From an optimization exercise on the open Yosys and OpenROAD flow, aimed at small area and a short achievable clock period; shortcuts taken in it are not production practice.
RTL that was checked went through simulation tests only; none was proved equivalent to the original.
Some runs may be left out. An edit can pass the tests and still lose a function that they never use.
The RTL of runs 2 to 7 was laid out without a check of its function.

Run 1, M1 wires:
Supply wires on this layer in gray.
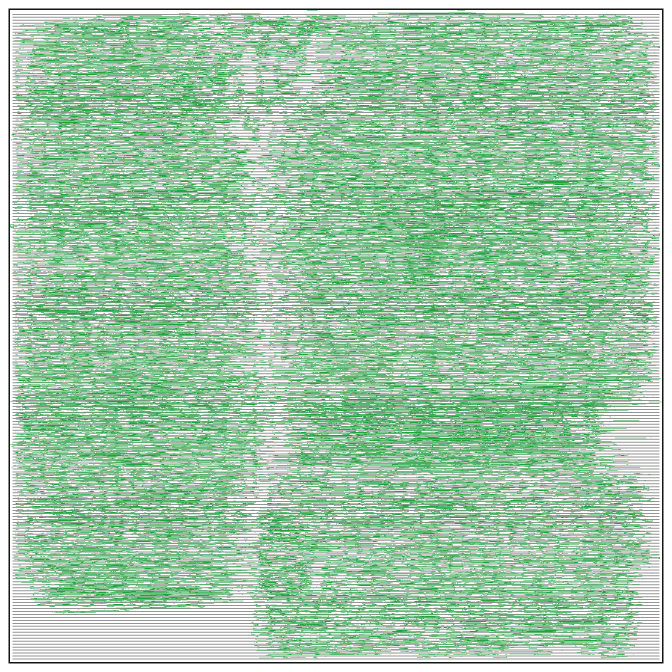
Run 1, met2 routing:
The bar under the picture is 200 microns long.
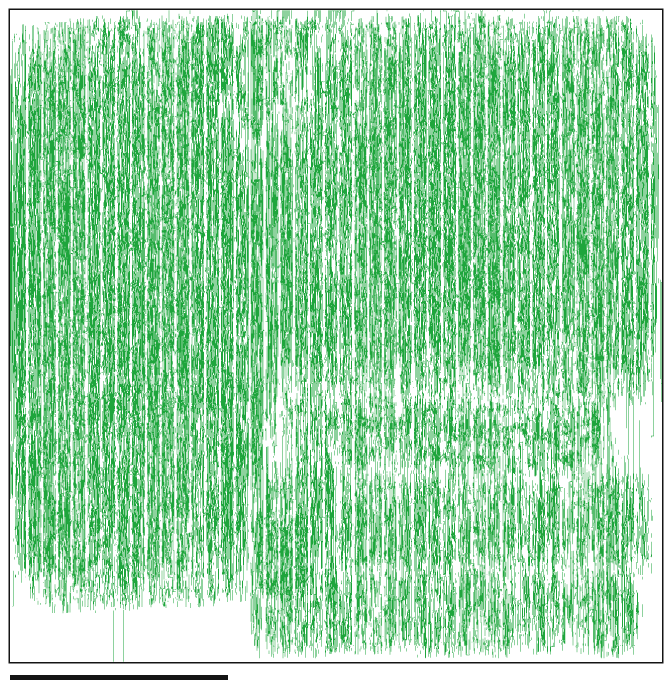
Run 1, M3 wires:
The bar under the picture is 200 microns long.
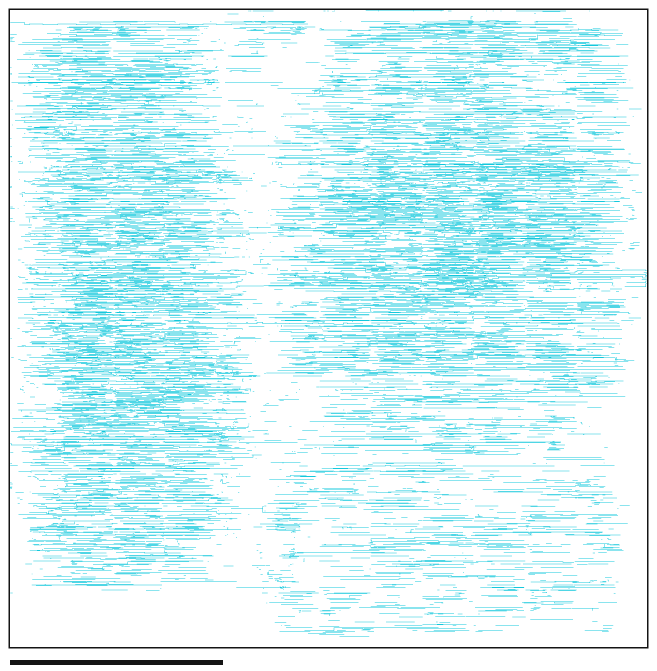
[flow/run.sh]
#!/bin/bash
# Standard ORFS layout, with repair_timing aiming at a setup slack margin so
# that the optimiser works on the real critical paths (the clock period and
# the SDC are the design's, unchanged).
set -euo pipefail
bash standard.sh SETUP_SLACK_MARGIN=12.5 finish > standard_flow.log 2>&1
[standard.sh]
#!/bin/bash
# synth_recipe.tcl (not shown) runs the flow's synth.tcl, then flattens the netlist and writes it again
# the make line also repeats each setting of config.mk as NAME=value (left out here)
make -C /OpenROAD-flow-scripts/flow DESIGN_CONFIG=/design/flow/config.mk WORK_HOME=/design/flow/orfs CLKGATE_MAP_FILE= SYNTH_SCRIPT=/design/flow/synth_recipe.tcl "${@:-finish}"
[config.mk]
export PLATFORM = sky130hd
export DESIGN_NAME = multiCycleDatapath
export DESIGN_NICKNAME = multiCycleDatapath
export VERILOG_FILES = /design/flow/design.v
export SDC_FILE = /design/flow/constraint.sdc
export NUM_CORES = 8
export LEC_CHECK = 0
export CAP_MARGIN = 20
export CORE_MARGIN = 2
export CORE_UTILIZATION = 55
export CTS_BUF_LIST = sky130_fd_sc_hd__clkbuf_16
export CTS_CLUSTER_DIAMETER = 60
export CTS_CLUSTER_SIZE = 30
export SLEW_MARGIN = 20
export SYNTH_MEMORY_MAX_BITS = 8192
[constraint.sdc]
create_clock -name core_clock -period 17.5 [get_ports {clk}]
set_input_delay 3.5000 -clock core_clock [delete_from_list [all_inputs] [get_ports {clk}]]
set_output_delay 3.5000 -clock core_clock [all_outputs]
set_load 0.01 [all_outputs]
[design.v]
module ramOneHot #(parameter W = 32, parameter D = 64)(
	input clk,
	input [D-1:0] we,
	input [W-1:0] din,
	input [D-1:0] rsel,
	output [W-1:0] dout
);
wire [W-1:0] acc [0:D];
assign acc[0] = {W{1'b0}};
genvar i;
generate
	for (i = 0; i < D; i = i + 1) begin: word
		reg [W-1:0] m;
		always @(posedge clk) if (we[i]) m <= din;
		assign acc[i+1] = acc[i] | (m & {W{rsel[i]}});
	end
endgenerate
assign dout = acc[D];
endmodule
module multiCycleDatapath #(parameter N = 32)(
	input [N-1:0] program_data, addr, init_PC,
	input pmode,
	input clk, reset,
	input SysCallAddr,
	output [1:0] flags,
	output wb_en,
	output [4:0] wb_addr,
	output [N-1:0] wb_data
);
function [3:0] encode;
	input [5:0] op;
	input [5:0] fn;
	begin
		if (op == 6'b000000) begin
			case (fn)
				6'b100000: encode = 4'b1000;
				6'b100010: encode = 4'b1001;
				6'b101010: encode = 4'b1010;
				6'b100100: encode = 4'b1011;
				6'b100110: encode = 4'b1101;
				6'b100111: encode = 4'b1110;
				6'b001000, 6'b001100: encode = 4'b1111;
				default: encode = 4'b1100;
			endcase
		end else begin
			case (op)
				6'b000001, 6'b000010, 6'b000011, 6'b000100, 6'b000101,
				6'b001111: encode = 4'b1111;
				6'b100011: encode = 4'b0111;
				6'b101011: encode = 4'b0001;
				6'b001000: encode = 4'b0000;
				6'b001010: encode = 4'b0010;
				6'b001100: encode = 4'b0011;
				6'b001101: encode = 4'b0110;
				6'b001110: encode = 4'b0101;
				default: encode = 4'b0100;
			endcase
		end
	end
endfunction
wire rst = reset & ~pmode;
reg S0, S1, S2, S3, S4, S5, S6, S7, S8;
reg [N-1:0] PC;
reg [24:0]  IR;             
reg [5:0]   addr_r;         
reg [1:0]   flags_r;
reg         wb_en_r;
reg [4:0]   wb_addr_r;
reg [N-1:0] wb_data_r;
assign flags   = flags_r;
assign wb_en   = wb_en_r;
assign wb_addr = wb_addr_r;
assign wb_data = wb_data_r;
wire [3:0]  cls = IR[24:21];
wire [4:0]  rt  = IR[20:16];
wire [4:0]  rd  = IR[15:11];
wire [15:0] imm = IR[15:0];
wire useY  = cls[3];
wire [2:0] k = cls[2:0];
wire isBR  = (cls == 4'b1111);
wire isMem = ~cls[3] & k[0] & (k[1] == k[2]);    
wire isSW  = (cls == 4'b0001);
wire sub   = (k == 3'b010) | (useY & (k == 3'b001)) | isBR;
wire [63:0] ia_dec = 64'd1 << addr[5:0];
wire [5:0]  fa     = reset ? init_PC[7:2] : PC[7:2];
wire [63:0] fa_dec = 64'd1 << fa;
wire [63:0] da_dec = 64'd1 << addr_r;
wire [31:0] wa_dec = 32'd1 << wb_addr_r;
wire [29:0] fetch;
ramOneHot #(30, 64) IMEM(.clk(clk), .we(ia_dec & {64{pmode}}),
	.din({encode(program_data[31:26], program_data[5:0]), program_data[25:0]}),
	.rsel(fa_dec), .dout(fetch));
reg [29:0] NIR;             
always @(posedge clk) NIR <= fetch;
wire [4:0]  ra = S0 ? NIR[25:21] : rt;
wire [31:0] ra_dec = 32'd1 << ra;
wire [N-1:0] rdata, Y, dout;
ramOneHot #(N, 31) RF(.clk(clk), .we(wa_dec[31:1] & {31{wb_en_r}}), .din(wb_data_r),
	.rsel(ra_dec[31:1]), .dout(rdata));
assign Y = rdata;
reg [N-1:0] X;
always @(posedge clk) if (S0) X <= rdata;
ramOneHot #(N, 64) DMEM(.clk(clk), .we(da_dec & {64{S6}}), .din(Yr),
	.rsel(da_dec), .dout(dout));
function [1:0] f0;
	input [N-1:0] p;
	begin
		f0[1] = (&p[31:2]) & ~p[1] & ~p[0];
		f0[0] = ~p[31] & (&p[30:2]);
	end
endfunction
function zsum;
	input [N-1:0] a, b;
	input cin;
	begin
		zsum = &(~(a ^ b ^ {a[N-2:0] | b[N-2:0], cin}));
	end
endfunction
wire [N-1:0] PCp4 = {PC[31:2] + 30'd1, PC[1:0]};
wire [N-1:0] bimm = {{14{NIR[15]}}, NIR[15:0], 2'b00};
wire [N-1:0] c31a = {1'b0, PCp4[30:0]} + {1'b0, bimm[30:0]};
wire zS1 = zsum(PCp4, bimm, 1'b0);
wire oS1 = (PCp4[31] == bimm[31]) & (c31a[31] ^ PCp4[31]);
wire [N-1:0] BF  = useY ? Y : {{16{imm[15]}}, imm};
wire [N-1:0] BFx = BF ^ {N{sub}};
wire [N:0]   sF  = {X, 1'b1} + {BFx, sub};
wire zE = zsum(X, BFx, sub);
wire oE = (X[31] == BFx[31]) & (sF[N] ^ X[31]);
reg [N-1:0] Yr;
always @(posedge clk) Yr <= Y;
wire [N-1:0] B   = useY ? Yr : {{16{imm[15]}}, imm};
wire [N-1:0] Bx  = B ^ {N{sub}};
wire [N:0]   sR  = {X, 1'b1} + {Bx, sub};
wire [N-1:0] sum = sR[N:1];
wire oR  = (X[31] == Bx[31]) & (sum[31] ^ X[31]);
wire slt = sum[31] & ~oR;
reg [N-1:0] res;
always @(*) begin
	case (k)
		3'b000, 3'b001: res = sum;
		3'b010: res = {{N-1{1'b0}}, slt};
		3'b011: res = X & B;
		3'b100: res = {B[15:0], 16'b0};
		3'b101: res = X ^ B;
		default: res = useY ? ~(X | B) : (X | B);
	endcase
end
always @(posedge clk) begin
	if (rst) begin
		{S0, S1, S2, S3, S4, S5, S6, S7, S8} <= 9'b100000000;
	end else begin
		S0 <= S4 | S5 | S6 | S8;
		S1 <= S0;
		S2 <= S1 & isMem;
		S5 <= S1 & isBR;
		S7 <= S1 & ~isMem & ~isBR;
		S3 <= S2 & ~isSW;
		S6 <= S2 & isSW;
		S4 <= S3;
		S8 <= S7;
	end
	if (rst) PC <= init_PC;
	else if (S0) PC <= PCp4;
	if (S0) IR <= {NIR[29:26], NIR[20:0]};
	addr_r <= sum[5:0];
	if (rst) flags_r <= f0(init_PC);
	else if (S0) flags_r <= {zS1, oS1};
	else if (S1) flags_r <= {zE, oE};
	else flags_r <= f0(PC);
	wb_en_r <= ~rst & (S3 | S7);
	wb_addr_r <= useY ? rd : rt;
	wb_data_r <= S3 ? dout : res;
end
endmodule
==> metrics.md, run 1 <==
| Metric | Value |
|---|---|
| Worst Tran Pin Value | around 1300 ps |
| CP dominant cell by count | sky130_fd_sc_hd__buf_12 |
| Number of buffers added by the clock tree synthesis step | 350 |
| Post-route met1 wirelength | between 200,000 and 300,000 microns |
| Max Clk Rate | 185 MHz |
| Run status | timing/DRC/antenna clean |
| Class of the tightest hold or removal check | reg -> reg |
| Crit path launch type | flop |
| DPL Wire Length | between 400,000 and 500,000 microns |
| Clock tree from TritonCTS | built |
| Starting utilization of the core area | a little under three fifths |
| Utilization after layout | 64.7% |
| Required time worst endpoint | 18,410 ps |
| Most used cells in the layout excluding fill and tap cells | sky130_fd_sc_hd__edfxtp_1, sky130_fd_sc_hd__a22oi_1, sky130_fd_sc_hd__buf_4 |
| Area enclosed by the die boundary | 0.356 sq mm |
| Vias in the first global route | 115,000 |
| Sink count of the clock tree | about 5,200 |
| Fraction of final layout cells sized beyond drive strength 1 | approximately a fifth |
| Min Clock Period, post-route | approximately 5400 ps |
| Wire length on met2 | approximately 350,000 microns |
| Flop and latch count out of synthesis | slightly above 5,000 |
| CP endpoint kind | flop |
| Count of final max-slew check failures | 0 |
| Met3 Wirelength | 126,000 microns |
| Crit share post-route | 30.9% |
| CTS HTree Levels | 5 |
| Share of the synthesized area in the top cell type | 78.4% |
| GR Overflow Total | 0 |
| Maximum single-stage delay on the critical path | 730 ps |
| Average size of a mapped cell | 17.7 sq um |
| Uppermost layer routed | met5 |
| Post-synth EDFFs | 5,049 |
| DP Cell Count | 15,500 |
| Most common cell in the netlist | sky130_fd_sc_hd__edfxtp_1 |
| Fraction of the mapped netlist area in compound gates | between 10% and 20% |
| Floorplan row count | 217 |
| Worst hold slack | 410 ps |
| Synth top area cells | sky130_fd_sc_hd__edfxtp_1, sky130_fd_sc_hd__a22oi_1, sky130_fd_sc_hd__a22o_1 |
| Final cell count without fillers | between 15,000 and 20,000 |
| Global-route track usage on met3 | 12.3% |
| Library cell occupying the most area in the post-synthesis netlist | sky130_fd_sc_hd__edfxtp_1 |
| Placeable core region | 0.350 sq mm |
| Post-synthesis cell area | 0.193 sq mm |
| Clk Latency, worst-skew pair | 1070 ps |
| First-pass GRT wire length | 1,070,000 microns |
| Worst-path maximum fanout | 15 |
| Cells after synthesis | 10,900 |
| Total cell area at the placement stage | 0.204 sq mm |
| Crit path kind | reg -> reg |
| Final-report hold violation count | 0 |
| Count of routing violations after the opening detailed-route iteration | around 26,000 |
| Largest clock skew in the final design | 96.5 ps |
| Place WS | 9310 ps |
| Final count of negative-setup-slack endpoints | 0 |
| Number of antenna violations at the first check in global routing | 61 |
| DR vias/cell | about 7.7 |
| Net count reported at finish | 12,000 |
| Last weighted congestion value of the routability-driven placer | 0.925 |
| Area of all placed cells without fillers | 0.226 sq mm |
| Layout area overhead | 17.0% |
| CP arrival | between 6000 and 7000 ps |
| Die W | 597 microns |
| Most instantiated cells after synthesis | sky130_fd_sc_hd__edfxtp_1, sky130_fd_sc_hd__a22oi_1, sky130_fd_sc_hd__a22o_1, sky130_fd_sc_hd__a221oi_1, sky130_fd_sc_hd__clkbuf_1 |
| Setup TNS | 0 ps |
| Post-DRT Antenna Nets | 0 |
| Post-synthesis net count | 11,200 |
| Main combinational cell family by area after synthesis | compound AO/OA/AOI/OAI gates |
| Sequential cell area fraction in the yosys report | about 80% |
| Num ports | 140 |
| Adder-cell share of the synthesized area | between 1 and 1.5% |
| Post-DR wirelength/cell | 49.6 microns |
| Relative slew margins | 15.3% |
| Pin count of the biggest net entering global routing | 71 |
| Busiest layer in global routing | met2 |
| Number of violations of the max-capacitance limit | 0 |
| Smallest setup slack after layout | 12,090 ps |
| Buffer cell driving the clock tree root | sky130_fd_sc_hd__clkbuf_16 |
| Fraction of synthesized cell area in xor and xnor cells | 1.06% |
| Die extent in y | 597 microns |
| Worst-path clk slew | 90 ps |
| Dominant register cell in the synthesized netlist | sky130_fd_sc_hd__edfxtp_1 |
| Count of unresolved DRC violations after routing | 0 |
| Number of buffer cells added on primary ports | 112 |
| Post-synthesis simple-gate area fraction | under 10% |
| Iteration count of the initial detailed-routing pass | 6 |
| Setup repair after global routing missed its margin | yes |
| Commonest non-fill, non-tap cell in the layout | sky130_fd_sc_hd__edfxtp_1 |
| Maximum buffer depth of the clock tree | 4 |
| Multiplexer share of the synthesized area | 0.200% |
| Count of cell types in the netlist | 99 |
| Syn. warnings | 4 |
| Share of flip-flops with an asynchronous set or reset | 0% |
| Gr usage total | between 40% and 50% |
| Crit-path slowest cell | sky130_fd_sc_hd__or4_1 |
Back to the opening pictures, 'M1 wires':
- main direction: horizontal
- share of all routed wire: 32%
- longest straight run: 129 microns
routing usage on met1: 57.7%
routed via count: 128,000
total wire length: 824,000 microns

Back to the opening pictures, 'met2 routing':
- share of all routed wire: 43%
- nets with wire on the layer: 9,948
- longest straight run: 195 microns
global-route track usage on met2: 66.7%

Back to the opening pictures, 'M3 wires':
- wire length on this layer: 126 mm
- longest straight run: 233 microns
- nets with wire on the layer: 1,599

[run 1: flip-flops by register name, indices dropped and copies added, names as in the netlist, 2 cells and up]
| name | cells |
|---|---|
| flags_r | 2 |
| PC | 32 |
| Yr | 32 |
| DMEM.word.m | 2048 |
| wb_data_r | 32 |
| wb_addr_r | 5 |
| NIR | 30 |
| addr_r | 6 |
| IMEM.word.m | 1920 |
| RF.word.m | 992 |
| IR | 25 |
| X | 32 |
[run 1: kinds of logic (layout without fill, tap and decap cells)]
kind of cell / after synthesis / count (layout)
buffers and inverters: 748 / 1775
multiplexers: 34 / 34
other: 0 / 67
flip-flops: 5166 / 5166
XOR/XNOR: 234 / 234
adder cells (fa/ha/maj): 217 / 217
AO/OA/AOI/OAI: 2876 / 2876
AND/OR/NAND/NOR: 1646 / 1649
[run 1: worst paths after layout]
| kind | slack (ps) | depth (start not counted) | startpoint | end |
|---|---|---|---|---|
| max | 12090 | 26 | S0$_SDFF_PP1_ | flags_r[0]$_DFF_P_ |
| min | 410 | 0 | NIR[17]$_DFF_P_ | IR[17]$_DFFE_PP_ |
| max reg2reg | 12090 | 26 | S0$_SDFF_PP1_ | flags_r[0]$_DFF_P_ |
| min reg2reg | 410 | 0 | NIR[17]$_DFF_P_ | IR[17]$_DFFE_PP_ |
[run 1: repair_timing]
item / 4_1_cts / 5_1_grt
setup buffers: 297 / 86
hold endpoints to repair: 0 / 0
endpoints found under the setup margin: 2146 / 826
resized for setup: 941 / 307
hold buffers: 0 / 0
cloned: 38 / 10
pin swaps: 151 / 140
[run 1: layout make-up]
cell class	instances	area, sq um
sequential	5166	154000
fill	23800	123000
timing repair buffer	970	11300
tap	4599	5750
timing repair inverter	1	5.00
inverter	149	566
clock buffer	352	8810
multi-input combinational	5010	41400
clock inverter	303	4210
antenna	67	168
[run 1: critical path, delay by kind of cell, from the launching register on]
| kind | cells | cell delay, ps |
|---|---|---|
| flip-flops | 1 | 390 |
| adder cells (fa/ha/maj) | 1 | 360 |
| AND/OR/NAND/NOR | 8 | 1910 |
| AO/OA/AOI/OAI | 8 | 1270 |
| buffers and inverters | 8 | 1150 |
| XOR/XNOR | 1 | 180 |
Run 1, wires after detailed routing:
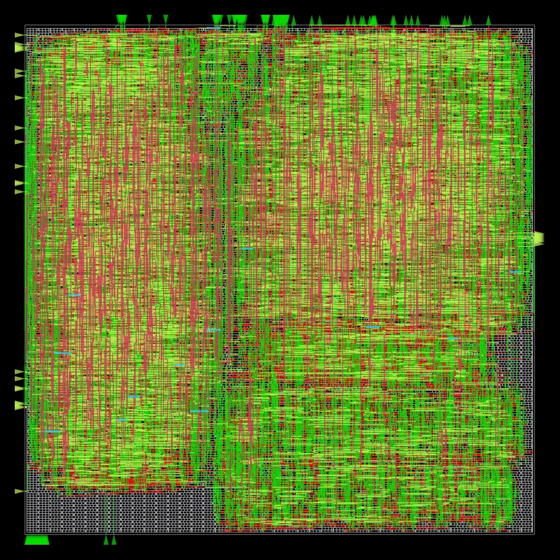

==> run 2: changes to the inputs <==
--- a/design.v
+++ b/design.v
@@ -84,4 +84,3 @@
 wire [63:0] ia_dec = 64'd1 << addr[5:0];
-wire [5:0]  fa     = reset ? init_PC[7:2] : PC[7:2];
-wire [63:0] fa_dec = 64'd1 << fa;
+wire [63:0] pc_dec = 64'd1 << PC[7:2];
 wire [63:0] da_dec = 64'd1 << addr_r;
@@ -91,6 +90,4 @@
 	.din({encode(program_data[31:26], program_data[5:0]), program_data[25:0]}),
-	.rsel(fa_dec), .dout(fetch));
-reg [29:0] NIR;             
-always @(posedge clk) NIR <= fetch;
-wire [4:0]  ra = S0 ? NIR[25:21] : rt;
+	.rsel(pc_dec), .dout(fetch));
+wire [4:0]  ra = S0 ? fetch[25:21] : rt;
 wire [31:0] ra_dec = 32'd1 << ra;
@@ -119,3 +116,3 @@
 wire [N-1:0] PCp4 = {PC[31:2] + 30'd1, PC[1:0]};
-wire [N-1:0] bimm = {{14{NIR[15]}}, NIR[15:0], 2'b00};
+wire [N-1:0] bimm = {{14{fetch[15]}}, fetch[15:0], 2'b00};
 wire [N-1:0] c31a = {1'b0, PCp4[30:0]} + {1'b0, bimm[30:0]};
@@ -163,3 +160,3 @@
 	else if (S0) PC <= PCp4;
-	if (S0) IR <= {NIR[29:26], NIR[20:0]};
+	if (S0) IR <= {fetch[29:26], fetch[20:0]};
 	addr_r <= sum[5:0];
Run 2, wires after detailed routing:
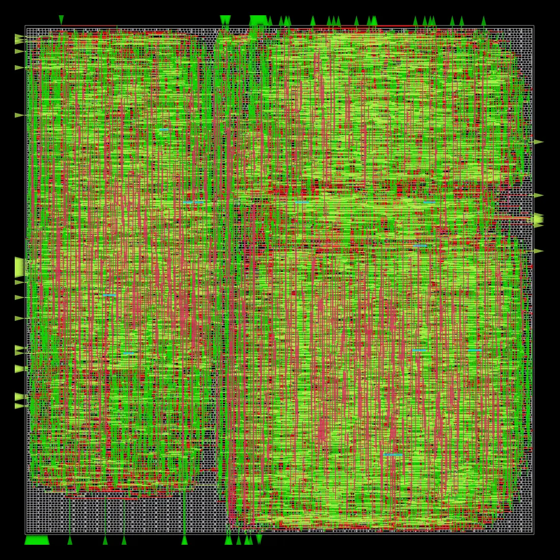
post-route met1 wirelength: 256,000 microns
Met3 Wirelength: 115,000 microns
wire length on met2: 341,000 microns
uppermost layer routed: met5
routed via count: 126,000

Run 2, M1 wires:
Supply wires on this layer in gray.
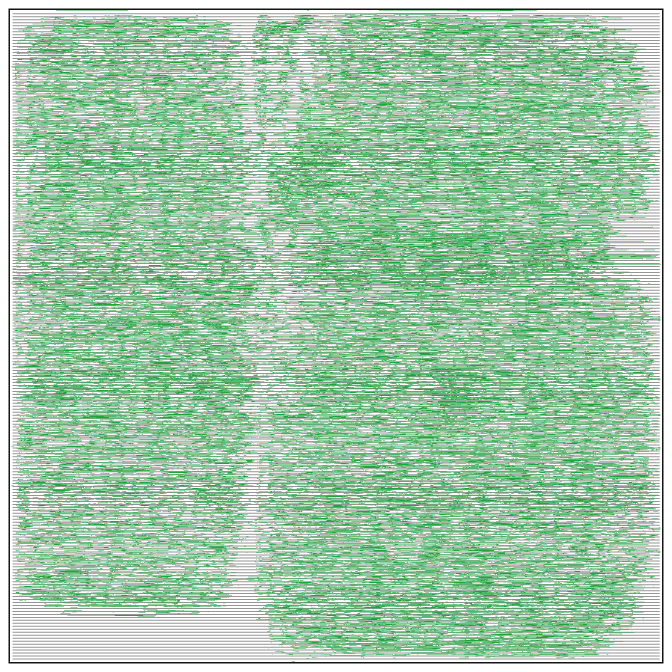
- wire length on this layer: 256 mm
- share of all routed wire: 33%

==> run 2 against run 1 <==
  * Clock skew down 15 ps
  * Cell count up 0.97%
  * Critical path type unchanged
==> metrics.md, run 2 <==
| Metric | Value |
|---|---|
| Place WS | 7310 ps (-2010 ps) |
| Count of routing violations after the opening detailed-route iteration | 24,800 (-6.0%) |
| Buffer cell driving the clock tree root | sky130_fd_sc_hd__clkbuf_16 |
| Area of all placed cells without fillers | 0.224 sq mm (-0.83%) |
| CP arrival | 8410 ps (+2090 ps) |
| Last weighted congestion value of the routability-driven placer | 0.915 (-1.1%) |
| Class of the tightest hold or removal check | reg -> reg |
| Number of antenna violations at the first check in global routing | 39 (-36%) |
| Post-synthesis net count | 11,300 (+0.64%) |
| Maximum buffer depth of the clock tree | 4 (unchanged) |
| Worst hold slack | 441 ps (+30.8 ps) |
| Worst-path clk slew | 80 ps (about the same) |
| Crit path kind | reg -> reg |
| Commonest non-fill, non-tap cell in the layout | sky130_fd_sc_hd__edfxtp_1 |
| Share of the synthesized area in the top cell type | 78.5% (+0.14 points) |
| Vias in the first global route | 117,000 (+1.6%) |
| Placeable core region | 0.349 sq mm (about the same) |
| Area enclosed by the die boundary | 0.356 sq mm (-0.18%) |
| Final cell count without fillers | 16,800 (+0.97%) |
| Setup repair after global routing missed its margin | yes |
| GR Overflow Total | 0 (unchanged) |
| Share of flip-flops with an asynchronous set or reset | 0% (unchanged) |
| Post-DRT Antenna Nets | 0 (unchanged) |
| Net count reported at finish | 12,200 (+1.7%) |
| Cells after synthesis | 11,000 (+0.61%) |
| Number of buffer cells added on primary ports | 112 (unchanged) |
| Num ports | 140 (unchanged) |
| CTS HTree Levels | 5 (unchanged) |
| Number of violations of the max-capacitance limit | 0 (unchanged) |
| Count of cell types in the netlist | 95 (-4.0%) |
| DR vias/cell | 7.48 (-2.7%) |
| Post-synth EDFFs | 5,049 (unchanged) |
| Fraction of synthesized cell area in xor and xnor cells | 1.08% (+0.021 points) |
| Total cell area at the placement stage | 0.204 sq mm (-0.30%) |
| CP endpoint kind | flop |
| Iteration count of the initial detailed-routing pass | 8 (+2) |
| Final-report hold violation count | 0 (unchanged) |
| Synth top area cells | sky130_fd_sc_hd__edfxtp_1, sky130_fd_sc_hd__a22oi_1, sky130_fd_sc_hd__a221oi_1 |
| Utilization after layout | 64.2% (-0.49 points) |
| Flop and latch count out of synthesis | 5,136 (-0.58%) |
| Maximum single-stage delay on the critical path | 550 ps (-180 ps) |
| Worst Tran Pin Value | 1310 ps (+39.1 ps) |
| Crit path launch type | flop |
| Average size of a mapped cell | 17.6 sq um (-0.79%) |
| Count of unresolved DRC violations after routing | 0 (unchanged) |
| DPL Wire Length | 409,000 microns (-3.1%) |
| Largest registers in the final layout | DMEM.word.m: 2048 flops, IMEM.word.m: 1920 flops, RF.word.m: 992 flops |
| Register containing the most flip-flops in the final layout | DMEM.word.m |
| Syn. warnings | 4 (unchanged) |
| Die extent in y | 596 microns (about the same) |
| Starting utilization of the core area | 55.2% (-0.056 points) |
| Die W | 596 microns (about the same) |
| Sink count of the clock tree | 5,136 (-0.58%) |
| Library cell occupying the most area in the post-synthesis netlist | sky130_fd_sc_hd__edfxtp_1 |
| First-pass GRT wire length | 1,030,000 microns (-3.3%) |
| Multiplexer share of the synthesized area | 0.229% (+0.029 points) |
| Main combinational cell family by area after synthesis | compound AO/OA/AOI/OAI gates |
| Required time worst endpoint | 18,370 ps (-40 ps) |
| Sequential cell area fraction in the yosys report | 79.4% (-0.17 points) |
| Smallest setup slack after layout | 9950 ps (-2140 ps) |
| Pin count of the biggest net entering global routing | 70 (-1.4%) |
| Crit-path slowest cell | sky130_fd_sc_hd__or4_4 |
| Final count of negative-setup-slack endpoints | 0 (unchanged) |
| Max Clk Rate | 133 MHz (-28%) |
| Most common cell in the netlist | sky130_fd_sc_hd__edfxtp_1 |
| Gr usage total | 43.3% (-2.0 points) |
| DP Cell Count | 15,600 (+1.2%) |
| Max FFs per register | 2,048 (unchanged) |
| Most instantiated cells after synthesis | sky130_fd_sc_hd__edfxtp_1, sky130_fd_sc_hd__a22oi_1, sky130_fd_sc_hd__a221oi_1, sky130_fd_sc_hd__a22o_1, sky130_fd_sc_hd__nand2_1 |
| Fraction of final layout cells sized beyond drive strength 1 | 19.3% (-1.4 points) |
| Clk Latency, worst-skew pair | 1040 ps (-30 ps) |
| Most used cells in the layout excluding fill and tap cells | sky130_fd_sc_hd__edfxtp_1, sky130_fd_sc_hd__a22oi_1, sky130_fd_sc_hd__buf_4 |
| Min Clock Period, post-route | 7550 ps (+2140 ps) |
| Clock tree from TritonCTS | built |
| Crit share post-route | 43.1% (+12 points) |
| Post-synthesis cell area | 0.193 sq mm (-0.18%) |
| Post-DR wirelength/cell | 46.5 microns (-6.2%) |
| Dominant register cell in the synthesized netlist | sky130_fd_sc_hd__edfxtp_1 |
| Adder-cell share of the synthesized area | 1.44% (+0.035 points) |
| Count of final max-slew check failures | 0 (unchanged) |
| Largest clock skew in the final design | 81.8 ps (-14.7 ps) |
| Setup TNS | 0 ps (unchanged) |
| Worst-path maximum fanout | 28 (+13) |
| Run status | timing/DRC/antenna clean |
| Floorplan row count | 217 (unchanged) |
| Layout area overhead | 16.3% |
| Fraction of the mapped netlist area in compound gates | 11.1% (-0.55 points) |
| Relative slew margins | 12.7% (-2.6 points) |
| Setup slack on the worst flop-to-flop path | 9950 ps (-2140 ps) |
| Number of buffers added by the clock tree synthesis step | 340 (-2.9%) |
Run 2, M3 wires:
The bar under the picture is 200 microns long.
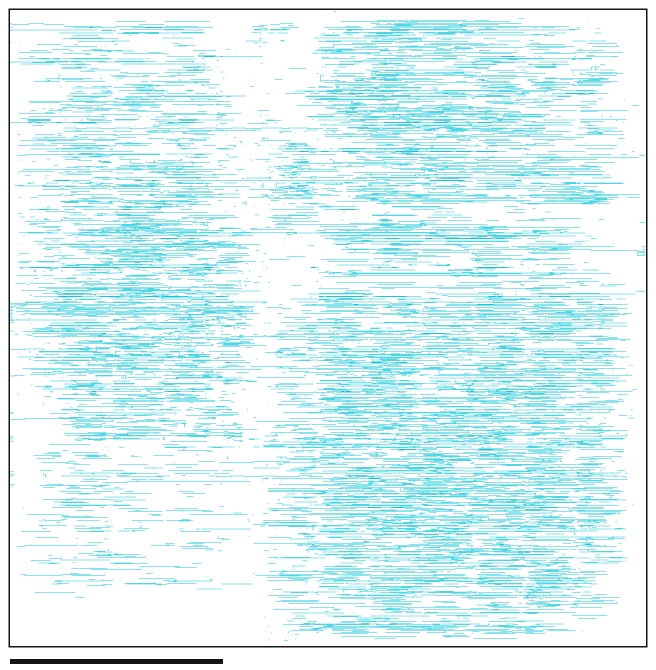
- share of all routed wire: 15%
- longest straight run: 218 microns
global-route track usage on met3: 11.2%
total wire length: 780,000 microns

## run 2: cell types whose count changed after synthesis, sizes merged, moves of 30 or more
cell | before | now
nand3 | 124 | 238
a221oi | 498 | 457
a2111oi | 14 | 45
nand2 | 379 | 429
a222oi | 42 | 91
and3 | 23 | 99
a22oi | 1441 | 1248
a21oi | 139 | 175
nor3 | 65 | 98
clkbuf | 426 | 378
dfxtp | 117 | 87
a22o | 498 | 447
## run 2: critical path, delay by kind of cell, from the launching register on
kind            cells  cell delay [ps]
compound gates      9             1720
xor+xnor            1              260
flops               1              370
fa+ha+maj           1              390
buf+inv             8             1710
simple gates       12             2790
mux                 1              150
## run 2: cells by family after synthesis
kind of cell / count (synthesis)
AO/OA/AOI/OAI: 2721
flip-flops: 5136
multiplexers: 42
AND/OR/NAND/NOR: 1908
adder cells (fa/ha/maj): 222
XOR/XNOR: 239
buffers and inverters: 720
## run 2: path summary, 6_finish.rpt
kind / endpoint / from / depth (start not counted)
worst max-delay path: flags_r[0]$_DFF_P_ / PC[7]$_DFFE_PP_ / 32
worst min-delay path: S0$_SDFF_PP1_ / S5$_SDFF_PP0_ / 2
worst max register to register: flags_r[0]$_DFF_P_ / PC[7]$_DFFE_PP_ / 32
worst min register to register: S0$_SDFF_PP1_ / S5$_SDFF_PP0_ / 2
## run 2: what timing repair did
item	CTS	global route
gates resized for setup	838	165
buffers inserted	353	53
setup endpoints to repair	1671	1051
gates cloned	54	2
hold buffers	0	0
hold endpoints to repair	0	0
pin swaps	142	86
## run 2: layer usage
metal / up-vias / GRT usage (%) / part of all wire, %
li1: 47300 / - / -
met3: 2584 / 11.2 / 15
met5: - / 0 / 0.017
met1: 64100 / 56.5 / 33
met4: 22 / 29.4 / 8.6
met2: 11600 / 64.3 / 44
## run 2: final cells by class
| cell class | count | area [sq um] |
|---|---|---|
| Antenna cell | 40 | 100 |
| Clock buffer | 347 | 8680 |
| Clock inverter | 282 | 3600 |
| Fill cell | 24000 | 125000 |
| Inverter | 145 | 547 |
| Multi-Input combinational cell | 5139 | 40500 |
| Sequential cell | 5136 | 154000 |
| Tap cell | 4599 | 5750 |
| Timing Repair Buffer | 1090 | 11700 |
Run 2, met2 routing:
The bar under the picture is 200 microns long.
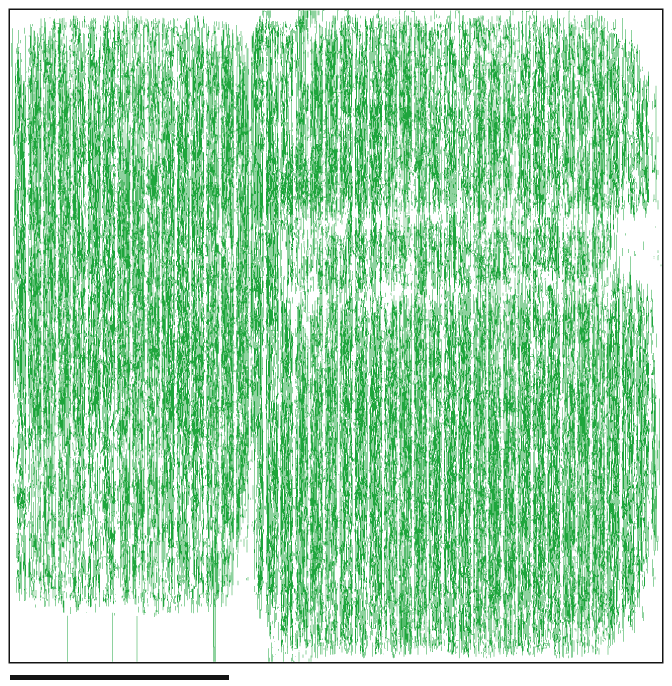

==> run 3: changes to the inputs <==
--- a/flow/run.sh
+++ b/flow/run.sh
@@ -5,2 +5,2 @@
 set -euo pipefail
-bash standard.sh SETUP_SLACK_MARGIN=12.5 finish > standard_flow.log 2>&1
+bash standard.sh SETUP_SLACK_MARGIN=13 finish > standard_flow.log 2>&1
Run 3, met2 routing:
The bar under the picture is 200 microns long.
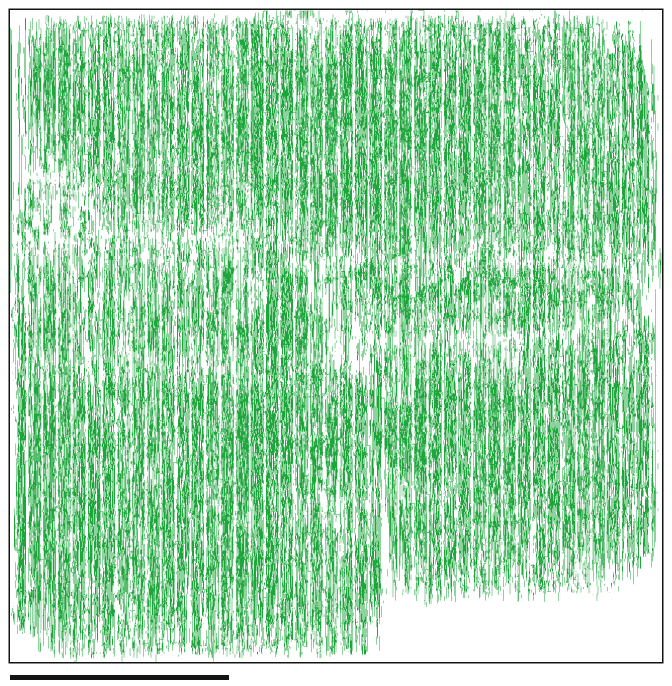
- longest straight run: 242 microns
- main direction: vertical
- nets with wire on the layer: 10,201

Run 3, M3 wires:
The bar under the picture is 200 microns long.
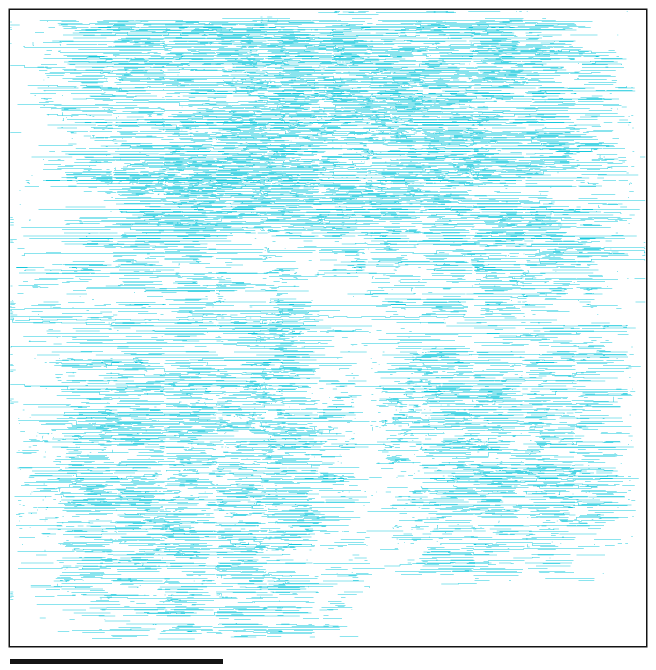
- wire length on this layer: 143 mm
- longest straight run: 246 microns
- share of all routed wire: 18%

Run 3, metal 4:
The bar under the picture is 200 microns long. Supply wires on this layer in gray. Cells faint in the background.
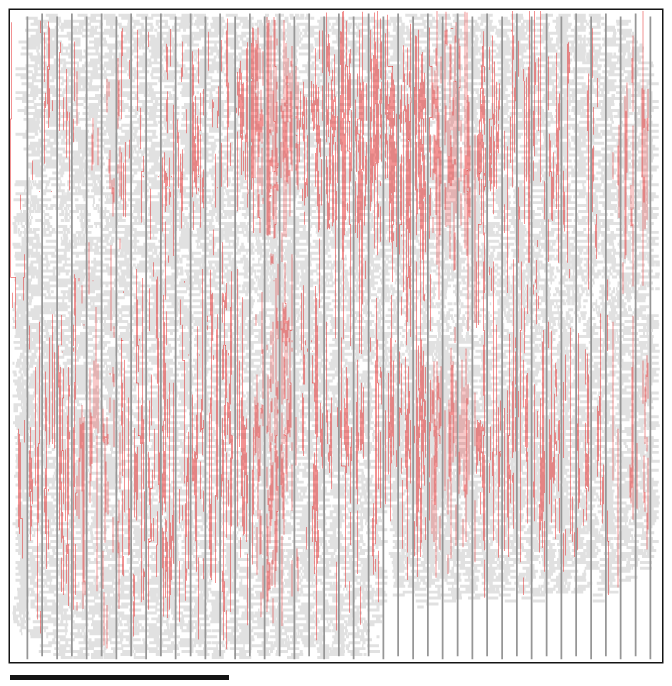
- wire length on this layer: 61.9 mm
- nets with wire on the layer: 655
- main direction: vertical
- share of all routed wire: 7.7%
- longest straight run: 300 microns

==> run 3 against run 2 <==
  * Synthesized cell count unchanged
  * Flip-flop and latch count is the same
  * Critical path depth up 3
  * Register-to-register slack worse by 80 ps
  * Critical endpoint unchanged
==> metrics.md, run 3 <==
| Metric | Value |
|---|---|
| Crit path kind | reg -> reg |
| Relative slew margins | 13.4% (+0.71 points) |
| Library cell occupying the most area in the post-synthesis netlist | sky130_fd_sc_hd__edfxtp_1 |
| Last weighted congestion value of the routability-driven placer | 0.939 (+2.6%) |
| Worst-path clk slew | 100 ps (+20 ps) |
| Hold buffer count at cts | 0 (unchanged) |
| Largest registers in the final layout | DMEM.word.m: 2048 flops, IMEM.word.m: 1920 flops, RF.word.m: 992 flops |
| Final cell count without fillers | 17,000 (+1.2%) |
| Syn. warnings | 4 (unchanged) |
| GR Overflow Total | 0 (unchanged) |
| Iteration count of the initial detailed-routing pass | 9 (+1) |
| Max FFs per register | 2,048 (unchanged) |
| DP Cell Count | 15,600 (-0.15%) |
| Crit path launch type | flop |
| DPL Wire Length | 422,000 microns (+3.0%) |
| Number of buffer cells added on primary ports | 112 (unchanged) |
| Number of violations of the max-capacitance limit | 0 (unchanged) |
| Floorplan row count | 217 (unchanged) |
| Worst-path maximum fanout | 13 (-54%) |
| Placeable core region | 0.349 sq mm (unchanged) |
| Total area of multi-input combinational cells | 0.0413 sq mm (+1.9%) |
| Post-synthesis net count | 11,300 (unchanged) |
| Area enclosed by the die boundary | 0.356 sq mm (unchanged) |
| FF-to-FF Start | PC[6]$_DFFE_PP_ |
| Die extent in y | 596 microns (unchanged) |
| Endpoint of the most critical register-to-register path | flags_r[0]$_DFF_P_ |
| CTS HTree Levels | 5 (unchanged) |
| Largest clock skew in the final design | 55.9 ps (-25.9 ps) |
| Crit-path slowest cell | sky130_fd_sc_hd__or4_4 |
| Total cell area at the placement stage | 0.204 sq mm (about the same) |
| Sequential Area | 0.154 sq mm (about the same) |
| Worst Tran Pin Value | 1300 ps (-10.7 ps) |
| Commonest non-fill, non-tap cell in the layout | sky130_fd_sc_hd__edfxtp_1 |
| Post-synthesis cell area | 0.193 sq mm (unchanged) |
| Min Clock Period, post-route | 7630 ps (+83.3 ps) |
| Layout area overhead | 18.3% |
| Net count reported at finish | 12,300 (+1.3%) |
| Final count of negative-setup-slack endpoints | 0 (unchanged) |
| Post-DRT Antenna Nets | 0 (unchanged) |
| Most common cell in the netlist | sky130_fd_sc_hd__edfxtp_1 |
| Smallest setup slack after layout | 9870 ps (-83.3 ps) |
| Crit share post-route | 43.6% (+0.48 points) |
| FILL cells | 23,600 (-1.7%) |
| Die W | 596 microns (unchanged) |
| Routed via count | 129,000 (+3.0%) |
| Share of flip-flops with an asynchronous set or reset | 0% (unchanged) |
| Register containing the most flip-flops in the final layout | DMEM.word.m |
| Count of cell types in the netlist | 95 (unchanged) |
| Run status | timing/DRC/antenna clean |
| Vias in the first global route | 117,000 (+0.35%) |
| Most used cells in the layout excluding fill and tap cells | sky130_fd_sc_hd__edfxtp_1, sky130_fd_sc_hd__a22oi_1, sky130_fd_sc_hd__buf_4 |
| Hold Crit Endpoint | S3$_SDFF_PP0_ |
| Area of all placed cells without fillers | 0.228 sq mm (+1.7%) |
| FF-to-FF path depth | 35 (+9.4%) |
| Required time worst endpoint | 18,470 ps (+100 ps) |
| Count of unresolved DRC violations after routing | 0 (unchanged) |
| CP arrival | 8600 ps (+190 ps) |
| Sink count of the clock tree | 5,136 (unchanged) |
| Gr usage total | 44.5% (+1.2 points) |
| Dominant register cell in the synthesized netlist | sky130_fd_sc_hd__edfxtp_1 |
| Maximum buffer depth of the clock tree | 4 (unchanged) |
| Maximum single-stage delay on the critical path | 600 ps (+50 ps) |
| Number of buffers added by the clock tree synthesis step | 355 (+4.4%) |
| Worst Hold Path Cells | 2 (unchanged) |
| Clock tree from TritonCTS | built |
| Final-report hold violation count | 0 (unchanged) |
| Count of routing violations after the opening detailed-route iteration | 26,900 (+8.7%) |
| Number of antenna violations at the first check in global routing | 72 (+85%) |
| Pin count of the biggest net entering global routing | 71 (+1.4%) |
| DR vias/cell | 7.62 (+1.8%) |
| Share of the synthesized area in the top cell type | 78.5% (unchanged) |
| Post-DR wirelength/cell | 47.4 microns (+2.0%) |
| Average size of a mapped cell | 17.6 sq um (unchanged) |
| Class of the tightest hold or removal check | reg -> reg |
| Max Clk Rate | 131 MHz (-1.1%) |
| First-pass GRT wire length | 1,050,000 microns (+2.1%) |
| Synth top area cells | sky130_fd_sc_hd__edfxtp_1, sky130_fd_sc_hd__a22oi_1, sky130_fd_sc_hd__a221oi_1 |
| Flop and latch count out of synthesis | 5,136 (unchanged) |
| Total wire length | 805,000 microns (+3.2%) |
| Most instantiated cells after synthesis | sky130_fd_sc_hd__edfxtp_1, sky130_fd_sc_hd__a22oi_1, sky130_fd_sc_hd__a221oi_1, sky130_fd_sc_hd__a22o_1, sky130_fd_sc_hd__nand2_1 |
| Start point of the worst hold path | S2$_SDFF_PP0_ |
| Fraction of final layout cells sized beyond drive strength 1 | 21.4% (+2.1 points) |
| Post-synth EDFFs | 5,049 (unchanged) |
| Count of final max-slew check failures | 0 (unchanged) |
| Place WS | 6850 ps (-460 ps) |
| Setup TNS | 0 ps (unchanged) |
| Num ports | 140 (unchanged) |
| Setup slack on the worst flop-to-flop path | 9870 ps (-80 ps) |
| Clk Latency, worst-skew pair | 1030 ps (about the same) |
| Buffer cell driving the clock tree root | sky130_fd_sc_hd__clkbuf_16 |
| CP endpoint kind | flop |
| Starting utilization of the core area | 55.2% (unchanged) |
| Sequential cell area fraction in the yosys report | 79.4% (unchanged) |
| Setup repair after global routing missed its margin | yes |
| Cells after synthesis | 11,000 (unchanged) |
## run 3: cells by family after synthesis
| family | Yosys count | share of synthesized area [%] |
|---|---|---|
| DFF | 5136 | 79.4 |
| AOI/OAI and AO/OA | 2721 | 11.1 |
| and+or+nand+nor | 1908 | 5.15 |
| buffers and inverters | 720 | 1.52 |
| xor gates and xnor gates | 239 | 1.08 |
| adders and majority gates | 222 | 1.44 |
| muxes | 42 | 0.229 |
## run 3: through the flow
step	utilization, %	hold WS (ps)
after floorplan	-	396
after global placement	58.3	417
after detailed placement	58.3	430
after CTS	64.7	444
after global routing	65.3	473
final	65.4	442
## run 3: cell type report
cell class                 instances  area share (%)
clock buffer                     357            3.91
tap                             4599            2.52
timing repair buffer            1236            6.08
inverter                         145           0.244
sequential                      5136            67.2
multi-input combinational       5140            18.1
antenna                           52          0.0570
clock inverter                   309            1.84
timing repair inverter             1         0.00329
## run 3: routing by layer
metal  up-vias  part of all wire (%)  wire (microns)  global-route usage [%]
met1     65600                    34          270000                    60.6
li1      47800                     -               -                       -
met4        52                   7.7           61900                    26.0
met3      2644                    18          143000                    16.0
met5         -                 0.059             476                       0
met2     13300                    41          330000                    61.7
## run 3: critical path: cells and delay by family (launching register included)
family	cells	cell delay, ps
AOI/OAI and AO/OA	13	3040
xor gates and xnor gates	1	150
adders and majority gates	1	200
buffers and inverters	11	1810
DFF	1	480
muxes	1	420
and+or+nand+nor	8	1470
## run 3: what timing repair did
action	in CTS	in global routing
endpoints found under the setup margin	2469	1381
buffers inserted	447	107
cloned	67	11
gates resized for setup	1134	197
hold endpoints to repair	0	0
pin swaps	181	141
## run 3: worst max-delay path by stage
stage / startpoint / to / slack (ps) / cells after the start
finish: PC[6]$_DFFE_PP_ / flags_r[0]$_DFF_P_ / 9870 / 35
global route: PC[6]$_DFFE_PP_ / flags_r[0]$_DFF_P_ / 9750 / 37
CTS: PC[2]$_DFFE_PP_ / flags_r[0]$_DFF_P_ / 10140 / 34
detailed placement: PC[2]$_DFFE_PP_ / flags_r[0]$_DFF_P_ / 6850 / 28
global placement: PC[2]$_DFFE_PP_ / flags_r[0]$_DFF_P_ / 6770 / 28
floorplan: PC[3]$_DFFE_PP_ / flags_r[0]$_DFF_P_ / 11320 / 33
Run 3, M1 wires:
Supply wires on this layer in gray.
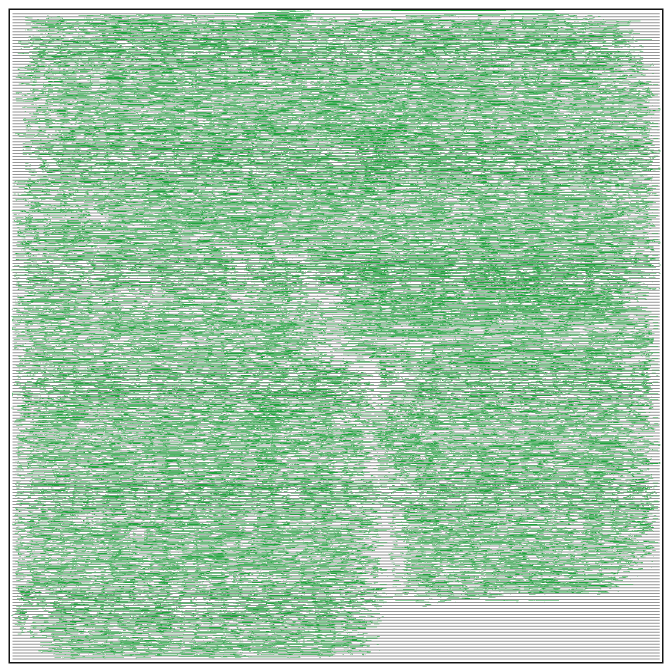

==> run 4: changes to the inputs <==
--- a/design.v
+++ b/design.v
@@ -18,2 +18,25 @@
 assign dout = acc[D];
+endmodule
+module ramOneHot2 #(parameter W = 32, parameter D = 32)(
+	input clk,
+	input [D-1:0] we,
+	input [W-1:0] din,
+	input [D-1:0] rsel1, rsel2,
+	output [W-1:0] dout1, dout2
+);
+wire [W-1:0] acc1 [0:D];
+wire [W-1:0] acc2 [0:D];
+assign acc1[0] = {W{1'b0}};
+assign acc2[0] = {W{1'b0}};
+genvar i;
+generate
+	for (i = 0; i < D; i = i + 1) begin: word
+		reg [W-1:0] m;
+		always @(posedge clk) if (we[i]) m <= din;
+		assign acc1[i+1] = acc1[i] | (m & {W{rsel1[i]}});
+		assign acc2[i+1] = acc2[i] | (m & {W{rsel2[i]}});
+	end
+endgenerate
+assign dout1 = acc1[D];
+assign dout2 = acc2[D];
 endmodule
@@ -61,5 +84,13 @@
 wire rst = reset & ~pmode;
+reg        pm_r;
+reg [5:0]  pa_r;
+reg [29:0] pd_r;
+always @(posedge clk) begin
+	pm_r <= pmode;
+	pa_r <= addr[5:0];
+	pd_r <= {encode(program_data[31:26], program_data[5:0]), program_data[25:0]};
+end
 reg S0, S1, S2, S3, S4, S5, S6, S7, S8;
 reg [N-1:0] PC;
-reg [24:0]  IR;             
+reg [29:0]  IR;             
 reg [5:0]   addr_r;         
@@ -73,3 +104,4 @@
 assign wb_data = wb_data_r;
-wire [3:0]  cls = IR[24:21];
+wire [3:0]  cls = IR[29:26];
+wire [4:0]  rs  = IR[25:21];
 wire [4:0]  rt  = IR[20:16];
@@ -83,19 +115,15 @@
 wire sub   = (k == 3'b010) | (useY & (k == 3'b001)) | isBR;
-wire [63:0] ia_dec = 64'd1 << addr[5:0];
+wire [63:0] ia_dec = 64'd1 << pa_r;
 wire [63:0] pc_dec = 64'd1 << PC[7:2];
 wire [63:0] da_dec = 64'd1 << addr_r;
+wire [31:0] rs_dec = 32'd1 << rs;
+wire [31:0] rt_dec = 32'd1 << rt;
 wire [31:0] wa_dec = 32'd1 << wb_addr_r;
 wire [29:0] fetch;
-ramOneHot #(30, 64) IMEM(.clk(clk), .we(ia_dec & {64{pmode}}),
-	.din({encode(program_data[31:26], program_data[5:0]), program_data[25:0]}),
+ramOneHot #(30, 64) IMEM(.clk(clk), .we(ia_dec & {64{pm_r}}), .din(pd_r),
 	.rsel(pc_dec), .dout(fetch));
-wire [4:0]  ra = S0 ? fetch[25:21] : rt;
-wire [31:0] ra_dec = 32'd1 << ra;
-wire [N-1:0] rdata, Y, dout;
-ramOneHot #(N, 31) RF(.clk(clk), .we(wa_dec[31:1] & {31{wb_en_r}}), .din(wb_data_r),
-	.rsel(ra_dec[31:1]), .dout(rdata));
-assign Y = rdata;
-reg [N-1:0] X;
-always @(posedge clk) if (S0) X <= rdata;
-ramOneHot #(N, 64) DMEM(.clk(clk), .we(da_dec & {64{S6}}), .din(Yr),
+wire [N-1:0] X, Y, dout;
+ramOneHot2 #(N, 31) RF(.clk(clk), .we(wa_dec[31:1] & {31{wb_en_r}}), .din(wb_data_r),
+	.rsel1(rs_dec[31:1]), .rsel2(rt_dec[31:1]), .dout1(X), .dout2(Y));
+ramOneHot #(N, 64) DMEM(.clk(clk), .we(da_dec & {64{S6}}), .din(Y),
 	.rsel(da_dec), .dout(dout));
@@ -120,15 +148,8 @@
 wire oS1 = (PCp4[31] == bimm[31]) & (c31a[31] ^ PCp4[31]);
-wire [N-1:0] BF  = useY ? Y : {{16{imm[15]}}, imm};
-wire [N-1:0] BFx = BF ^ {N{sub}};
-wire [N:0]   sF  = {X, 1'b1} + {BFx, sub};
-wire zE = zsum(X, BFx, sub);
-wire oE = (X[31] == BFx[31]) & (sF[N] ^ X[31]);
-reg [N-1:0] Yr;
-always @(posedge clk) Yr <= Y;
-wire [N-1:0] B   = useY ? Yr : {{16{imm[15]}}, imm};
+wire [N-1:0] B   = useY ? Y : {{16{imm[15]}}, imm};
 wire [N-1:0] Bx  = B ^ {N{sub}};
-wire [N:0]   sR  = {X, 1'b1} + {Bx, sub};
-wire [N-1:0] sum = sR[N:1];
-wire oR  = (X[31] == Bx[31]) & (sum[31] ^ X[31]);
-wire slt = sum[31] & ~oR;
+wire [N-1:0] sum = X + Bx + {{N-1{1'b0}}, sub};
+wire zE = zsum(X, Bx, sub);
+wire oE = (X[31] == Bx[31]) & (sum[31] ^ X[31]);
+wire slt = sum[31] & ~oE;
 reg [N-1:0] res;
@@ -160,3 +181,3 @@
 	else if (S0) PC <= PCp4;
-	if (S0) IR <= {fetch[29:26], fetch[20:0]};
+	if (S0) IR <= fetch;
 	addr_r <= sum[5:0];
--- a/flow/run.sh
+++ b/flow/run.sh
@@ -5,2 +5,2 @@
 set -euo pipefail
-bash standard.sh SETUP_SLACK_MARGIN=13 finish > standard_flow.log 2>&1
+bash standard.sh SETUP_SLACK_MARGIN=12 finish > standard_flow.log 2>&1
Run 4, M1 wires:
Supply wires on this layer in gray.
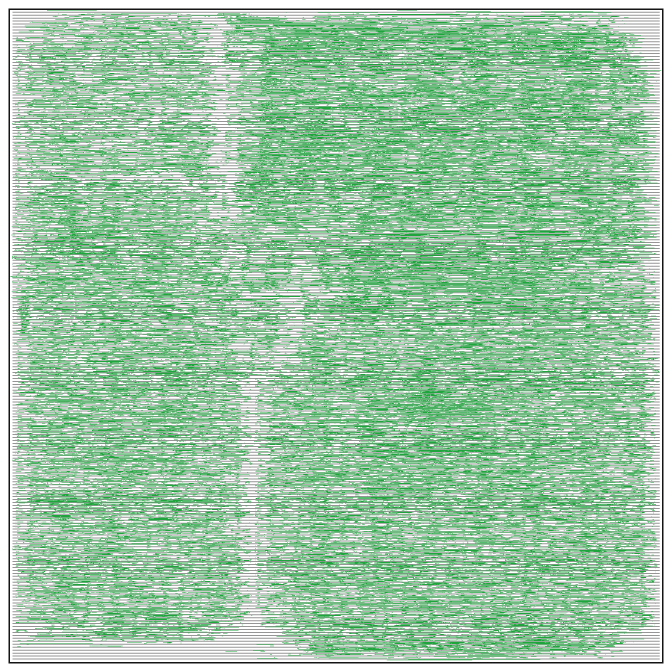
- share of all routed wire: 32%
- nets with wire on the layer: 12,085
- main direction: horizontal
- longest straight run: 132 microns
- wire length on this layer: 283 mm

Run 4, wires after detailed routing:
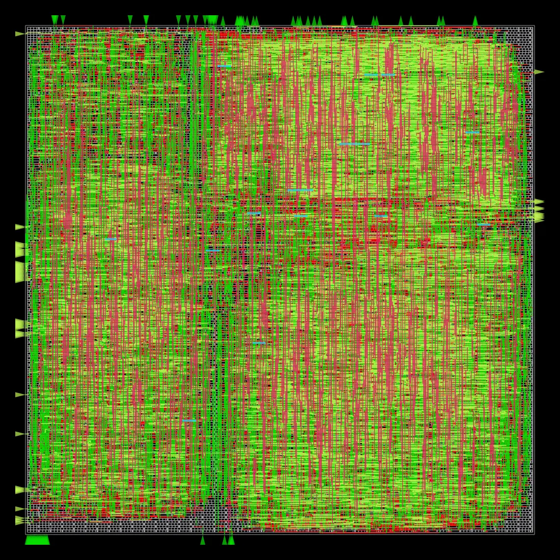
Met3 Wirelength: 141,000 microns
gr usage total: 47.7%

Run 4, metal 4:
The bar under the picture is 200 microns long. Supply wires on this layer in gray. Cells faint in the background.
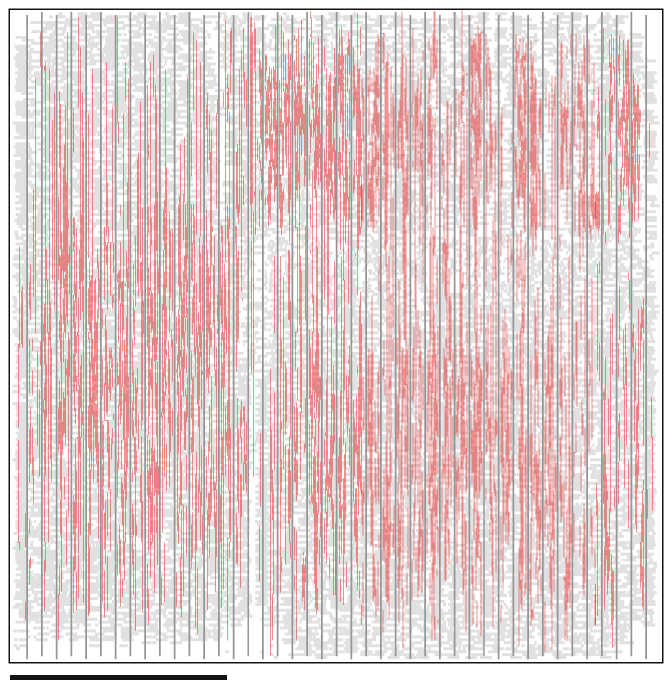
- longest straight run: 311 microns
- main direction: vertical
- share of all routed wire: 10%
- nets with wire on the layer: 775
routed via count: 137,000
total wire length: 879,000 microns

==> run 4 against run 3 <==
  * Still clean on timing, DRC and antenna
  * First-iteration DRC count up 8.2%
  * Flip-flop and latch count decreased by 22
  * Via count up 5.7%
  * Setup slack better by 1900 ps
  * Largest cell class unchanged
==> metrics.md, run 4 <==
| Metric | Value |
|---|---|
| Count of routing violations after the opening detailed-route iteration | 29,100 (+8.2%) |
| Relative slew margins | 13.2% (-0.25 points) |
| Count of cell types in the netlist | 94 (-1.1%) |
| Number of buffer and inverter stages on the critical path | 6 (-5) |
| Required time worst endpoint | 18,380 ps (-90 ps) |
| Post-synthesis cell area | 0.196 sq mm (+1.4%) |
| Last weighted congestion value of the routability-driven placer | 0.948 (+0.97%) |
| Final count of negative-setup-slack endpoints | 0 (unchanged) |
| CTS HTree Levels | 5 (unchanged) |
| Crit-path slowest cell | sky130_fd_sc_hd__edfxtp_1 |
| Class of the tightest hold or removal check | reg -> reg |
| Crit path launch type | flop |
| Synth top area cells | sky130_fd_sc_hd__edfxtp_1, sky130_fd_sc_hd__a22oi_1, sky130_fd_sc_hd__a221oi_1 |
| TAP cells | 4,751 (+3.3%) |
| Total cell area at the placement stage | 0.207 sq mm (+1.5%) |
| FF-to-FF Start | IR[16]$_DFFE_PP_ |
| Count of unresolved DRC violations after routing | 0 (unchanged) |
| GR Overflow Total | 0 (unchanged) |
| Sequential Area | 0.153 sq mm (-0.48%) |
| Start point of the worst hold path | S8$_SDFF_PP0_ |
| Floorplan row count | 219 (+0.92%) |
| Dominant register cell in the synthesized netlist | sky130_fd_sc_hd__edfxtp_1 |
| Vias in the first global route | 126,000 (+7.8%) |
| Sequential cell area fraction in the yosys report | 78.0% (-1.4 points) |
| Commonest non-fill, non-tap cell in the layout | sky130_fd_sc_hd__edfxtp_1 |
| Post-route met1 wirelength | 283,000 microns (+4.7%) |
| Area enclosed by the die boundary | 0.361 sq mm (+1.4%) |
| Cells after synthesis | 11,600 (+5.2%) |
| Crit path kind | reg -> reg |
| DP Cell Count | 16,300 (+4.1%) |
| Worst-path maximum fanout | 11 (-2) |
| Portion of the layout cell area used by non-clock buffers | 5.17% (-0.91 points) |
| Worst hold slack | 437 ps (-5.10 ps) |
| Iteration count of the initial detailed-routing pass | 9 (unchanged) |
| Post-DR wirelength/cell | 50.3 microns (+6.0%) |
| Number of combinational gates with multiple inputs | 5,564 (+8.2%) |
| Maximum single-stage delay on the critical path | 530 ps (-70 ps) |
| Max FFs per register | 2,048 (unchanged) |
| Worst Tran Pin Value | 1300 ps (-3.33 ps) |
| Setup TNS | 0 ps (unchanged) |
| Final-report hold violation count | 0 (unchanged) |
| Share of the synthesized area in the top cell type | 77.1% (-1.5 points) |
| DPL Wire Length | 464,000 microns (+10%) |
| DR vias/cell | 7.83 (+2.7%) |
| Smallest setup slack after layout | 11,770 ps (+1900 ps) |
| Final-layout clock buffer total | 366 (+2.5%) |
| Sequential share of cell area | 66.8% (-0.48 points) |
| Share of flip-flops with an asynchronous set or reset | 0% (unchanged) |
| Clock distribution area overhead in the final layout | 5.86% (+0.099 points) |
| Setup repair after global routing missed its margin | yes |
| Multi-input gate share of the layout cell area | 19.2% (+1.2 points) |
| Most common cell in the netlist | sky130_fd_sc_hd__edfxtp_1 |
| Pin count of the biggest net entering global routing | 66 (-7.0%) |
| Syn. warnings | 4 (unchanged) |
| Setup Fix Bufs, Post-CTS | 360 (-19%) |
| Largest registers in the final layout | DMEM.word.m: 2048 flops, IMEM.word.m: 1920 flops, RF.word.m: 992 flops |
| Average size of a mapped cell | 16.9 sq um (-3.6%) |
| CP arrival | 6610 ps (-1990 ps) |
| Area of all placed cells without fillers | 0.229 sq mm (+0.24%) |
| Register containing the most flip-flops in the final layout | DMEM.word.m |
| Sink count of the clock tree | 5,114 (-0.43%) |
| Number of antenna violations at the first check in global routing | 50 (-31%) |
| Crit. Startpoint | IR[16]$_DFFE_PP_ |
| Delay-heaviest family, CP | compound AO/OA/AOI/OAI gates |
| Post-DRT Antenna Nets | 0 (unchanged) |
| Total area of multi-input combinational cells | 0.0441 sq mm (+6.6%) |
| Number of flip-flops and latches | 5,114 (-0.43%) |
| Starting utilization of the core area | 55.1% (-0.14 points) |
| Number of violations of the max-capacitance limit | 0 (unchanged) |
| Quantity of gates resized following cts | 668 (-41%) |
| Post-synth EDFFs | 5,022 (-0.53%) |
| Count of final max-slew check failures | 0 (unchanged) |
| Non-CTS buffers | 1,137 (-8.0%) |
| Buffer cell driving the clock tree root | sky130_fd_sc_hd__clkbuf_16 |
| Largest clock skew in the final design | 104 ps (+48.3 ps) |
| Wire length on met2 | 365,000 microns (+11%) |
| Net count reported at finish | 12,600 (+2.4%) |
| Most instantiated cells after synthesis | sky130_fd_sc_hd__edfxtp_1, sky130_fd_sc_hd__a22oi_1, sky130_fd_sc_hd__a221oi_1, sky130_fd_sc_hd__clkbuf_1, sky130_fd_sc_hd__a22o_1 |
| Die extent in y | 600 microns (+0.67%) |
| Maximum buffer depth of the clock tree | 4 (unchanged) |
| FILL cells | 24,800 (+5.4%) |
| Placeable core region | 0.355 sq mm (+1.6%) |
| Worst-path clk slew | 80 ps (-20 ps) |
| Clock tree from TritonCTS | built |
| Run status | timing/DRC/antenna clean |
| Flop and latch count out of synthesis | 5,114 (-0.43%) |
| Top cell class by occupied area | sequential cells |
| Num ports | 140 (unchanged) |
| Final cell count without fillers | 17,500 (+2.9%) |
| Most used cells in the layout excluding fill and tap cells | sky130_fd_sc_hd__edfxtp_1, sky130_fd_sc_hd__a22oi_1, sky130_fd_sc_hd__buf_4 |
| Fraction of final layout cells sized beyond drive strength 1 | 19.5% (-1.8 points) |
| Utilization after layout | 64.5% (-0.89 points) |
| Layout area overhead | 17.0% |
| Uppermost layer routed | met5 |
| Crit share post-route | 32.7% (-11 points) |
| Number of buffer cells added on primary ports | 112 (unchanged) |
| First-pass GRT wire length | 1,150,000 microns (+9.1%) |
| Diode count | 52 (unchanged) |
| Inverters, non-clock | 187 (+28%) |
| Place WS | 9140 ps (+2290 ps) |
| Hold buffer count at cts | 0 (unchanged) |
| Clk Latency, worst-skew pair | 1060 ps (+30 ps) |
| Library cell occupying the most area in the post-synthesis netlist | sky130_fd_sc_hd__edfxtp_1 |
| Post-synthesis net count | 11,800 (+4.6%) |
| Min Clock Period, post-route | 5730 ps (-1900 ps) |
| Die W | 600 microns (+0.67%) |
| Max Clk Rate | 175 MHz (+33%) |
| CP endpoint kind | flop |
| Number of buffers added by the clock tree synthesis step | 360 (+1.4%) |
==> run 4: changes by cell type in the layout (fill, tap and decap cells not counted), sizes merged, moves of 62 or more <==
cell and delta:
a22oi +517, and3 -62, a22o +68, a221oi +103, nand2 -83, nand3 +71, nor2 +81, buf -156
==> run 4: worst paths after layout <==
| kind | slack, ps | endpoint | depth (start not counted) |
|---|---|---|---|
| worst min register to register | 440 | S0$_SDFF_PP1_ | 2 |
| worst max register to register | 11770 | wb_data_r[30]$_DFF_P_ | 25 |
| worst max-delay path | 11770 | wb_data_r[30]$_DFF_P_ | 25 |
| worst min-delay path | 440 | S0$_SDFF_PP1_ | 2 |
==> run 4: per-layer routing <==
layer | global-route usage, % | vias up
met5 | 0 | -
met4 | 38.0 | 28
met3 | 14.9 | 3722
met2 | 67.7 | 14300
met1 | 61.0 | 68700
li1 | - | 50000
==> run 4: worst reg2reg max path: stages, from the launching register on <==
cell,delay [ps]
sky130_fd_sc_hd__edfxtp_1,530
sky130_fd_sc_hd__buf_6,200
sky130_fd_sc_hd__nand2b_4,100
sky130_fd_sc_hd__buf_12,120
sky130_fd_sc_hd__buf_4,110
sky130_fd_sc_hd__nor2_4,90
sky130_fd_sc_hd__buf_4,220
sky130_fd_sc_hd__buf_16,210
sky130_fd_sc_hd__a221oi_2,340
sky130_fd_sc_hd__nand4_1,170
sky130_fd_sc_hd__or3_4,440
sky130_fd_sc_hd__mux2_4,380
sky130_fd_sc_hd__xnor2_4,170
sky130_fd_sc_hd__ha_4,320
sky130_fd_sc_hd__a21o_1,160
sky130_fd_sc_hd__a21o_1,200
sky130_fd_sc_hd__a21oi_4,210
sky130_fd_sc_hd__a211oi_4,120
sky130_fd_sc_hd__nor2_2,180
sky130_fd_sc_hd__o21a_4,210
sky130_fd_sc_hd__buf_6,130
sky130_fd_sc_hd__o31ai_4,70
sky130_fd_sc_hd__o41a_1,440
sky130_fd_sc_hd__xor2_1,160
sky130_fd_sc_hd__a221oi_1,250
sky130_fd_sc_hd__o21ai_1,90
==> run 4: logic make-up after synthesis <==
group                    synth area share [%]
flip-flops                               78.0
AO/OA/AOI/OAI                            13.0
AND/OR/NAND/NOR                          5.14
buffers and inverters                    1.75
adder cells (fa/ha/maj)                  1.12
XOR/XNOR                                0.769
multiplexers                            0.245
Run 4, M3 wires:
The bar under the picture is 200 microns long.
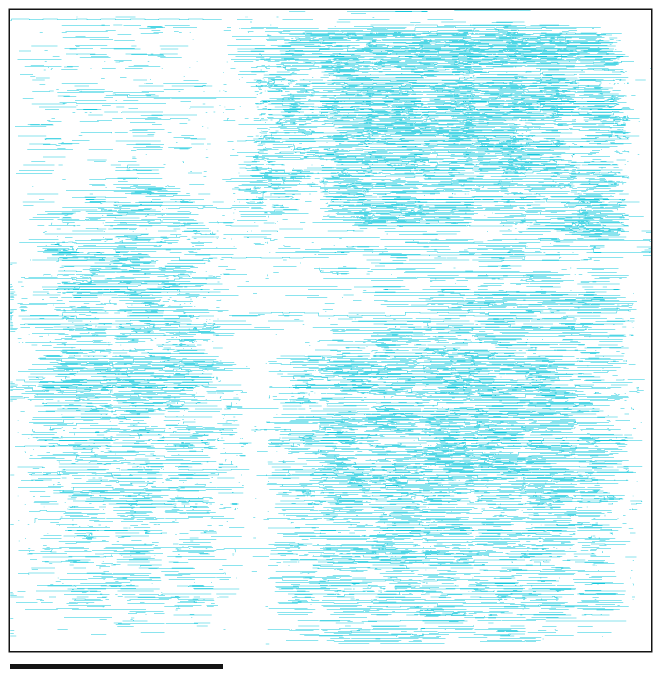

==> run 5: changes to the inputs <==
==> run.sh (new file) <==
#!/bin/bash
# synth_recipe.tcl (not shown) runs the flow's synth.tcl, then flattens the netlist and writes it again
# the make line also repeats each setting of config.mk as NAME=value (left out here)
make -C /OpenROAD-flow-scripts/flow DESIGN_CONFIG=/design/flow/config.mk WORK_HOME=/design/flow/orfs CLKGATE_MAP_FILE= SYNTH_SCRIPT=/design/flow/synth_recipe.tcl finish
--- a/config.mk
+++ b/config.mk
@@ -7,2 +7,3 @@
 export LEC_CHECK = 0
+export ABC_CLOCK_PERIOD_IN_PS = 5000
 export CAP_MARGIN = 20
removed: flow/run.sh
removed: standard.sh
Run 5, M3 wires:
The bar under the picture is 200 microns long.
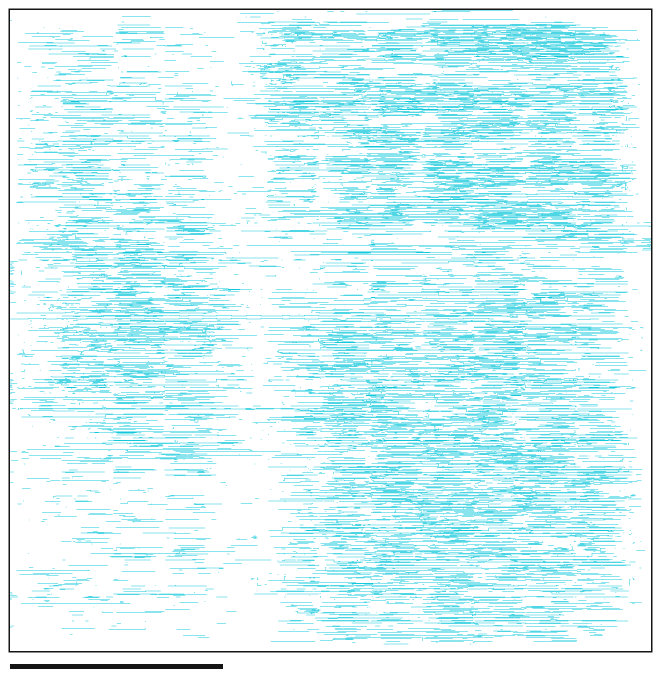
- share of all routed wire: 15%
- nets with wire on the layer: 1,617
- wire length on this layer: 127 mm
- longest straight run: 209 microns
- main direction: horizontal
global-route track usage on met3: 12.1%
routed via count: 132,000

Run 5, M1 wires:
Supply wires on this layer in gray.
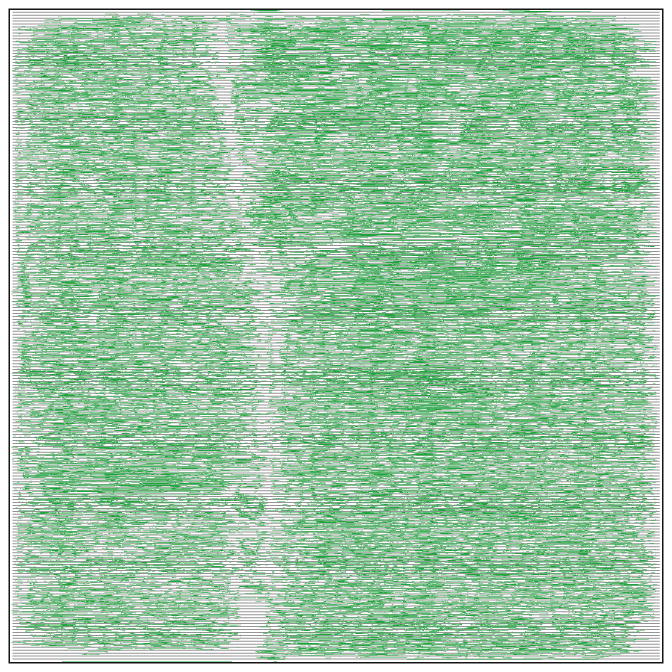
- main direction: horizontal
- wire length on this layer: 277 mm
- share of all routed wire: 33%
- longest straight run: 156 microns
routing usage on met1: 60.1%
total wire length: 842,000 microns

==> run 5 against run 4 <==
  * Die area is the same
  * Via count fell by 3.5%
  * Synthesized area unchanged
  * Register-to-register slack lost 3000 ps
  * Clock skew shrank 41 ps
  * Sequential share of layout area increased by 2.9 points
  * Utilization down 2.7 points
==> metrics.md, run 5 <==
| Metric | Value |
|---|---|
| Run status | timing/DRC/antenna clean |
| CP arrival | 9500 ps (+2890 ps) |
| Setup repair after global routing missed its margin | no |
| FF-to-FF Start | IR[16]$_DFFE_PP_ |
| Utilization after layout | 61.8% (-2.7 points) |
| Sequential cell area fraction in the yosys report | 78.0% (unchanged) |
| Post-DRT Antenna Nets | 0 (unchanged) |
| Crit path launch type | flop |
| Fraction of the mapped netlist area in compound gates | 13.0% (unchanged) |
| Required time worst endpoint | 18,310 ps (-70 ps) |
| Syn. warnings | 4 (unchanged) |
| Count of unresolved DRC violations after routing | 0 (unchanged) |
| Multiplexer share of the synthesized area | 0.245% (unchanged) |
| Setup Fix Bufs, Post-CTS | 0 (-100%) |
| Gr usage total | 45.9% (-1.9 points) |
| Dominant register cell in the synthesized netlist | sky130_fd_sc_hd__edfxtp_1 |
| Pin count of the biggest net entering global routing | 66 (unchanged) |
| Worst-path clk slew | 90 ps (about the same) |
| Maximum buffer depth of the clock tree | 4 (unchanged) |
| Number of buffer and inverter stages on the critical path | 2 (-4) |
| Busiest layer in global routing | met2 |
| Number of antenna violations at the first check in global routing | 37 (-26%) |
| Maximum single-stage delay on the critical path | 840 ps (+310 ps) |
| Total area of multi-input combinational cells | 0.0420 sq mm (-4.7%) |
| Number of violations of the max-capacitance limit | 0 (unchanged) |
| Buffer cell driving the clock tree root | sky130_fd_sc_hd__clkbuf_16 |
| Clock tree from TritonCTS | built |
| Max Clk Rate | 115 MHz (-34%) |
| Num ports | 140 (unchanged) |
| GR Overflow Total | 0 (unchanged) |
| Most instantiated cells after synthesis | sky130_fd_sc_hd__edfxtp_1, sky130_fd_sc_hd__a22oi_1, sky130_fd_sc_hd__a221oi_1, sky130_fd_sc_hd__clkbuf_1, sky130_fd_sc_hd__a22o_1 |
| Crit. Startpoint | IR[16]$_DFFE_PP_ |
| Post-DR wirelength/cell | 49.8 microns (-1.0%) |
| Starting utilization of the core area | 55.1% (unchanged) |
| Critical Path Stages | 22 (-12%) |
| Clk Latency, worst-skew pair | 1020 ps (-40 ps) |
| Worst Hold Path Cells | 1 (-1) |
| Register containing the most flip-flops in the final layout | DMEM.word.m |
| Share of flip-flops with an asynchronous set or reset | 0% (unchanged) |
| Number of buffer cells added on primary ports | 112 (unchanged) |
| FILL cells | 25,700 (+3.4%) |
| Count of routing violations after the opening detailed-route iteration | 28,200 (-3.3%) |
| Fraction of synthesized cell area in xor and xnor cells | 0.769% (unchanged) |
| Largest clock skew in the final design | 63.1 ps (-41.1 ps) |
| Min Clock Period, post-route | 8690 ps (+2960 ps) |
| First-pass GRT wire length | 1,110,000 microns (-3.6%) |
| Hold buffer count at cts | 0 (unchanged) |
| DPL Wire Length | 463,000 microns (-0.43%) |
| Class of the tightest hold or removal check | reg -> reg |
| Post-synthesis simple-gate area fraction | 5.14% (unchanged) |
| Worst-path maximum fanout | 65 (+54) |
| Cells after synthesis | 11,600 (unchanged) |
| Net count reported at finish | 12,100 (-4.2%) |
| Relative slew margins | 15.2% (+2.1 points) |
| Final count of negative-setup-slack endpoints | 0 (unchanged) |
| Number of buffers added by the clock tree synthesis step | 350 (-2.8%) |
| Start point of the worst hold path | S7$_SDFF_PP0_ |
| Commonest non-fill, non-tap cell in the layout | sky130_fd_sc_hd__edfxtp_1 |
| Floorplan row count | 219 (unchanged) |
| Iteration count of the initial detailed-routing pass | 7 (-2) |
| Die extent in y | 600 microns (unchanged) |
| Final-report hold violation count | 0 (unchanged) |
| Crit share post-route | 49.6% (+17 points) |
| Area enclosed by the die boundary | 0.361 sq mm (unchanged) |
| Sink count of the clock tree | 5,114 (unchanged) |
| Max FFs per register | 2,048 (unchanged) |
| Largest registers in the final layout | DMEM.word.m: 2048 flops, IMEM.word.m: 1920 flops, RF.word.m: 992 flops |
| DP Cell Count | 16,200 (-0.16%) |
| Vias in the first global route | 122,000 (-3.1%) |
| Crit-path slowest cell | sky130_fd_sc_hd__edfxtp_1 |
| Layout area overhead | 12.1% |
| Share of the synthesized area in the top cell type | 77.1% (unchanged) |
| Die W | 600 microns (unchanged) |
| CP endpoint kind | flop |
| Most common cell in the netlist | sky130_fd_sc_hd__edfxtp_1 |
| Synth top area cells | sky130_fd_sc_hd__edfxtp_1, sky130_fd_sc_hd__a22oi_1, sky130_fd_sc_hd__a221oi_1 |
| FF-to-FF path depth | 22 (-12%) |
| Post-synthesis net count | 11,800 (unchanged) |
| Adder-cell share of the synthesized area | 1.12% (unchanged) |
Run 5, met2 routing:
The bar under the picture is 200 microns long.
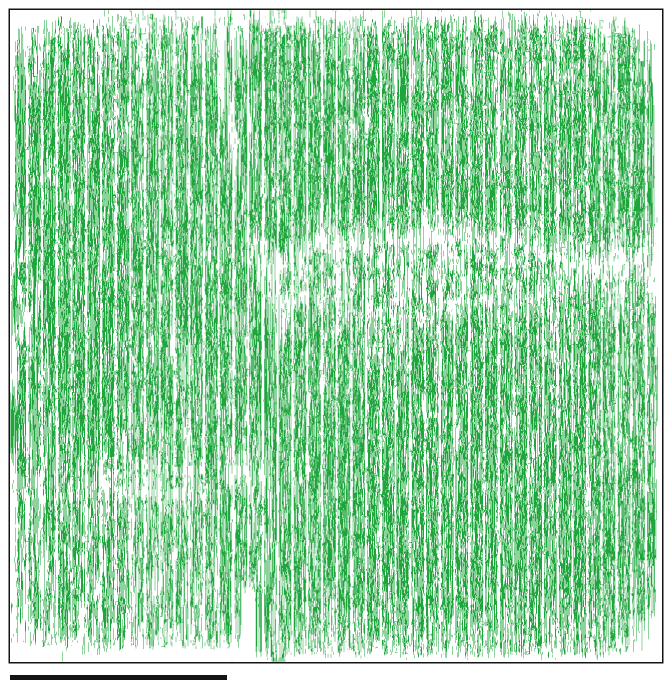
- nets with wire on the layer: 9,986
- longest straight run: 244 microns
- main direction: vertical

[run 5: logic make-up (layout without fill, tap and decap cells)]
kind of cell             count (synthesis)  in the layout
AO/OA/AOI/OAI                         3213           3213
buffers and inverters                  886           1460
adder cells (fa/ha/maj)                175            175
AND/OR/NAND/NOR                       1952           1952
multiplexers                            45             45
XOR/XNOR                               171            171
other                                    0             35
flip-flops                            5114           5114
[run 5: path summary, 6_finish.rpt]
kind / end / slack [ps]
worst min-delay path: S8$_SDFF_PP0_ / 450
worst max-delay path: wb_data_r[24]$_DFF_P_ / 8810
worst max register to register: wb_data_r[24]$_DFF_P_ / 8810
worst min register to register: S8$_SDFF_PP0_ / 450
[run 5: per-layer routing]
layer	wire length, microns	up-vias
met4	76300	32
li1	-	48800
met1	277000	66900
met2	362000	13100
met5	286	-
met3	127000	3066
[run 5: layout make-up]
| cell class | instances | area share [%] |
|---|---|---|
| Antenna cell | 35 | 0.0399 |
| Clock buffer | 357 | 4.07 |
| Clock inverter | 291 | 1.79 |
| Inverter | 187 | 0.320 |
| Multi-Input combinational cell | 5556 | 19.1 |
| Sequential cell | 5114 | 69.6 |
| Tap cell | 4751 | 2.71 |
| Timing Repair Buffer | 625 | 2.29 |
[run 5: stage by stage]
step / worst slack [ps] / hold WS, ps / instance area (sq um)
floorplan: 11070 / 396 / 196000
global placement: 8960 / 418 / 206000
detailed placement: 8890 / 435 / 206000
CTS: 8770 / 455 / 219000
global route: 8780 / 455 / 219000
finish: 8810 / 451 / 219000
Run 5, metal 4:
The bar under the picture is 200 microns long. Supply wires on this layer in gray. Cells faint in the background.
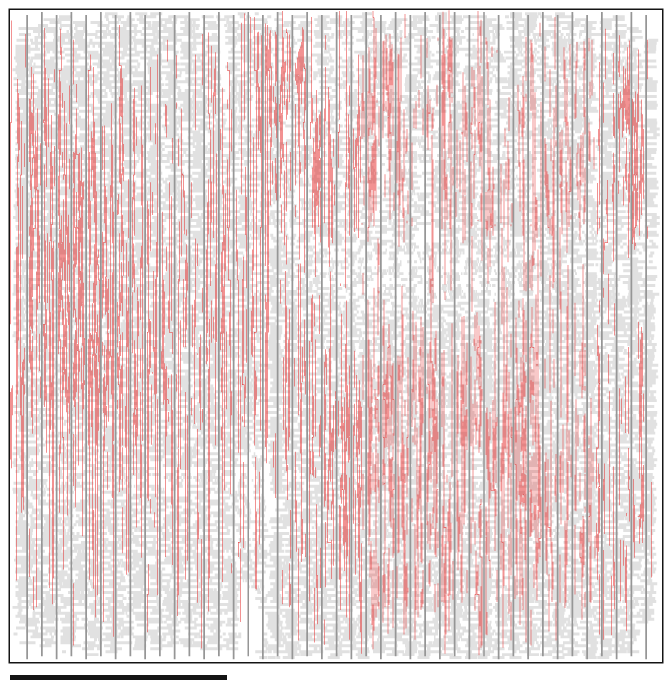

==> run 6: changes to the inputs <==
--- a/design.v
+++ b/design.v
@@ -1,43 +1 @@
-module ramOneHot #(parameter W = 32, parameter D = 64)(
-	input clk,
-	input [D-1:0] we,
-	input [W-1:0] din,
-	input [D-1:0] rsel,
-	output [W-1:0] dout
-);
-wire [W-1:0] acc [0:D];
-assign acc[0] = {W{1'b0}};
-genvar i;
-generate
-	for (i = 0; i < D; i = i + 1) begin: word
-		reg [W-1:0] m;
-		always @(posedge clk) if (we[i]) m <= din;
-		assign acc[i+1] = acc[i] | (m & {W{rsel[i]}});
-	end
-endgenerate
-assign dout = acc[D];
-endmodule
-module ramOneHot2 #(parameter W = 32, parameter D = 32)(
-	input clk,
-	input [D-1:0] we,
-	input [W-1:0] din,
-	input [D-1:0] rsel1, rsel2,
-	output [W-1:0] dout1, dout2
-);
-wire [W-1:0] acc1 [0:D];
-wire [W-1:0] acc2 [0:D];
-assign acc1[0] = {W{1'b0}};
-assign acc2[0] = {W{1'b0}};
-genvar i;
-generate
-	for (i = 0; i < D; i = i + 1) begin: word
-		reg [W-1:0] m;
-		always @(posedge clk) if (we[i]) m <= din;
-		assign acc1[i+1] = acc1[i] | (m & {W{rsel1[i]}});
-		assign acc2[i+1] = acc2[i] | (m & {W{rsel2[i]}});
-	end
-endgenerate
-assign dout1 = acc1[D];
-assign dout2 = acc2[D];
-endmodule
 module multiCycleDatapath #(parameter N = 32)(
@@ -115,16 +73,18 @@
 wire sub   = (k == 3'b010) | (useY & (k == 3'b001)) | isBR;
-wire [63:0] ia_dec = 64'd1 << pa_r;
-wire [63:0] pc_dec = 64'd1 << PC[7:2];
-wire [63:0] da_dec = 64'd1 << addr_r;
-wire [31:0] rs_dec = 32'd1 << rs;
-wire [31:0] rt_dec = 32'd1 << rt;
-wire [31:0] wa_dec = 32'd1 << wb_addr_r;
-wire [29:0] fetch;
-ramOneHot #(30, 64) IMEM(.clk(clk), .we(ia_dec & {64{pm_r}}), .din(pd_r),
-	.rsel(pc_dec), .dout(fetch));
-wire [N-1:0] X, Y, dout;
-ramOneHot2 #(N, 31) RF(.clk(clk), .we(wa_dec[31:1] & {31{wb_en_r}}), .din(wb_data_r),
-	.rsel1(rs_dec[31:1]), .rsel2(rt_dec[31:1]), .dout1(X), .dout2(Y));
-ramOneHot #(N, 64) DMEM(.clk(clk), .we(da_dec & {64{S6}}), .din(Y),
-	.rsel(da_dec), .dout(dout));
+reg [29:0]  imem [0:63];
+reg [N-1:0] dmem [0:63];
+reg [N-1:0] rf   [1:31];
+always @(posedge clk) begin
+	if (pm_r) imem[pa_r] <= pd_r;
+end
+wire [29:0] fetch = imem[PC[7:2]];
+wire [N-1:0] X = (rs == 5'd0) ? {N{1'b0}} : rf[rs];
+wire [N-1:0] Y = (rt == 5'd0) ? {N{1'b0}} : rf[rt];
+always @(posedge clk) begin
+	if (wb_en_r && wb_addr_r != 5'd0) rf[wb_addr_r] <= wb_data_r;
+end
+always @(posedge clk) begin
+	if (S6) dmem[addr_r] <= Y;
+end
+wire [N-1:0] dout = dmem[addr_r];
 function [1:0] f0;
--- a/config.mk
+++ b/config.mk
@@ -7,9 +7,5 @@
 export LEC_CHECK = 0
-export ABC_CLOCK_PERIOD_IN_PS = 5000
 export CAP_MARGIN = 20
 export CORE_MARGIN = 2
-export CORE_UTILIZATION = 55
-export CTS_BUF_LIST = sky130_fd_sc_hd__clkbuf_16
-export CTS_CLUSTER_DIAMETER = 60
-export CTS_CLUSTER_SIZE = 30
+export CORE_UTILIZATION = 40
 export SLEW_MARGIN = 20
Run 6, metal 4:
The bar under the picture is 200 microns long. Supply wires on this layer in gray. Cells faint in the background.
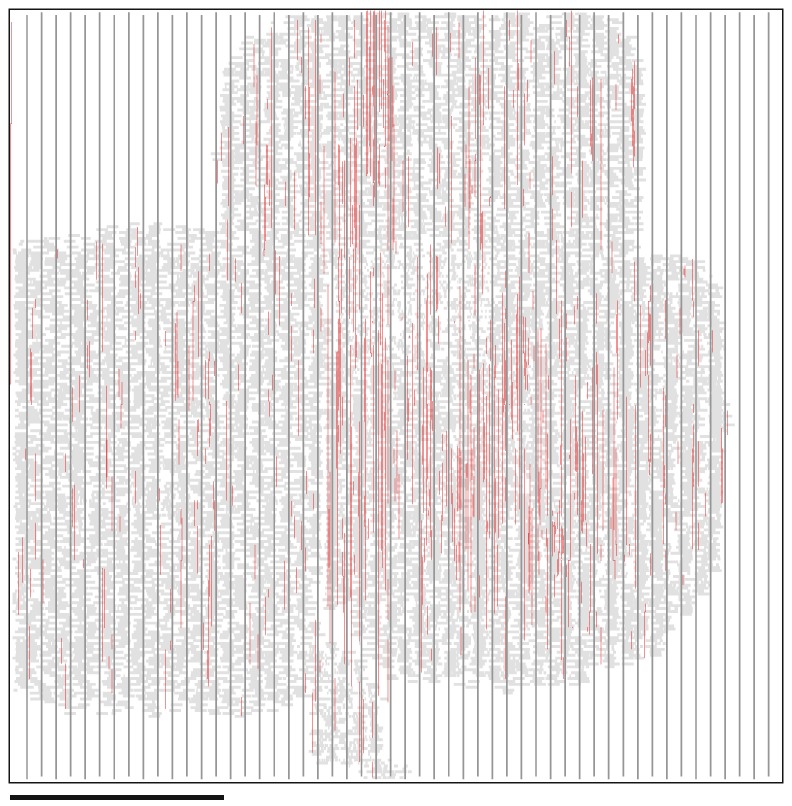
- wire length on this layer: 28.4 mm
- longest straight run: 341 microns
- share of all routed wire: 4.7%
routed via count: 110,000
total wire length: 608,000 microns

Run 6, M3 wires:
The bar under the picture is 200 microns long.
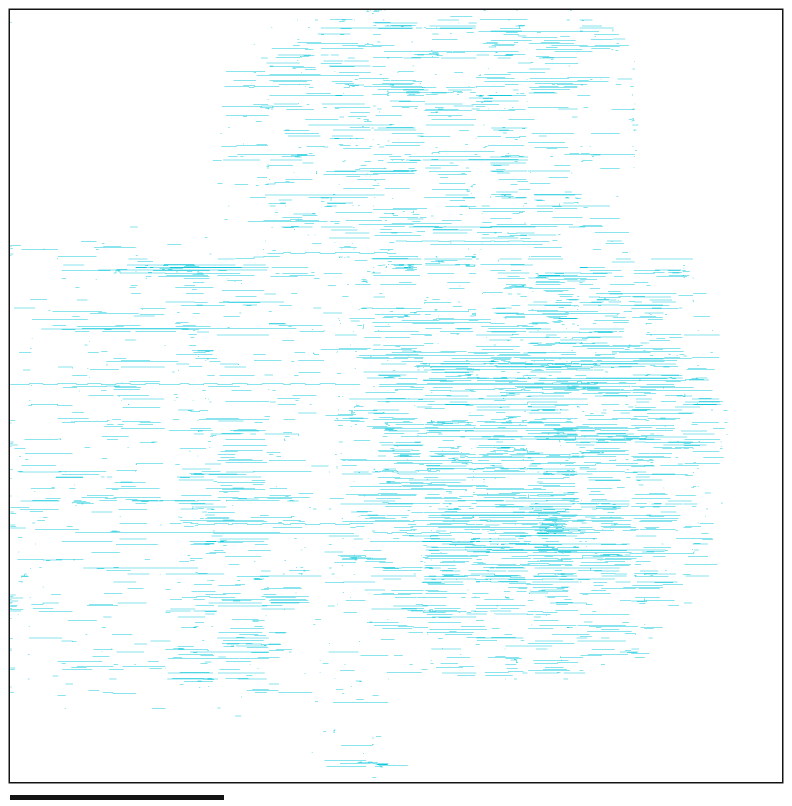
- main direction: horizontal
- share of all routed wire: 9.1%
- wire length on this layer: 55.4 mm

==> run 6 against run 5 <==
  * Register-to-register slack improved by 170 ps
  * Critical path type unchanged
  * Global-route usage decreased by 23 points
  * Die area increased by 44%
  * Critical path depth decreased by 2
  * Highest routed layer unchanged
  * Cell area increased by 6.9%
  * Utilization decreased by 16 points
  * Via count decreased by 17%
==> metrics.md, run 6 <==
| Metric | Value |
|---|---|
| Run status | timing/DRC/antenna clean |
| Area enclosed by the die boundary | 0.519 sq mm (+44%) |
| Die extent in y | 720 microns (+20%) |
| GR Overflow Total | 0 (unchanged) |
| Commonest non-fill, non-tap cell in the layout | sky130_fd_sc_hd__edfxtp_1 |
| Worst hold slack | 372 ps (-79.7 ps) |
| Required time worst endpoint | 18,460 ps (+150 ps) |
| Worst-path clk slew | 60 ps (-30 ps) |
| Starting utilization of the core area | 40.1% (-15 points) |
| Relative slew margins | 17.1% (+1.9 points) |
| Total cell area at the placement stage | 0.217 sq mm (+5.2%) |
| First-pass GRT wire length | 847,000 microns (-24%) |
| Crit path launch type | flop |
| Dominant register cell in the synthesized netlist | sky130_fd_sc_hd__edfxtp_1 |
| Area of all placed cells without fillers | 0.234 sq mm (+6.9%) |
| Start point of the worst hold path | S8$_SDFF_PP0_ |
| Vias in the first global route | 110,000 (-9.7%) |
| Setup Fix Bufs, Post-CTS | 0 (unchanged) |
| Crit path kind | reg -> reg |
| Setup slack on the worst flop-to-flop path | 8990 ps (+170 ps) |
| Number of buffers added by the clock tree synthesis step | 531 (+52%) |
| Most instantiated cells after synthesis | sky130_fd_sc_hd__edfxtp_1, sky130_fd_sc_hd__mux4_2, sky130_fd_sc_hd__a22oi_1, sky130_fd_sc_hd__clkbuf_1, sky130_fd_sc_hd__nor2_1 |
| Worst Hold Path Cells | 2 (+1) |
| DR vias/cell | 6.17 |
| Sequential cell area fraction in the yosys report | 74.5% (-3.5 points) |
| Floorplan row count | 263 (+20%) |
| Post-DR wirelength/cell | 34.1 microns (-32%) |
| Number of violations of the max-capacitance limit | 0 (unchanged) |
| Die W | 720 microns (+20%) |
| Largest registers in the final layout | dmem: 2048 flops, imem: 1920 flops, rf: 992 flops |
| Final count of negative-setup-slack endpoints | 0 (unchanged) |
| Crit share post-route | 48.7% (-0.98 points) |
| Most common cell in the netlist | sky130_fd_sc_hd__edfxtp_1 |
| Num ports | 140 (unchanged) |
| Clk Latency, worst-skew pair | 1080 ps (+60 ps) |
| Count of unresolved DRC violations after routing | 0 (unchanged) |
| Maximum buffer depth of the clock tree | 4 (unchanged) |
| Min Clock Period, post-route | 8510 ps (-172 ps) |
| Setup repair after global routing missed its margin | no |
| Share of the synthesized area in the top cell type | 73.5% (-3.6 points) |
| DPL Wire Length | 339,000 microns (-27%) |
| Max Clk Rate | 117 MHz (+2.0%) |
| CTS HTree Levels | 6 |
| Cells after synthesis | 10,300 (-11%) |
| Last weighted congestion value of the routability-driven placer | 0.873 |
| Synth top area cells | sky130_fd_sc_hd__edfxtp_1, sky130_fd_sc_hd__mux4_2, sky130_fd_sc_hd__a22oi_1 |
| Hold buffer count at cts | 0 (unchanged) |
| Register containing the most flip-flops in the final layout | dmem |
| Share of flip-flops with an asynchronous set or reset | 0% (unchanged) |
| Buffer cell driving the clock tree root | sky130_fd_sc_hd__clkbuf_16 |
| Flop and latch count out of synthesis | 5,130 |
| Iteration count of the initial detailed-routing pass | 5 (-2) |
| Number of buffer cells added on primary ports | 112 (unchanged) |
| Endpoint of the most critical register-to-register path | wb_data_r[28]$_DFF_P_ |
| Post-synthesis cell area | a little over 0.2 sq mm |
| Net count reported at finish | 10,900 (-9.7%) |
| FF-to-FF path depth | 20 (-9.1%) |
| Class of the tightest hold or removal check | reg -> reg |
| Worst Tran Pin Value | between 1000 and 1500 ps |
| Gr usage total | 22.9% (-23 points) |
| Final-report hold violation count | 0 (unchanged) |
| Sink count of the clock tree | 5,130 (+0.31%) |
| Crit-path slowest cell | sky130_fd_sc_hd__buf_4 |
| Clock tree from TritonCTS | built |
| Largest clock skew in the final design | 76.5 ps (+13.4 ps) |
| Number of antenna violations at the first check in global routing | 31 (-16%) |
| CP endpoint kind | flop |
| Count of routing violations after the opening detailed-route iteration | 14,000 (-50%) |
| Post-DRT Antenna Nets | 0 (unchanged) |
| Worst-path maximum fanout | 90 (+38%) |
| Post-synthesis net count | 10,600 (-11%) |
| Maximum single-stage delay on the critical path | 930 ps (+90 ps) |
| Hold Crit Endpoint | S0$_SDFF_PP1_ |
| Number of buffer and inverter stages on the critical path | 4 (+2) |
| Syn. warnings | 1 (-3) |
| Pin count of the biggest net entering global routing | 148 (+120%) |
| Layout area overhead | 14.2% |
| Max FFs per register | 2,048 (unchanged) |
| FILL cells | 42,400 (+65%) |
| Fraction of final layout cells sized beyond drive strength 1 | 24.0% |
| CP arrival | 9480 ps (-20 ps) |
Run 6, M1 wires:
Supply wires on this layer in gray.
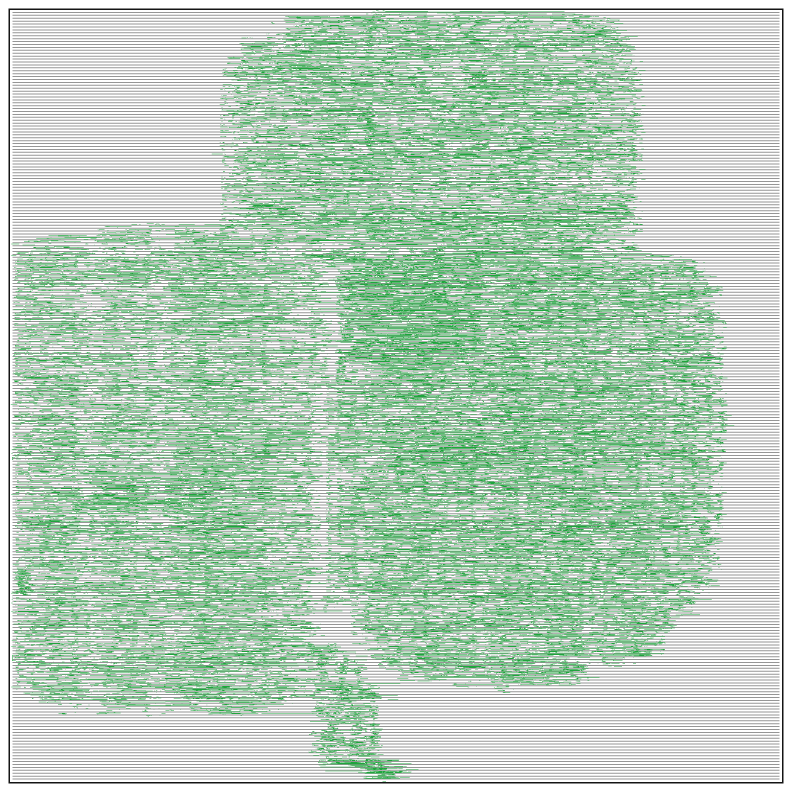
- longest straight run: 174 microns
- nets with wire on the layer: 10,437
- wire length on this layer: 232 mm
- share of all routed wire: 38%

## run 6: cell type report
class                      count  area (sq um)  share of cell area, %
clock inverter               269          2930                   1.25
multi-input combinational   4327         50800                   21.7
clock buffer                 686         14200                   6.07
timing repair buffer         481          4230                   1.80
tap                         6757          8450                   3.61
antenna                       13          32.5                 0.0139
inverter                     172           646                  0.275
sequential                  5130        153000                   65.3
## run 6: routing by layer
layer / vias to the layer above / global-route usage (%) / part of all wire, % / wire length (microns)
li1: 44200 / - / - / -
met1: 58700 / 30.6 / 38 / 232000
met2: 5859 / 37.3 / 48 / 292000
met3: 1174 / 4.09 / 9.1 / 55400
met4: 20 / 9.37 / 4.7 / 28400
met5: - / 0 / 0.021 / 130
## run 6: worst min-delay path, delay by kind of cell (launching register included)
| kind | cells | cell delay [ps] |
|---|---|---|
| flip-flops | 1 | 300 |
| AND/OR/NAND/NOR | 2 | 90 |
## run 6: cell families (layout without fill, tap and decap cells)
group / count (synthesis) / count (layout) / share of synthesized area [%]
other: 0 / 13 / 0
multiplexers: 1347 / 1347 / 13.9
adder cells (fa/ha/maj): 187 / 187 / 1.14
AND/OR/NAND/NOR: 919 / 919 / 2.09
buffers and inverters: 811 / 1608 / 1.53
AO/OA/AOI/OAI: 1698 / 1698 / 6.03
flip-flops: 5130 / 5130 / 74.5
XOR/XNOR: 176 / 176 / 0.760
## run 6: worst max-delay path by stage
stage	end	slack, ps	cells after the start
after floorplan	wb_data_r[28]$_DFF_P_	10780	23
after global placement	wb_data_r[28]$_DFF_P_	8920	20
after detailed placement	wb_data_r[28]$_DFF_P_	8930	20
after CTS	wb_data_r[28]$_DFF_P_	8910	20
after global routing	wb_data_r[28]$_DFF_P_	8400	20
final	wb_data_r[28]$_DFF_P_	8990	20
## run 6: per-stage QoR
| step | worst slack (ps) | instances | util, % |
|---|---|---|---|
| floorplan | 10780 | 10300 | - |
| detailed placement | 8930 | 16900 | 42.4 |
| finish | 8990 | 17800 | 45.8 |
| global placement | 8920 | 16900 | 42.4 |
| global route | 8400 | 17800 | 45.8 |
| CTS | 8910 | 17800 | 45.7 |
Run 6, met2 routing:
The bar under the picture is 200 microns long.
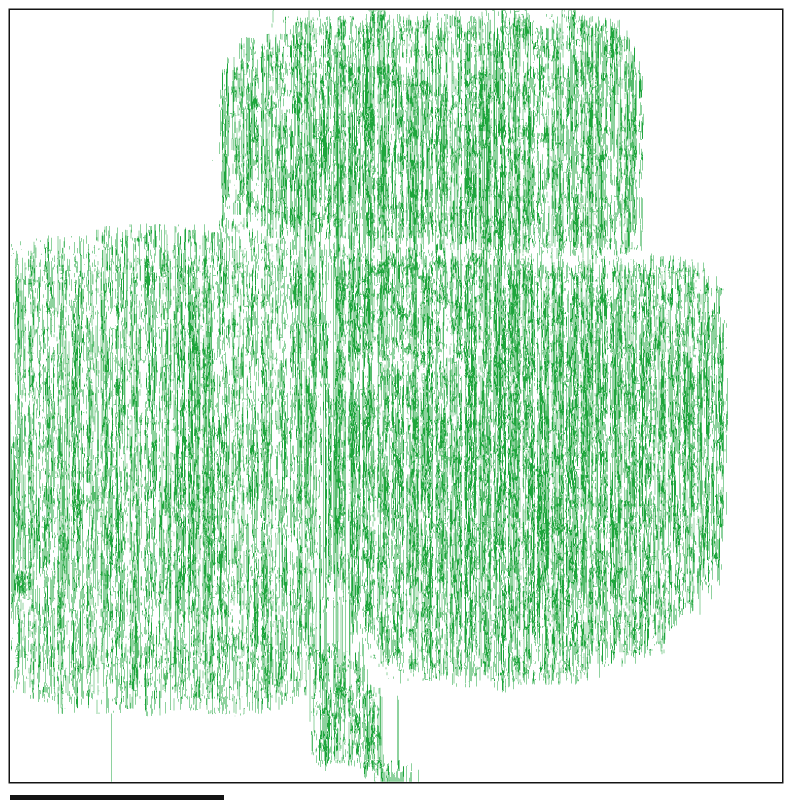

## Run 7: files that changed since run 6, shown whole
removed: run.sh
==> design.v <==
module ramOneHot #(parameter W = 32, parameter D = 64)(
	input clk,
	input [D-1:0] we,
	input [W-1:0] din,
	input [D-1:0] rsel,
	output [W-1:0] dout
);
wire [W-1:0] acc [0:D];
assign acc[0] = {W{1'b0}};
genvar i;
generate
	for (i = 0; i < D; i = i + 1) begin: word
		reg [W-1:0] m;
		always @(posedge clk) if (we[i]) m <= din;
		assign acc[i+1] = acc[i] | (m & {W{rsel[i]}});
	end
endgenerate
assign dout = acc[D];
endmodule
module ramOneHot2 #(parameter W = 32, parameter D = 32)(
	input clk,
	input [D-1:0] we,
	input [W-1:0] din,
	input [D-1:0] rsel1, rsel2,
	output [W-1:0] dout1, dout2
);
wire [W-1:0] acc1 [0:D];
wire [W-1:0] acc2 [0:D];
assign acc1[0] = {W{1'b0}};
assign acc2[0] = {W{1'b0}};
genvar i;
generate
	for (i = 0; i < D; i = i + 1) begin: word
		reg [W-1:0] m;
		always @(posedge clk) if (we[i]) m <= din;
		assign acc1[i+1] = acc1[i] | (m & {W{rsel1[i]}});
		assign acc2[i+1] = acc2[i] | (m & {W{rsel2[i]}});
	end
endgenerate
assign dout1 = acc1[D];
assign dout2 = acc2[D];
endmodule
module multiCycleDatapath #(parameter N = 32)(
	input [N-1:0] program_data, addr, init_PC,
	input pmode,
	input clk, reset,
	input SysCallAddr,
	output [1:0] flags,
	output wb_en,
	output [4:0] wb_addr,
	output [N-1:0] wb_data
);
function [3:0] encode;
	input [5:0] op;
	input [5:0] fn;
	begin
		if (op == 6'b000000) begin
			case (fn)
				6'b100000: encode = 4'b1000;
				6'b100010: encode = 4'b1001;
				6'b101010: encode = 4'b1010;
				6'b100100: encode = 4'b1011;
				6'b100110: encode = 4'b1101;
				6'b100111: encode = 4'b1110;
				6'b001000, 6'b001100: encode = 4'b1111;
				default: encode = 4'b1100;
			endcase
		end else begin
			case (op)
				6'b000001, 6'b000010, 6'b000011, 6'b000100, 6'b000101,
				6'b001111: encode = 4'b1111;
				6'b100011: encode = 4'b0111;
				6'b101011: encode = 4'b0001;
				6'b001000: encode = 4'b0000;
				6'b001010: encode = 4'b0010;
				6'b001100: encode = 4'b0011;
				6'b001101: encode = 4'b0110;
				6'b001110: encode = 4'b0101;
				default: encode = 4'b0100;
			endcase
		end
	end
endfunction
function [1:0] f0;
	input [N-1:0] p;
	begin
		f0[1] = (&p[31:2]) & ~p[1] & ~p[0];
		f0[0] = ~p[31] & (&p[30:2]);
	end
endfunction
function zsum;
	input [N-1:0] a, b;
	input cin;
	begin
		zsum = &(~(a ^ b ^ {a[N-2:0] | b[N-2:0], cin}));
	end
endfunction
function [7:0] dec3;
	input [2:0] a;
	begin
		dec3 = 8'd1 << a;
	end
endfunction
wire rst = reset & ~pmode;
reg S0, S1, S2, S3, S4, S5, S6, S7, S8;
reg [N-1:0] PC;
reg [29:0]  IR;             
reg [N-1:0] Xr, Yr;         
reg [7:0]   aLo, aHi;       
reg [1:0]   flags_r;
reg         wb_en_r;
reg [4:0]   wb_addr_r;
reg [N-1:0] wb_data_r;
assign flags   = flags_r;
assign wb_en   = wb_en_r;
assign wb_addr = wb_addr_r;
assign wb_data = wb_data_r;
wire [3:0]  cls = IR[29:26];
wire [4:0]  rs  = IR[25:21];
wire [4:0]  rt  = IR[20:16];
wire [4:0]  rd  = IR[15:11];
wire [15:0] imm = IR[15:0];
wire useY  = cls[3];
wire [2:0] k = cls[2:0];
wire isBR  = (cls == 4'b1111);
wire isMem = ~cls[3] & k[0] & (k[1] == k[2]);    
wire isSW  = (cls == 4'b0001);
wire sub   = (k == 3'b010) | (useY & (k == 3'b001)) | isBR;
wire [7:0] pmLo = dec3(addr[2:0]);
wire [7:0] pmHi = dec3(addr[5:3]) & {8{pmode}};
wire [29:0] pdin = {encode(program_data[31:26], program_data[5:0]), program_data[25:0]};
wire [63:0] ime;
genvar gi;
generate
	for (gi = 0; gi < 64; gi = gi + 1) begin: imwe
		assign ime[gi] = pmHi[gi / 8] & pmLo[gi % 8];
	end
endgenerate
wire [63:0] fa_dec = 64'd1 << PC[7:2];
wire [29:0] fetch;
ramOneHot #(30, 64) IMEM(.clk(clk), .we(ime), .din(pdin),
	.rsel(fa_dec), .dout(fetch));
wire [31:0] wa_dec = 32'd1 << wb_addr_r;
wire [31:0] rs_dec = 32'd1 << rs;
wire [31:0] rt_dec = 32'd1 << rt;
wire [N-1:0] X, Y;
ramOneHot2 #(N, 31) RF(.clk(clk), .we(wa_dec[31:1] & {31{wb_en_r}}), .din(wb_data_r),
	.rsel1(rs_dec[31:1]), .rsel2(rt_dec[31:1]), .dout1(X), .dout2(Y));
wire [63:0] dsel;
generate
	for (gi = 0; gi < 64; gi = gi + 1) begin: dmsel
		assign dsel[gi] = aHi[gi / 8] & aLo[gi % 8];
	end
endgenerate
wire [N-1:0] dout;
ramOneHot #(N, 64) DMEM(.clk(clk), .we(dsel & {64{S6}}), .din(Yr),
	.rsel(dsel), .dout(dout));
wire [N-1:0] PCp4 = {PC[31:2] + 30'd1, PC[1:0]};
wire [N-1:0] bimm = {{14{fetch[15]}}, fetch[15:0], 2'b00};
wire [N-1:0] c31a = {1'b0, PCp4[30:0]} + {1'b0, bimm[30:0]};
wire zS1 = zsum(PCp4, bimm, 1'b0);
wire oS1 = (PCp4[31] == bimm[31]) & (c31a[31] ^ PCp4[31]);
wire [N-1:0] BF  = useY ? Y : {{16{imm[15]}}, imm};
wire [N-1:0] BFx = BF ^ {N{sub}};
wire [N:0]   sF  = {X, 1'b1} + {BFx, sub};
wire zE = zsum(X, BFx, sub);
wire oE = (X[31] == BFx[31]) & (sF[N] ^ X[31]);
wire [N-1:0] B   = useY ? Yr : {{16{imm[15]}}, imm};
wire [N-1:0] Bx  = B ^ {N{sub}};
wire [N:0]   sR  = {Xr, 1'b1} + {Bx, sub};
wire [N-1:0] sum = sR[N:1];
wire oR  = (Xr[31] == Bx[31]) & (sum[31] ^ Xr[31]);
wire slt = sum[31] & ~oR;
reg [N-1:0] res;
always @(*) begin
	case (k)
		3'b000, 3'b001: res = sum;
		3'b010: res = {{N-1{1'b0}}, slt};
		3'b011: res = Xr & B;
		3'b100: res = {B[15:0], 16'b0};
		3'b101: res = Xr ^ B;
		default: res = useY ? ~(Xr | B) : (Xr | B);
	endcase
end
always @(posedge clk) begin
	if (rst) begin
		{S0, S1, S2, S3, S4, S5, S6, S7, S8} <= 9'b100000000;
	end else begin
		S0 <= S4 | S5 | S6 | S8;
		S1 <= S0;
		S2 <= S1 & isMem;
		S5 <= S1 & isBR;
		S7 <= S1 & ~isMem & ~isBR;
		S3 <= S2 & ~isSW;
		S6 <= S2 & isSW;
		S4 <= S3;
		S8 <= S7;
	end
	if (rst) PC <= init_PC;
	else if (S0) PC <= PCp4;
	if (S0) IR <= fetch;
	Xr <= X;
	Yr <= Y;
	aLo <= dec3(sum[2:0]);
	aHi <= dec3(sum[5:3]);
	if (rst) flags_r <= f0(init_PC);
	else if (S0) flags_r <= {zS1, oS1};
	else if (S1) flags_r <= {zE, oE};
	else flags_r <= f0(PC);
	wb_en_r <= ~rst & (S3 | S7);
	wb_addr_r <= useY ? rd : rt;
	wb_data_r <= S3 ? dout : res;
end
endmodule
==> flow/run.sh <==
#!/bin/bash
# Standard ORFS layout, with repair_timing aiming at a setup slack margin so
# that the optimiser works on the real critical paths (the clock period and
# the SDC are the design's, unchanged).
set -euo pipefail
bash standard.sh SETUP_SLACK_MARGIN=13 finish > standard_flow.log 2>&1
==> standard.sh <==
#!/bin/bash
# synth_recipe.tcl (not shown) runs the flow's synth.tcl, then flattens the netlist and writes it again
# the make line also repeats each setting of config.mk as NAME=value (left out here)
make -C /OpenROAD-flow-scripts/flow DESIGN_CONFIG=/design/flow/config.mk WORK_HOME=/design/flow/orfs CLKGATE_MAP_FILE= SYNTH_SCRIPT=/design/flow/synth_recipe.tcl "${@:-finish}"
==> config.mk <==
export PLATFORM = sky130hd
export DESIGN_NAME = multiCycleDatapath
export DESIGN_NICKNAME = multiCycleDatapath
export VERILOG_FILES = /design/flow/design.v
export SDC_FILE = /design/flow/constraint.sdc
export NUM_CORES = 8
export LEC_CHECK = 0
export CAP_MARGIN = 20
export CORE_MARGIN = 2
export CORE_UTILIZATION = 60
export CTS_BUF_LIST = sky130_fd_sc_hd__clkbuf_16
export CTS_CLUSTER_DIAMETER = 60
export CTS_CLUSTER_SIZE = 30
export SLEW_MARGIN = 20
export SYNTH_MEMORY_MAX_BITS = 8192
Run 7, met2 routing:
The bar under the picture is 200 microns long.
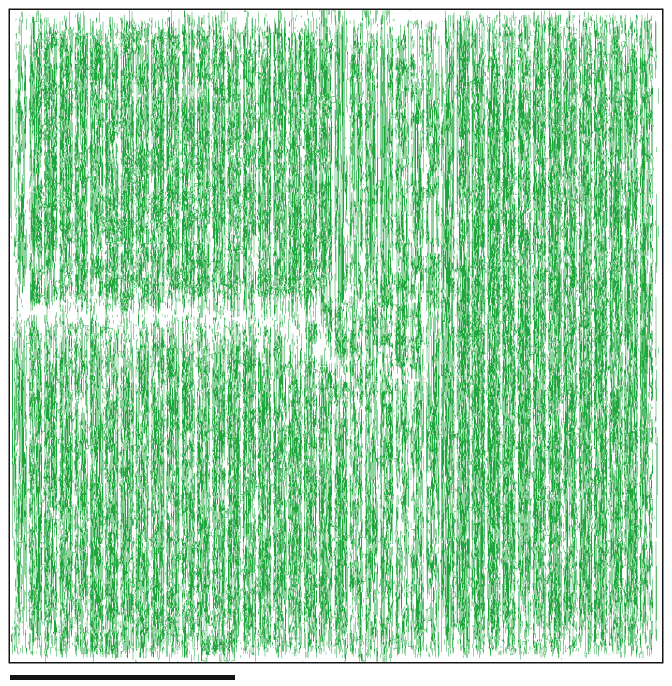
- longest straight run: 256 microns
- share of all routed wire: 41%
- nets with wire on the layer: 10,695
- wire length on this layer: 357 mm
routed via count: 138,000
global-route track usage on met2: 71.6%
total wire length: 866,000 microns

Run 7, metal 4:
The bar under the picture is 200 microns long. Supply wires on this layer in gray. Cells faint in the background.
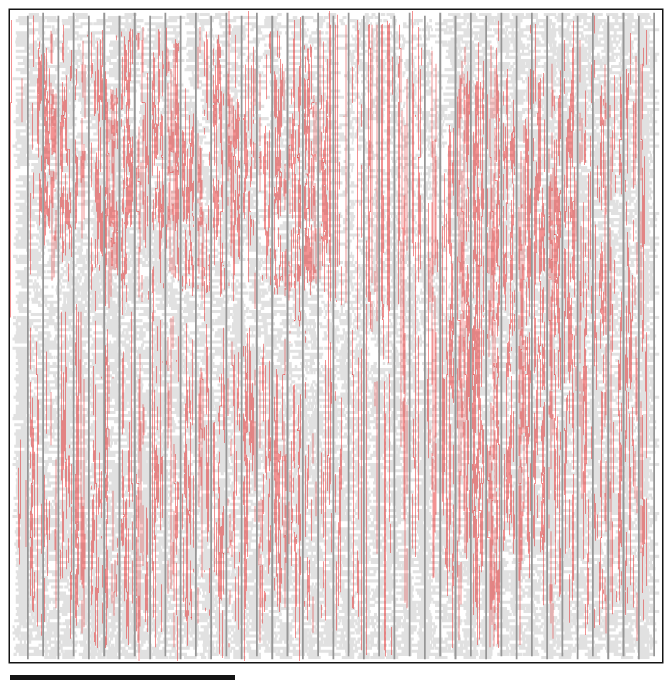
- nets with wire on the layer: 716
- wire length on this layer: 81.7 mm
- share of all routed wire: 9.4%
- longest straight run: 301 microns

Run 7, wires after detailed routing:
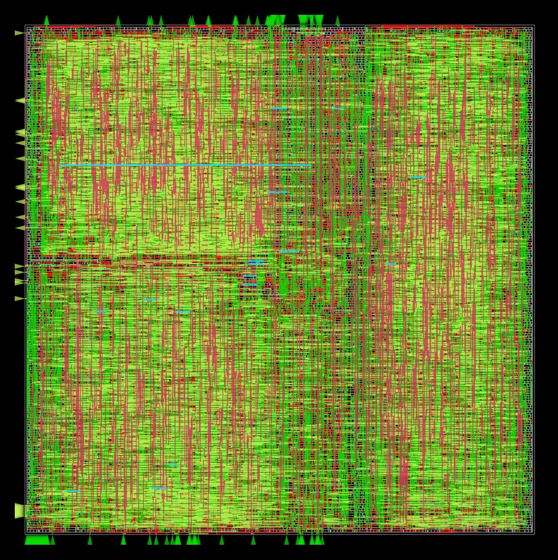
wire length on met2: 357,000 microns
gr usage total: 51.0%

==> run 7 against run 6 <==
  * Utilization increased by 23 points
  * Die area down 35%
  * Cell area shrank 3.4%
  * Synthesized area down 3.3%
  * Highest routed layer unchanged
  * Non-clock buffer count up 471
  * Via count up 26%
  * Routed wire length up 42%
  * Still clean
  * Critical endpoint is now flags_r[1]$_DFF_P_
  * Critical path type unchanged
  * Hold slack improved by 79 ps
==> metrics.md, run 7 <==
| Metric | Value |
|---|---|
| Pin count of the biggest net entering global routing | 71 (-52%) |
| Fraction of final layout cells sized beyond drive strength 1 | 17.0% (-6.9 points) |
| Num ports | 140 (unchanged) |
| Final count of negative-setup-slack endpoints | 0 (unchanged) |
| Largest clock skew in the final design | 67.1 ps (-9.40 ps) |
| Critical Path Stages | 15 (-25%) |
| Post-synthesis cell area | 0.199 sq mm (-3.3%) |
| Utilization after layout | 68.7% (+23 points) |
| Worst Tran Pin Value | 1340 ps (+109 ps) |
| Sequential Area | 0.154 sq mm (+0.30%) |
| Final cell count without fillers | 17,100 (-4.3%) |
| Final-report hold violation count | 0 (unchanged) |
| Worst Hold Path Cells | 2 (unchanged) |
| Post-DR wirelength/cell | 50.7 microns (+49%) |
| Number of buffer and inverter stages on the critical path | 2 (-2) |
| Share of flip-flops with an asynchronous set or reset | 0% (unchanged) |
| Post-DRT Antenna Nets | 0 (unchanged) |
| Sequential cell area fraction in the yosys report | 77.2% (+2.7 points) |
| FILL cells | 21,600 (-49%) |
| Total area of multi-input combinational cells | 0.0445 sq mm (-12%) |
| Clock tree from TritonCTS | built |
| Crit share post-route | 31.0% (-18 points) |
| Buffer cell driving the clock tree root | sky130_fd_sc_hd__clkbuf_16 |
| Sink count of the clock tree | 5,151 (+0.41%) |
| Number of antenna violations at the first check in global routing | 57 (+84%) |
| Crit path kind | reg -> reg |
| Register containing the most flip-flops in the final layout | DMEM.word.m |
| CP arrival | 6340 ps (-3140 ps) |
| Cells after synthesis | 11,800 (+15%) |
| Number of violations of the max-capacitance limit | 0 (unchanged) |
| GR Overflow Total | 0 (unchanged) |
| Class of the tightest hold or removal check | reg -> reg |
| Count of routing violations after the opening detailed-route iteration | 31,200 (+120%) |
| FF-to-FF path depth | 15 (-25%) |
| Area enclosed by the die boundary | 0.336 sq mm (-35%) |
| Place WS | 10,530 ps (+1600 ps) |
| Vias in the first global route | 127,000 (+15%) |
| Max Clk Rate | 185 MHz (+57%) |
| Layout area overhead | 14.0% |
| CP endpoint kind | flop |
| Maximum single-stage delay on the critical path | 790 ps (-140 ps) |
| Iteration count of the initial detailed-routing pass | 10 (+5) |
| Most instantiated cells after synthesis | sky130_fd_sc_hd__edfxtp_1, sky130_fd_sc_hd__a22oi_1, sky130_fd_sc_hd__clkbuf_1, sky130_fd_sc_hd__a22o_1, sky130_fd_sc_hd__a221oi_1 |
| Worst-path clk slew | 80 ps (+20 ps) |
| Maximum buffer depth of the clock tree | 4 (unchanged) |
| Run status | timing/DRC/antenna clean |
| Commonest non-fill, non-tap cell in the layout | sky130_fd_sc_hd__edfxtp_1 |
| Syn. warnings | 4 (+3) |
| DP Cell Count | 16,100 (-4.6%) |
| Required time worst endpoint | 18,420 ps (-40 ps) |
| Net count reported at finish | 12,700 (+16%) |
| Area of all placed cells without fillers | 0.226 sq mm (-3.4%) |
| Last weighted congestion value of the routability-driven placer | 0.963 (+10%) |
| Relative slew margins | 10.6% (-6.5 points) |
| Largest registers in the final layout | DMEM.word.m: 2048 flops, IMEM.word.m: 1920 flops, RF.word.m: 992 flops |
| Number of buffer cells added on primary ports | 112 (unchanged) |
| Worst-path maximum fanout | 26 (-71%) |
| Smallest setup slack after layout | 12,080 ps (+3090 ps) |
| Max FFs per register | 2,048 (unchanged) |
| Count of unresolved DRC violations after routing | 0 (unchanged) |
| Clk Latency, worst-skew pair | 1050 ps (-30 ps) |
| Crit path launch type | flop |
| Worst hold slack | 451 ps (+78.8 ps) |
==> run 7: worst paths after layout <==
path / startpoint / endpoint / slack [ps]
max reg2reg: IR[25]$_DFFE_PP_ / flags_r[1]$_DFF_P_ / 12080
min reg2reg: S8$_SDFF_PP0_ / S0$_SDFF_PP1_ / 450
max: IR[25]$_DFFE_PP_ / flags_r[1]$_DFF_P_ / 12080
min: S8$_SDFF_PP0_ / S0$_SDFF_PP1_ / 450
==> run 7: layout make-up <==
class / count / area share [%]
antenna: 56 / 0.0619
clock buffer: 332 / 3.67
clock inverter: 265 / 1.63
inverter: 184 / 0.316
multi-input combinational: 5758 / 19.7
sequential: 5151 / 67.9
tap: 4366 / 2.41
timing repair buffer: 952 / 4.37
timing repair inverter: 1 / 0.00332
==> run 7: kinds of logic (layout without fill, tap and decap cells) <==
group                    Yosys count  after routing  synth area share, %
flip-flops                      5151           5151                 77.2
AO/OA/AOI/OAI                   3262           3262                 13.0
multiplexers                      29             29                0.154
adder cells (fa/ha/maj)          205            205                 1.29
AND/OR/NAND/NOR                 2044           2045                 5.46
buffers and inverters            938           1734                 1.88
XOR/XNOR                         217            217                0.957
other                              0             56                    0
==> run 7: what timing repair did <==
action	4_1_cts	5_1_grt
pin swaps	98	39
hold buffers	0	0
gates resized for setup	804	129
hold endpoints to repair	0	0
setup endpoints to repair	2238	1171
setup buffers	256	37
cloned	25	9
==> run 7: per-layer routing <==
metal / vias to the layer above / track usage, % / routed length, microns
met5: - / 0.851 / 500
met4: 34 / 36.5 / 81700
met3: 4005 / 21.4 / 161000
met2: 15400 / 71.6 / 357000
met1: 68500 / 63.9 / 266000
li1: 50500 / - / -
==> run 7: worst reg2reg max path: stages, from the launching register on <==
cell and delay [ps]:
sky130_fd_sc_hd__edfxtp_1 570, sky130_fd_sc_hd__or3b_4 520, sky130_fd_sc_hd__nor2_4 390, sky130_fd_sc_hd__buf_4 790, sky130_fd_sc_hd__a22oi_1 350, sky130_fd_sc_hd__and4_1 310, sky130_fd_sc_hd__nand4_1 500, sky130_fd_sc_hd__inv_1 120
sky130_fd_sc_hd__ha_1 220, sky130_fd_sc_hd__xor2_1 260, sky130_fd_sc_hd__nand4_1 140, sky130_fd_sc_hd__nor4_1 280, sky130_fd_sc_hd__nand4_1 270, sky130_fd_sc_hd__o31ai_1 380, sky130_fd_sc_hd__a21oi_1 160, sky130_fd_sc_hd__o31ai_1 80

==> gallery <==
Wires after detailed routing.
shot_01.png
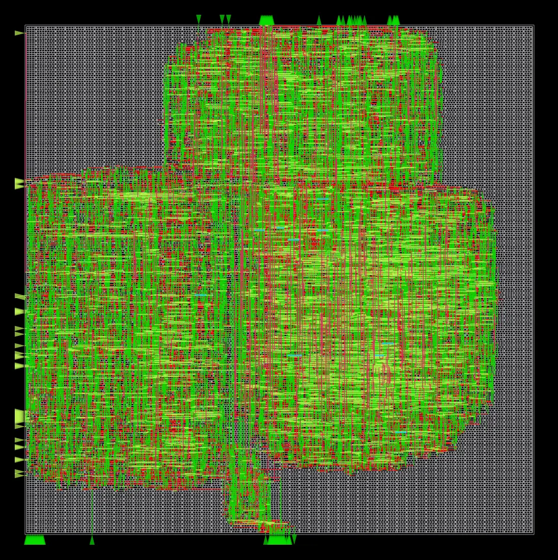
shot_02.png
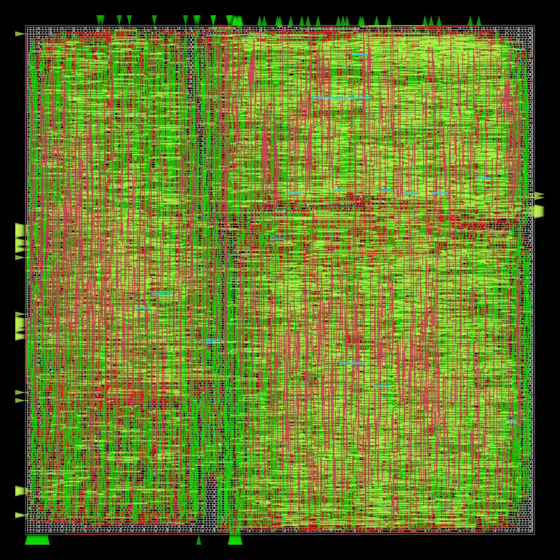
shot_03.png
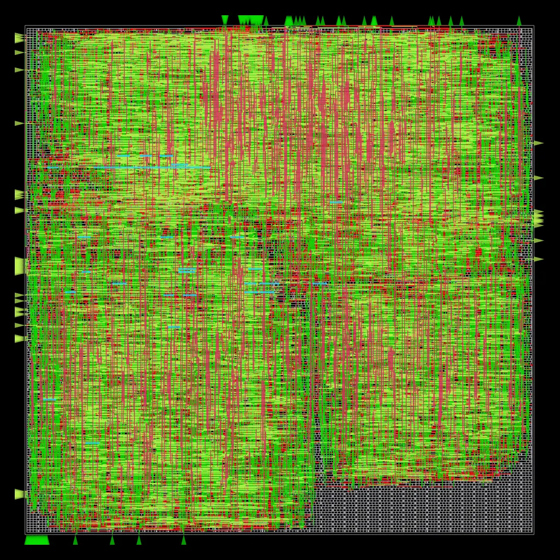
Of these, least wire per cell: shot_01.png
Of these, lowest track usage: shot_01.png
- shot_01.png = run 6
- shot_03.png = run 3
- shot_02.png = run 5

==> static timing again, ports no longer ideal <==
In the flow no input, the clock included, has a driving cell. The finished layouts below were timed again as built, in two steps. Step 1: set_driving_cell puts a clkbuf_16 on clk and a buf_2 on each other input, an assumption about the parent block. Step 2 also shifts input and output timing later by t, the mid clock arrival at the registers, as if the neighbouring blocks saw the same clock. a / b / c = ideal / step 1 / step 2; a / b = the first two.
| run | shift t [ns] | slack for setup (ns) | latest minus earliest clock arrival (ns) | worst data-port slew with drivers (ns) |
|---|---|---|---|---|
| run 1 | 1.144 | 12.093 / 12.093 / 11.030 | 0.103 / 0.103 | 0.40 |
| run 2 | 1.113 | 9.954 / 9.954 / 9.954 | 0.118 / 0.117 | 0.15 |
| run 3 | 1.124 | 9.871 / 9.871 / 9.871 | 0.069 / 0.070 | 0.34 |
| run 4 | 1.137 | 11.772 / 11.772 / 11.361 | 0.104 / 0.104 | 0.07 |
| run 5 | 1.103 | 8.814 / 8.814 / 8.814 | 0.075 / 0.075 | 0.10 |
| run 6 | 1.155 | 8.985 / 8.985 / 8.985 | 0.078 / 0.079 | 0.08 |
| run 7 | 1.121 | 12.080 / 12.080 / 11.825 | 0.085 / 0.085 | 0.21 |
After both steps setup and hold are still met in every run listed. For run 1, which loses most, drivers alone change the setup slack by 0.000 ns; drivers and shift together by -1.063 ns.
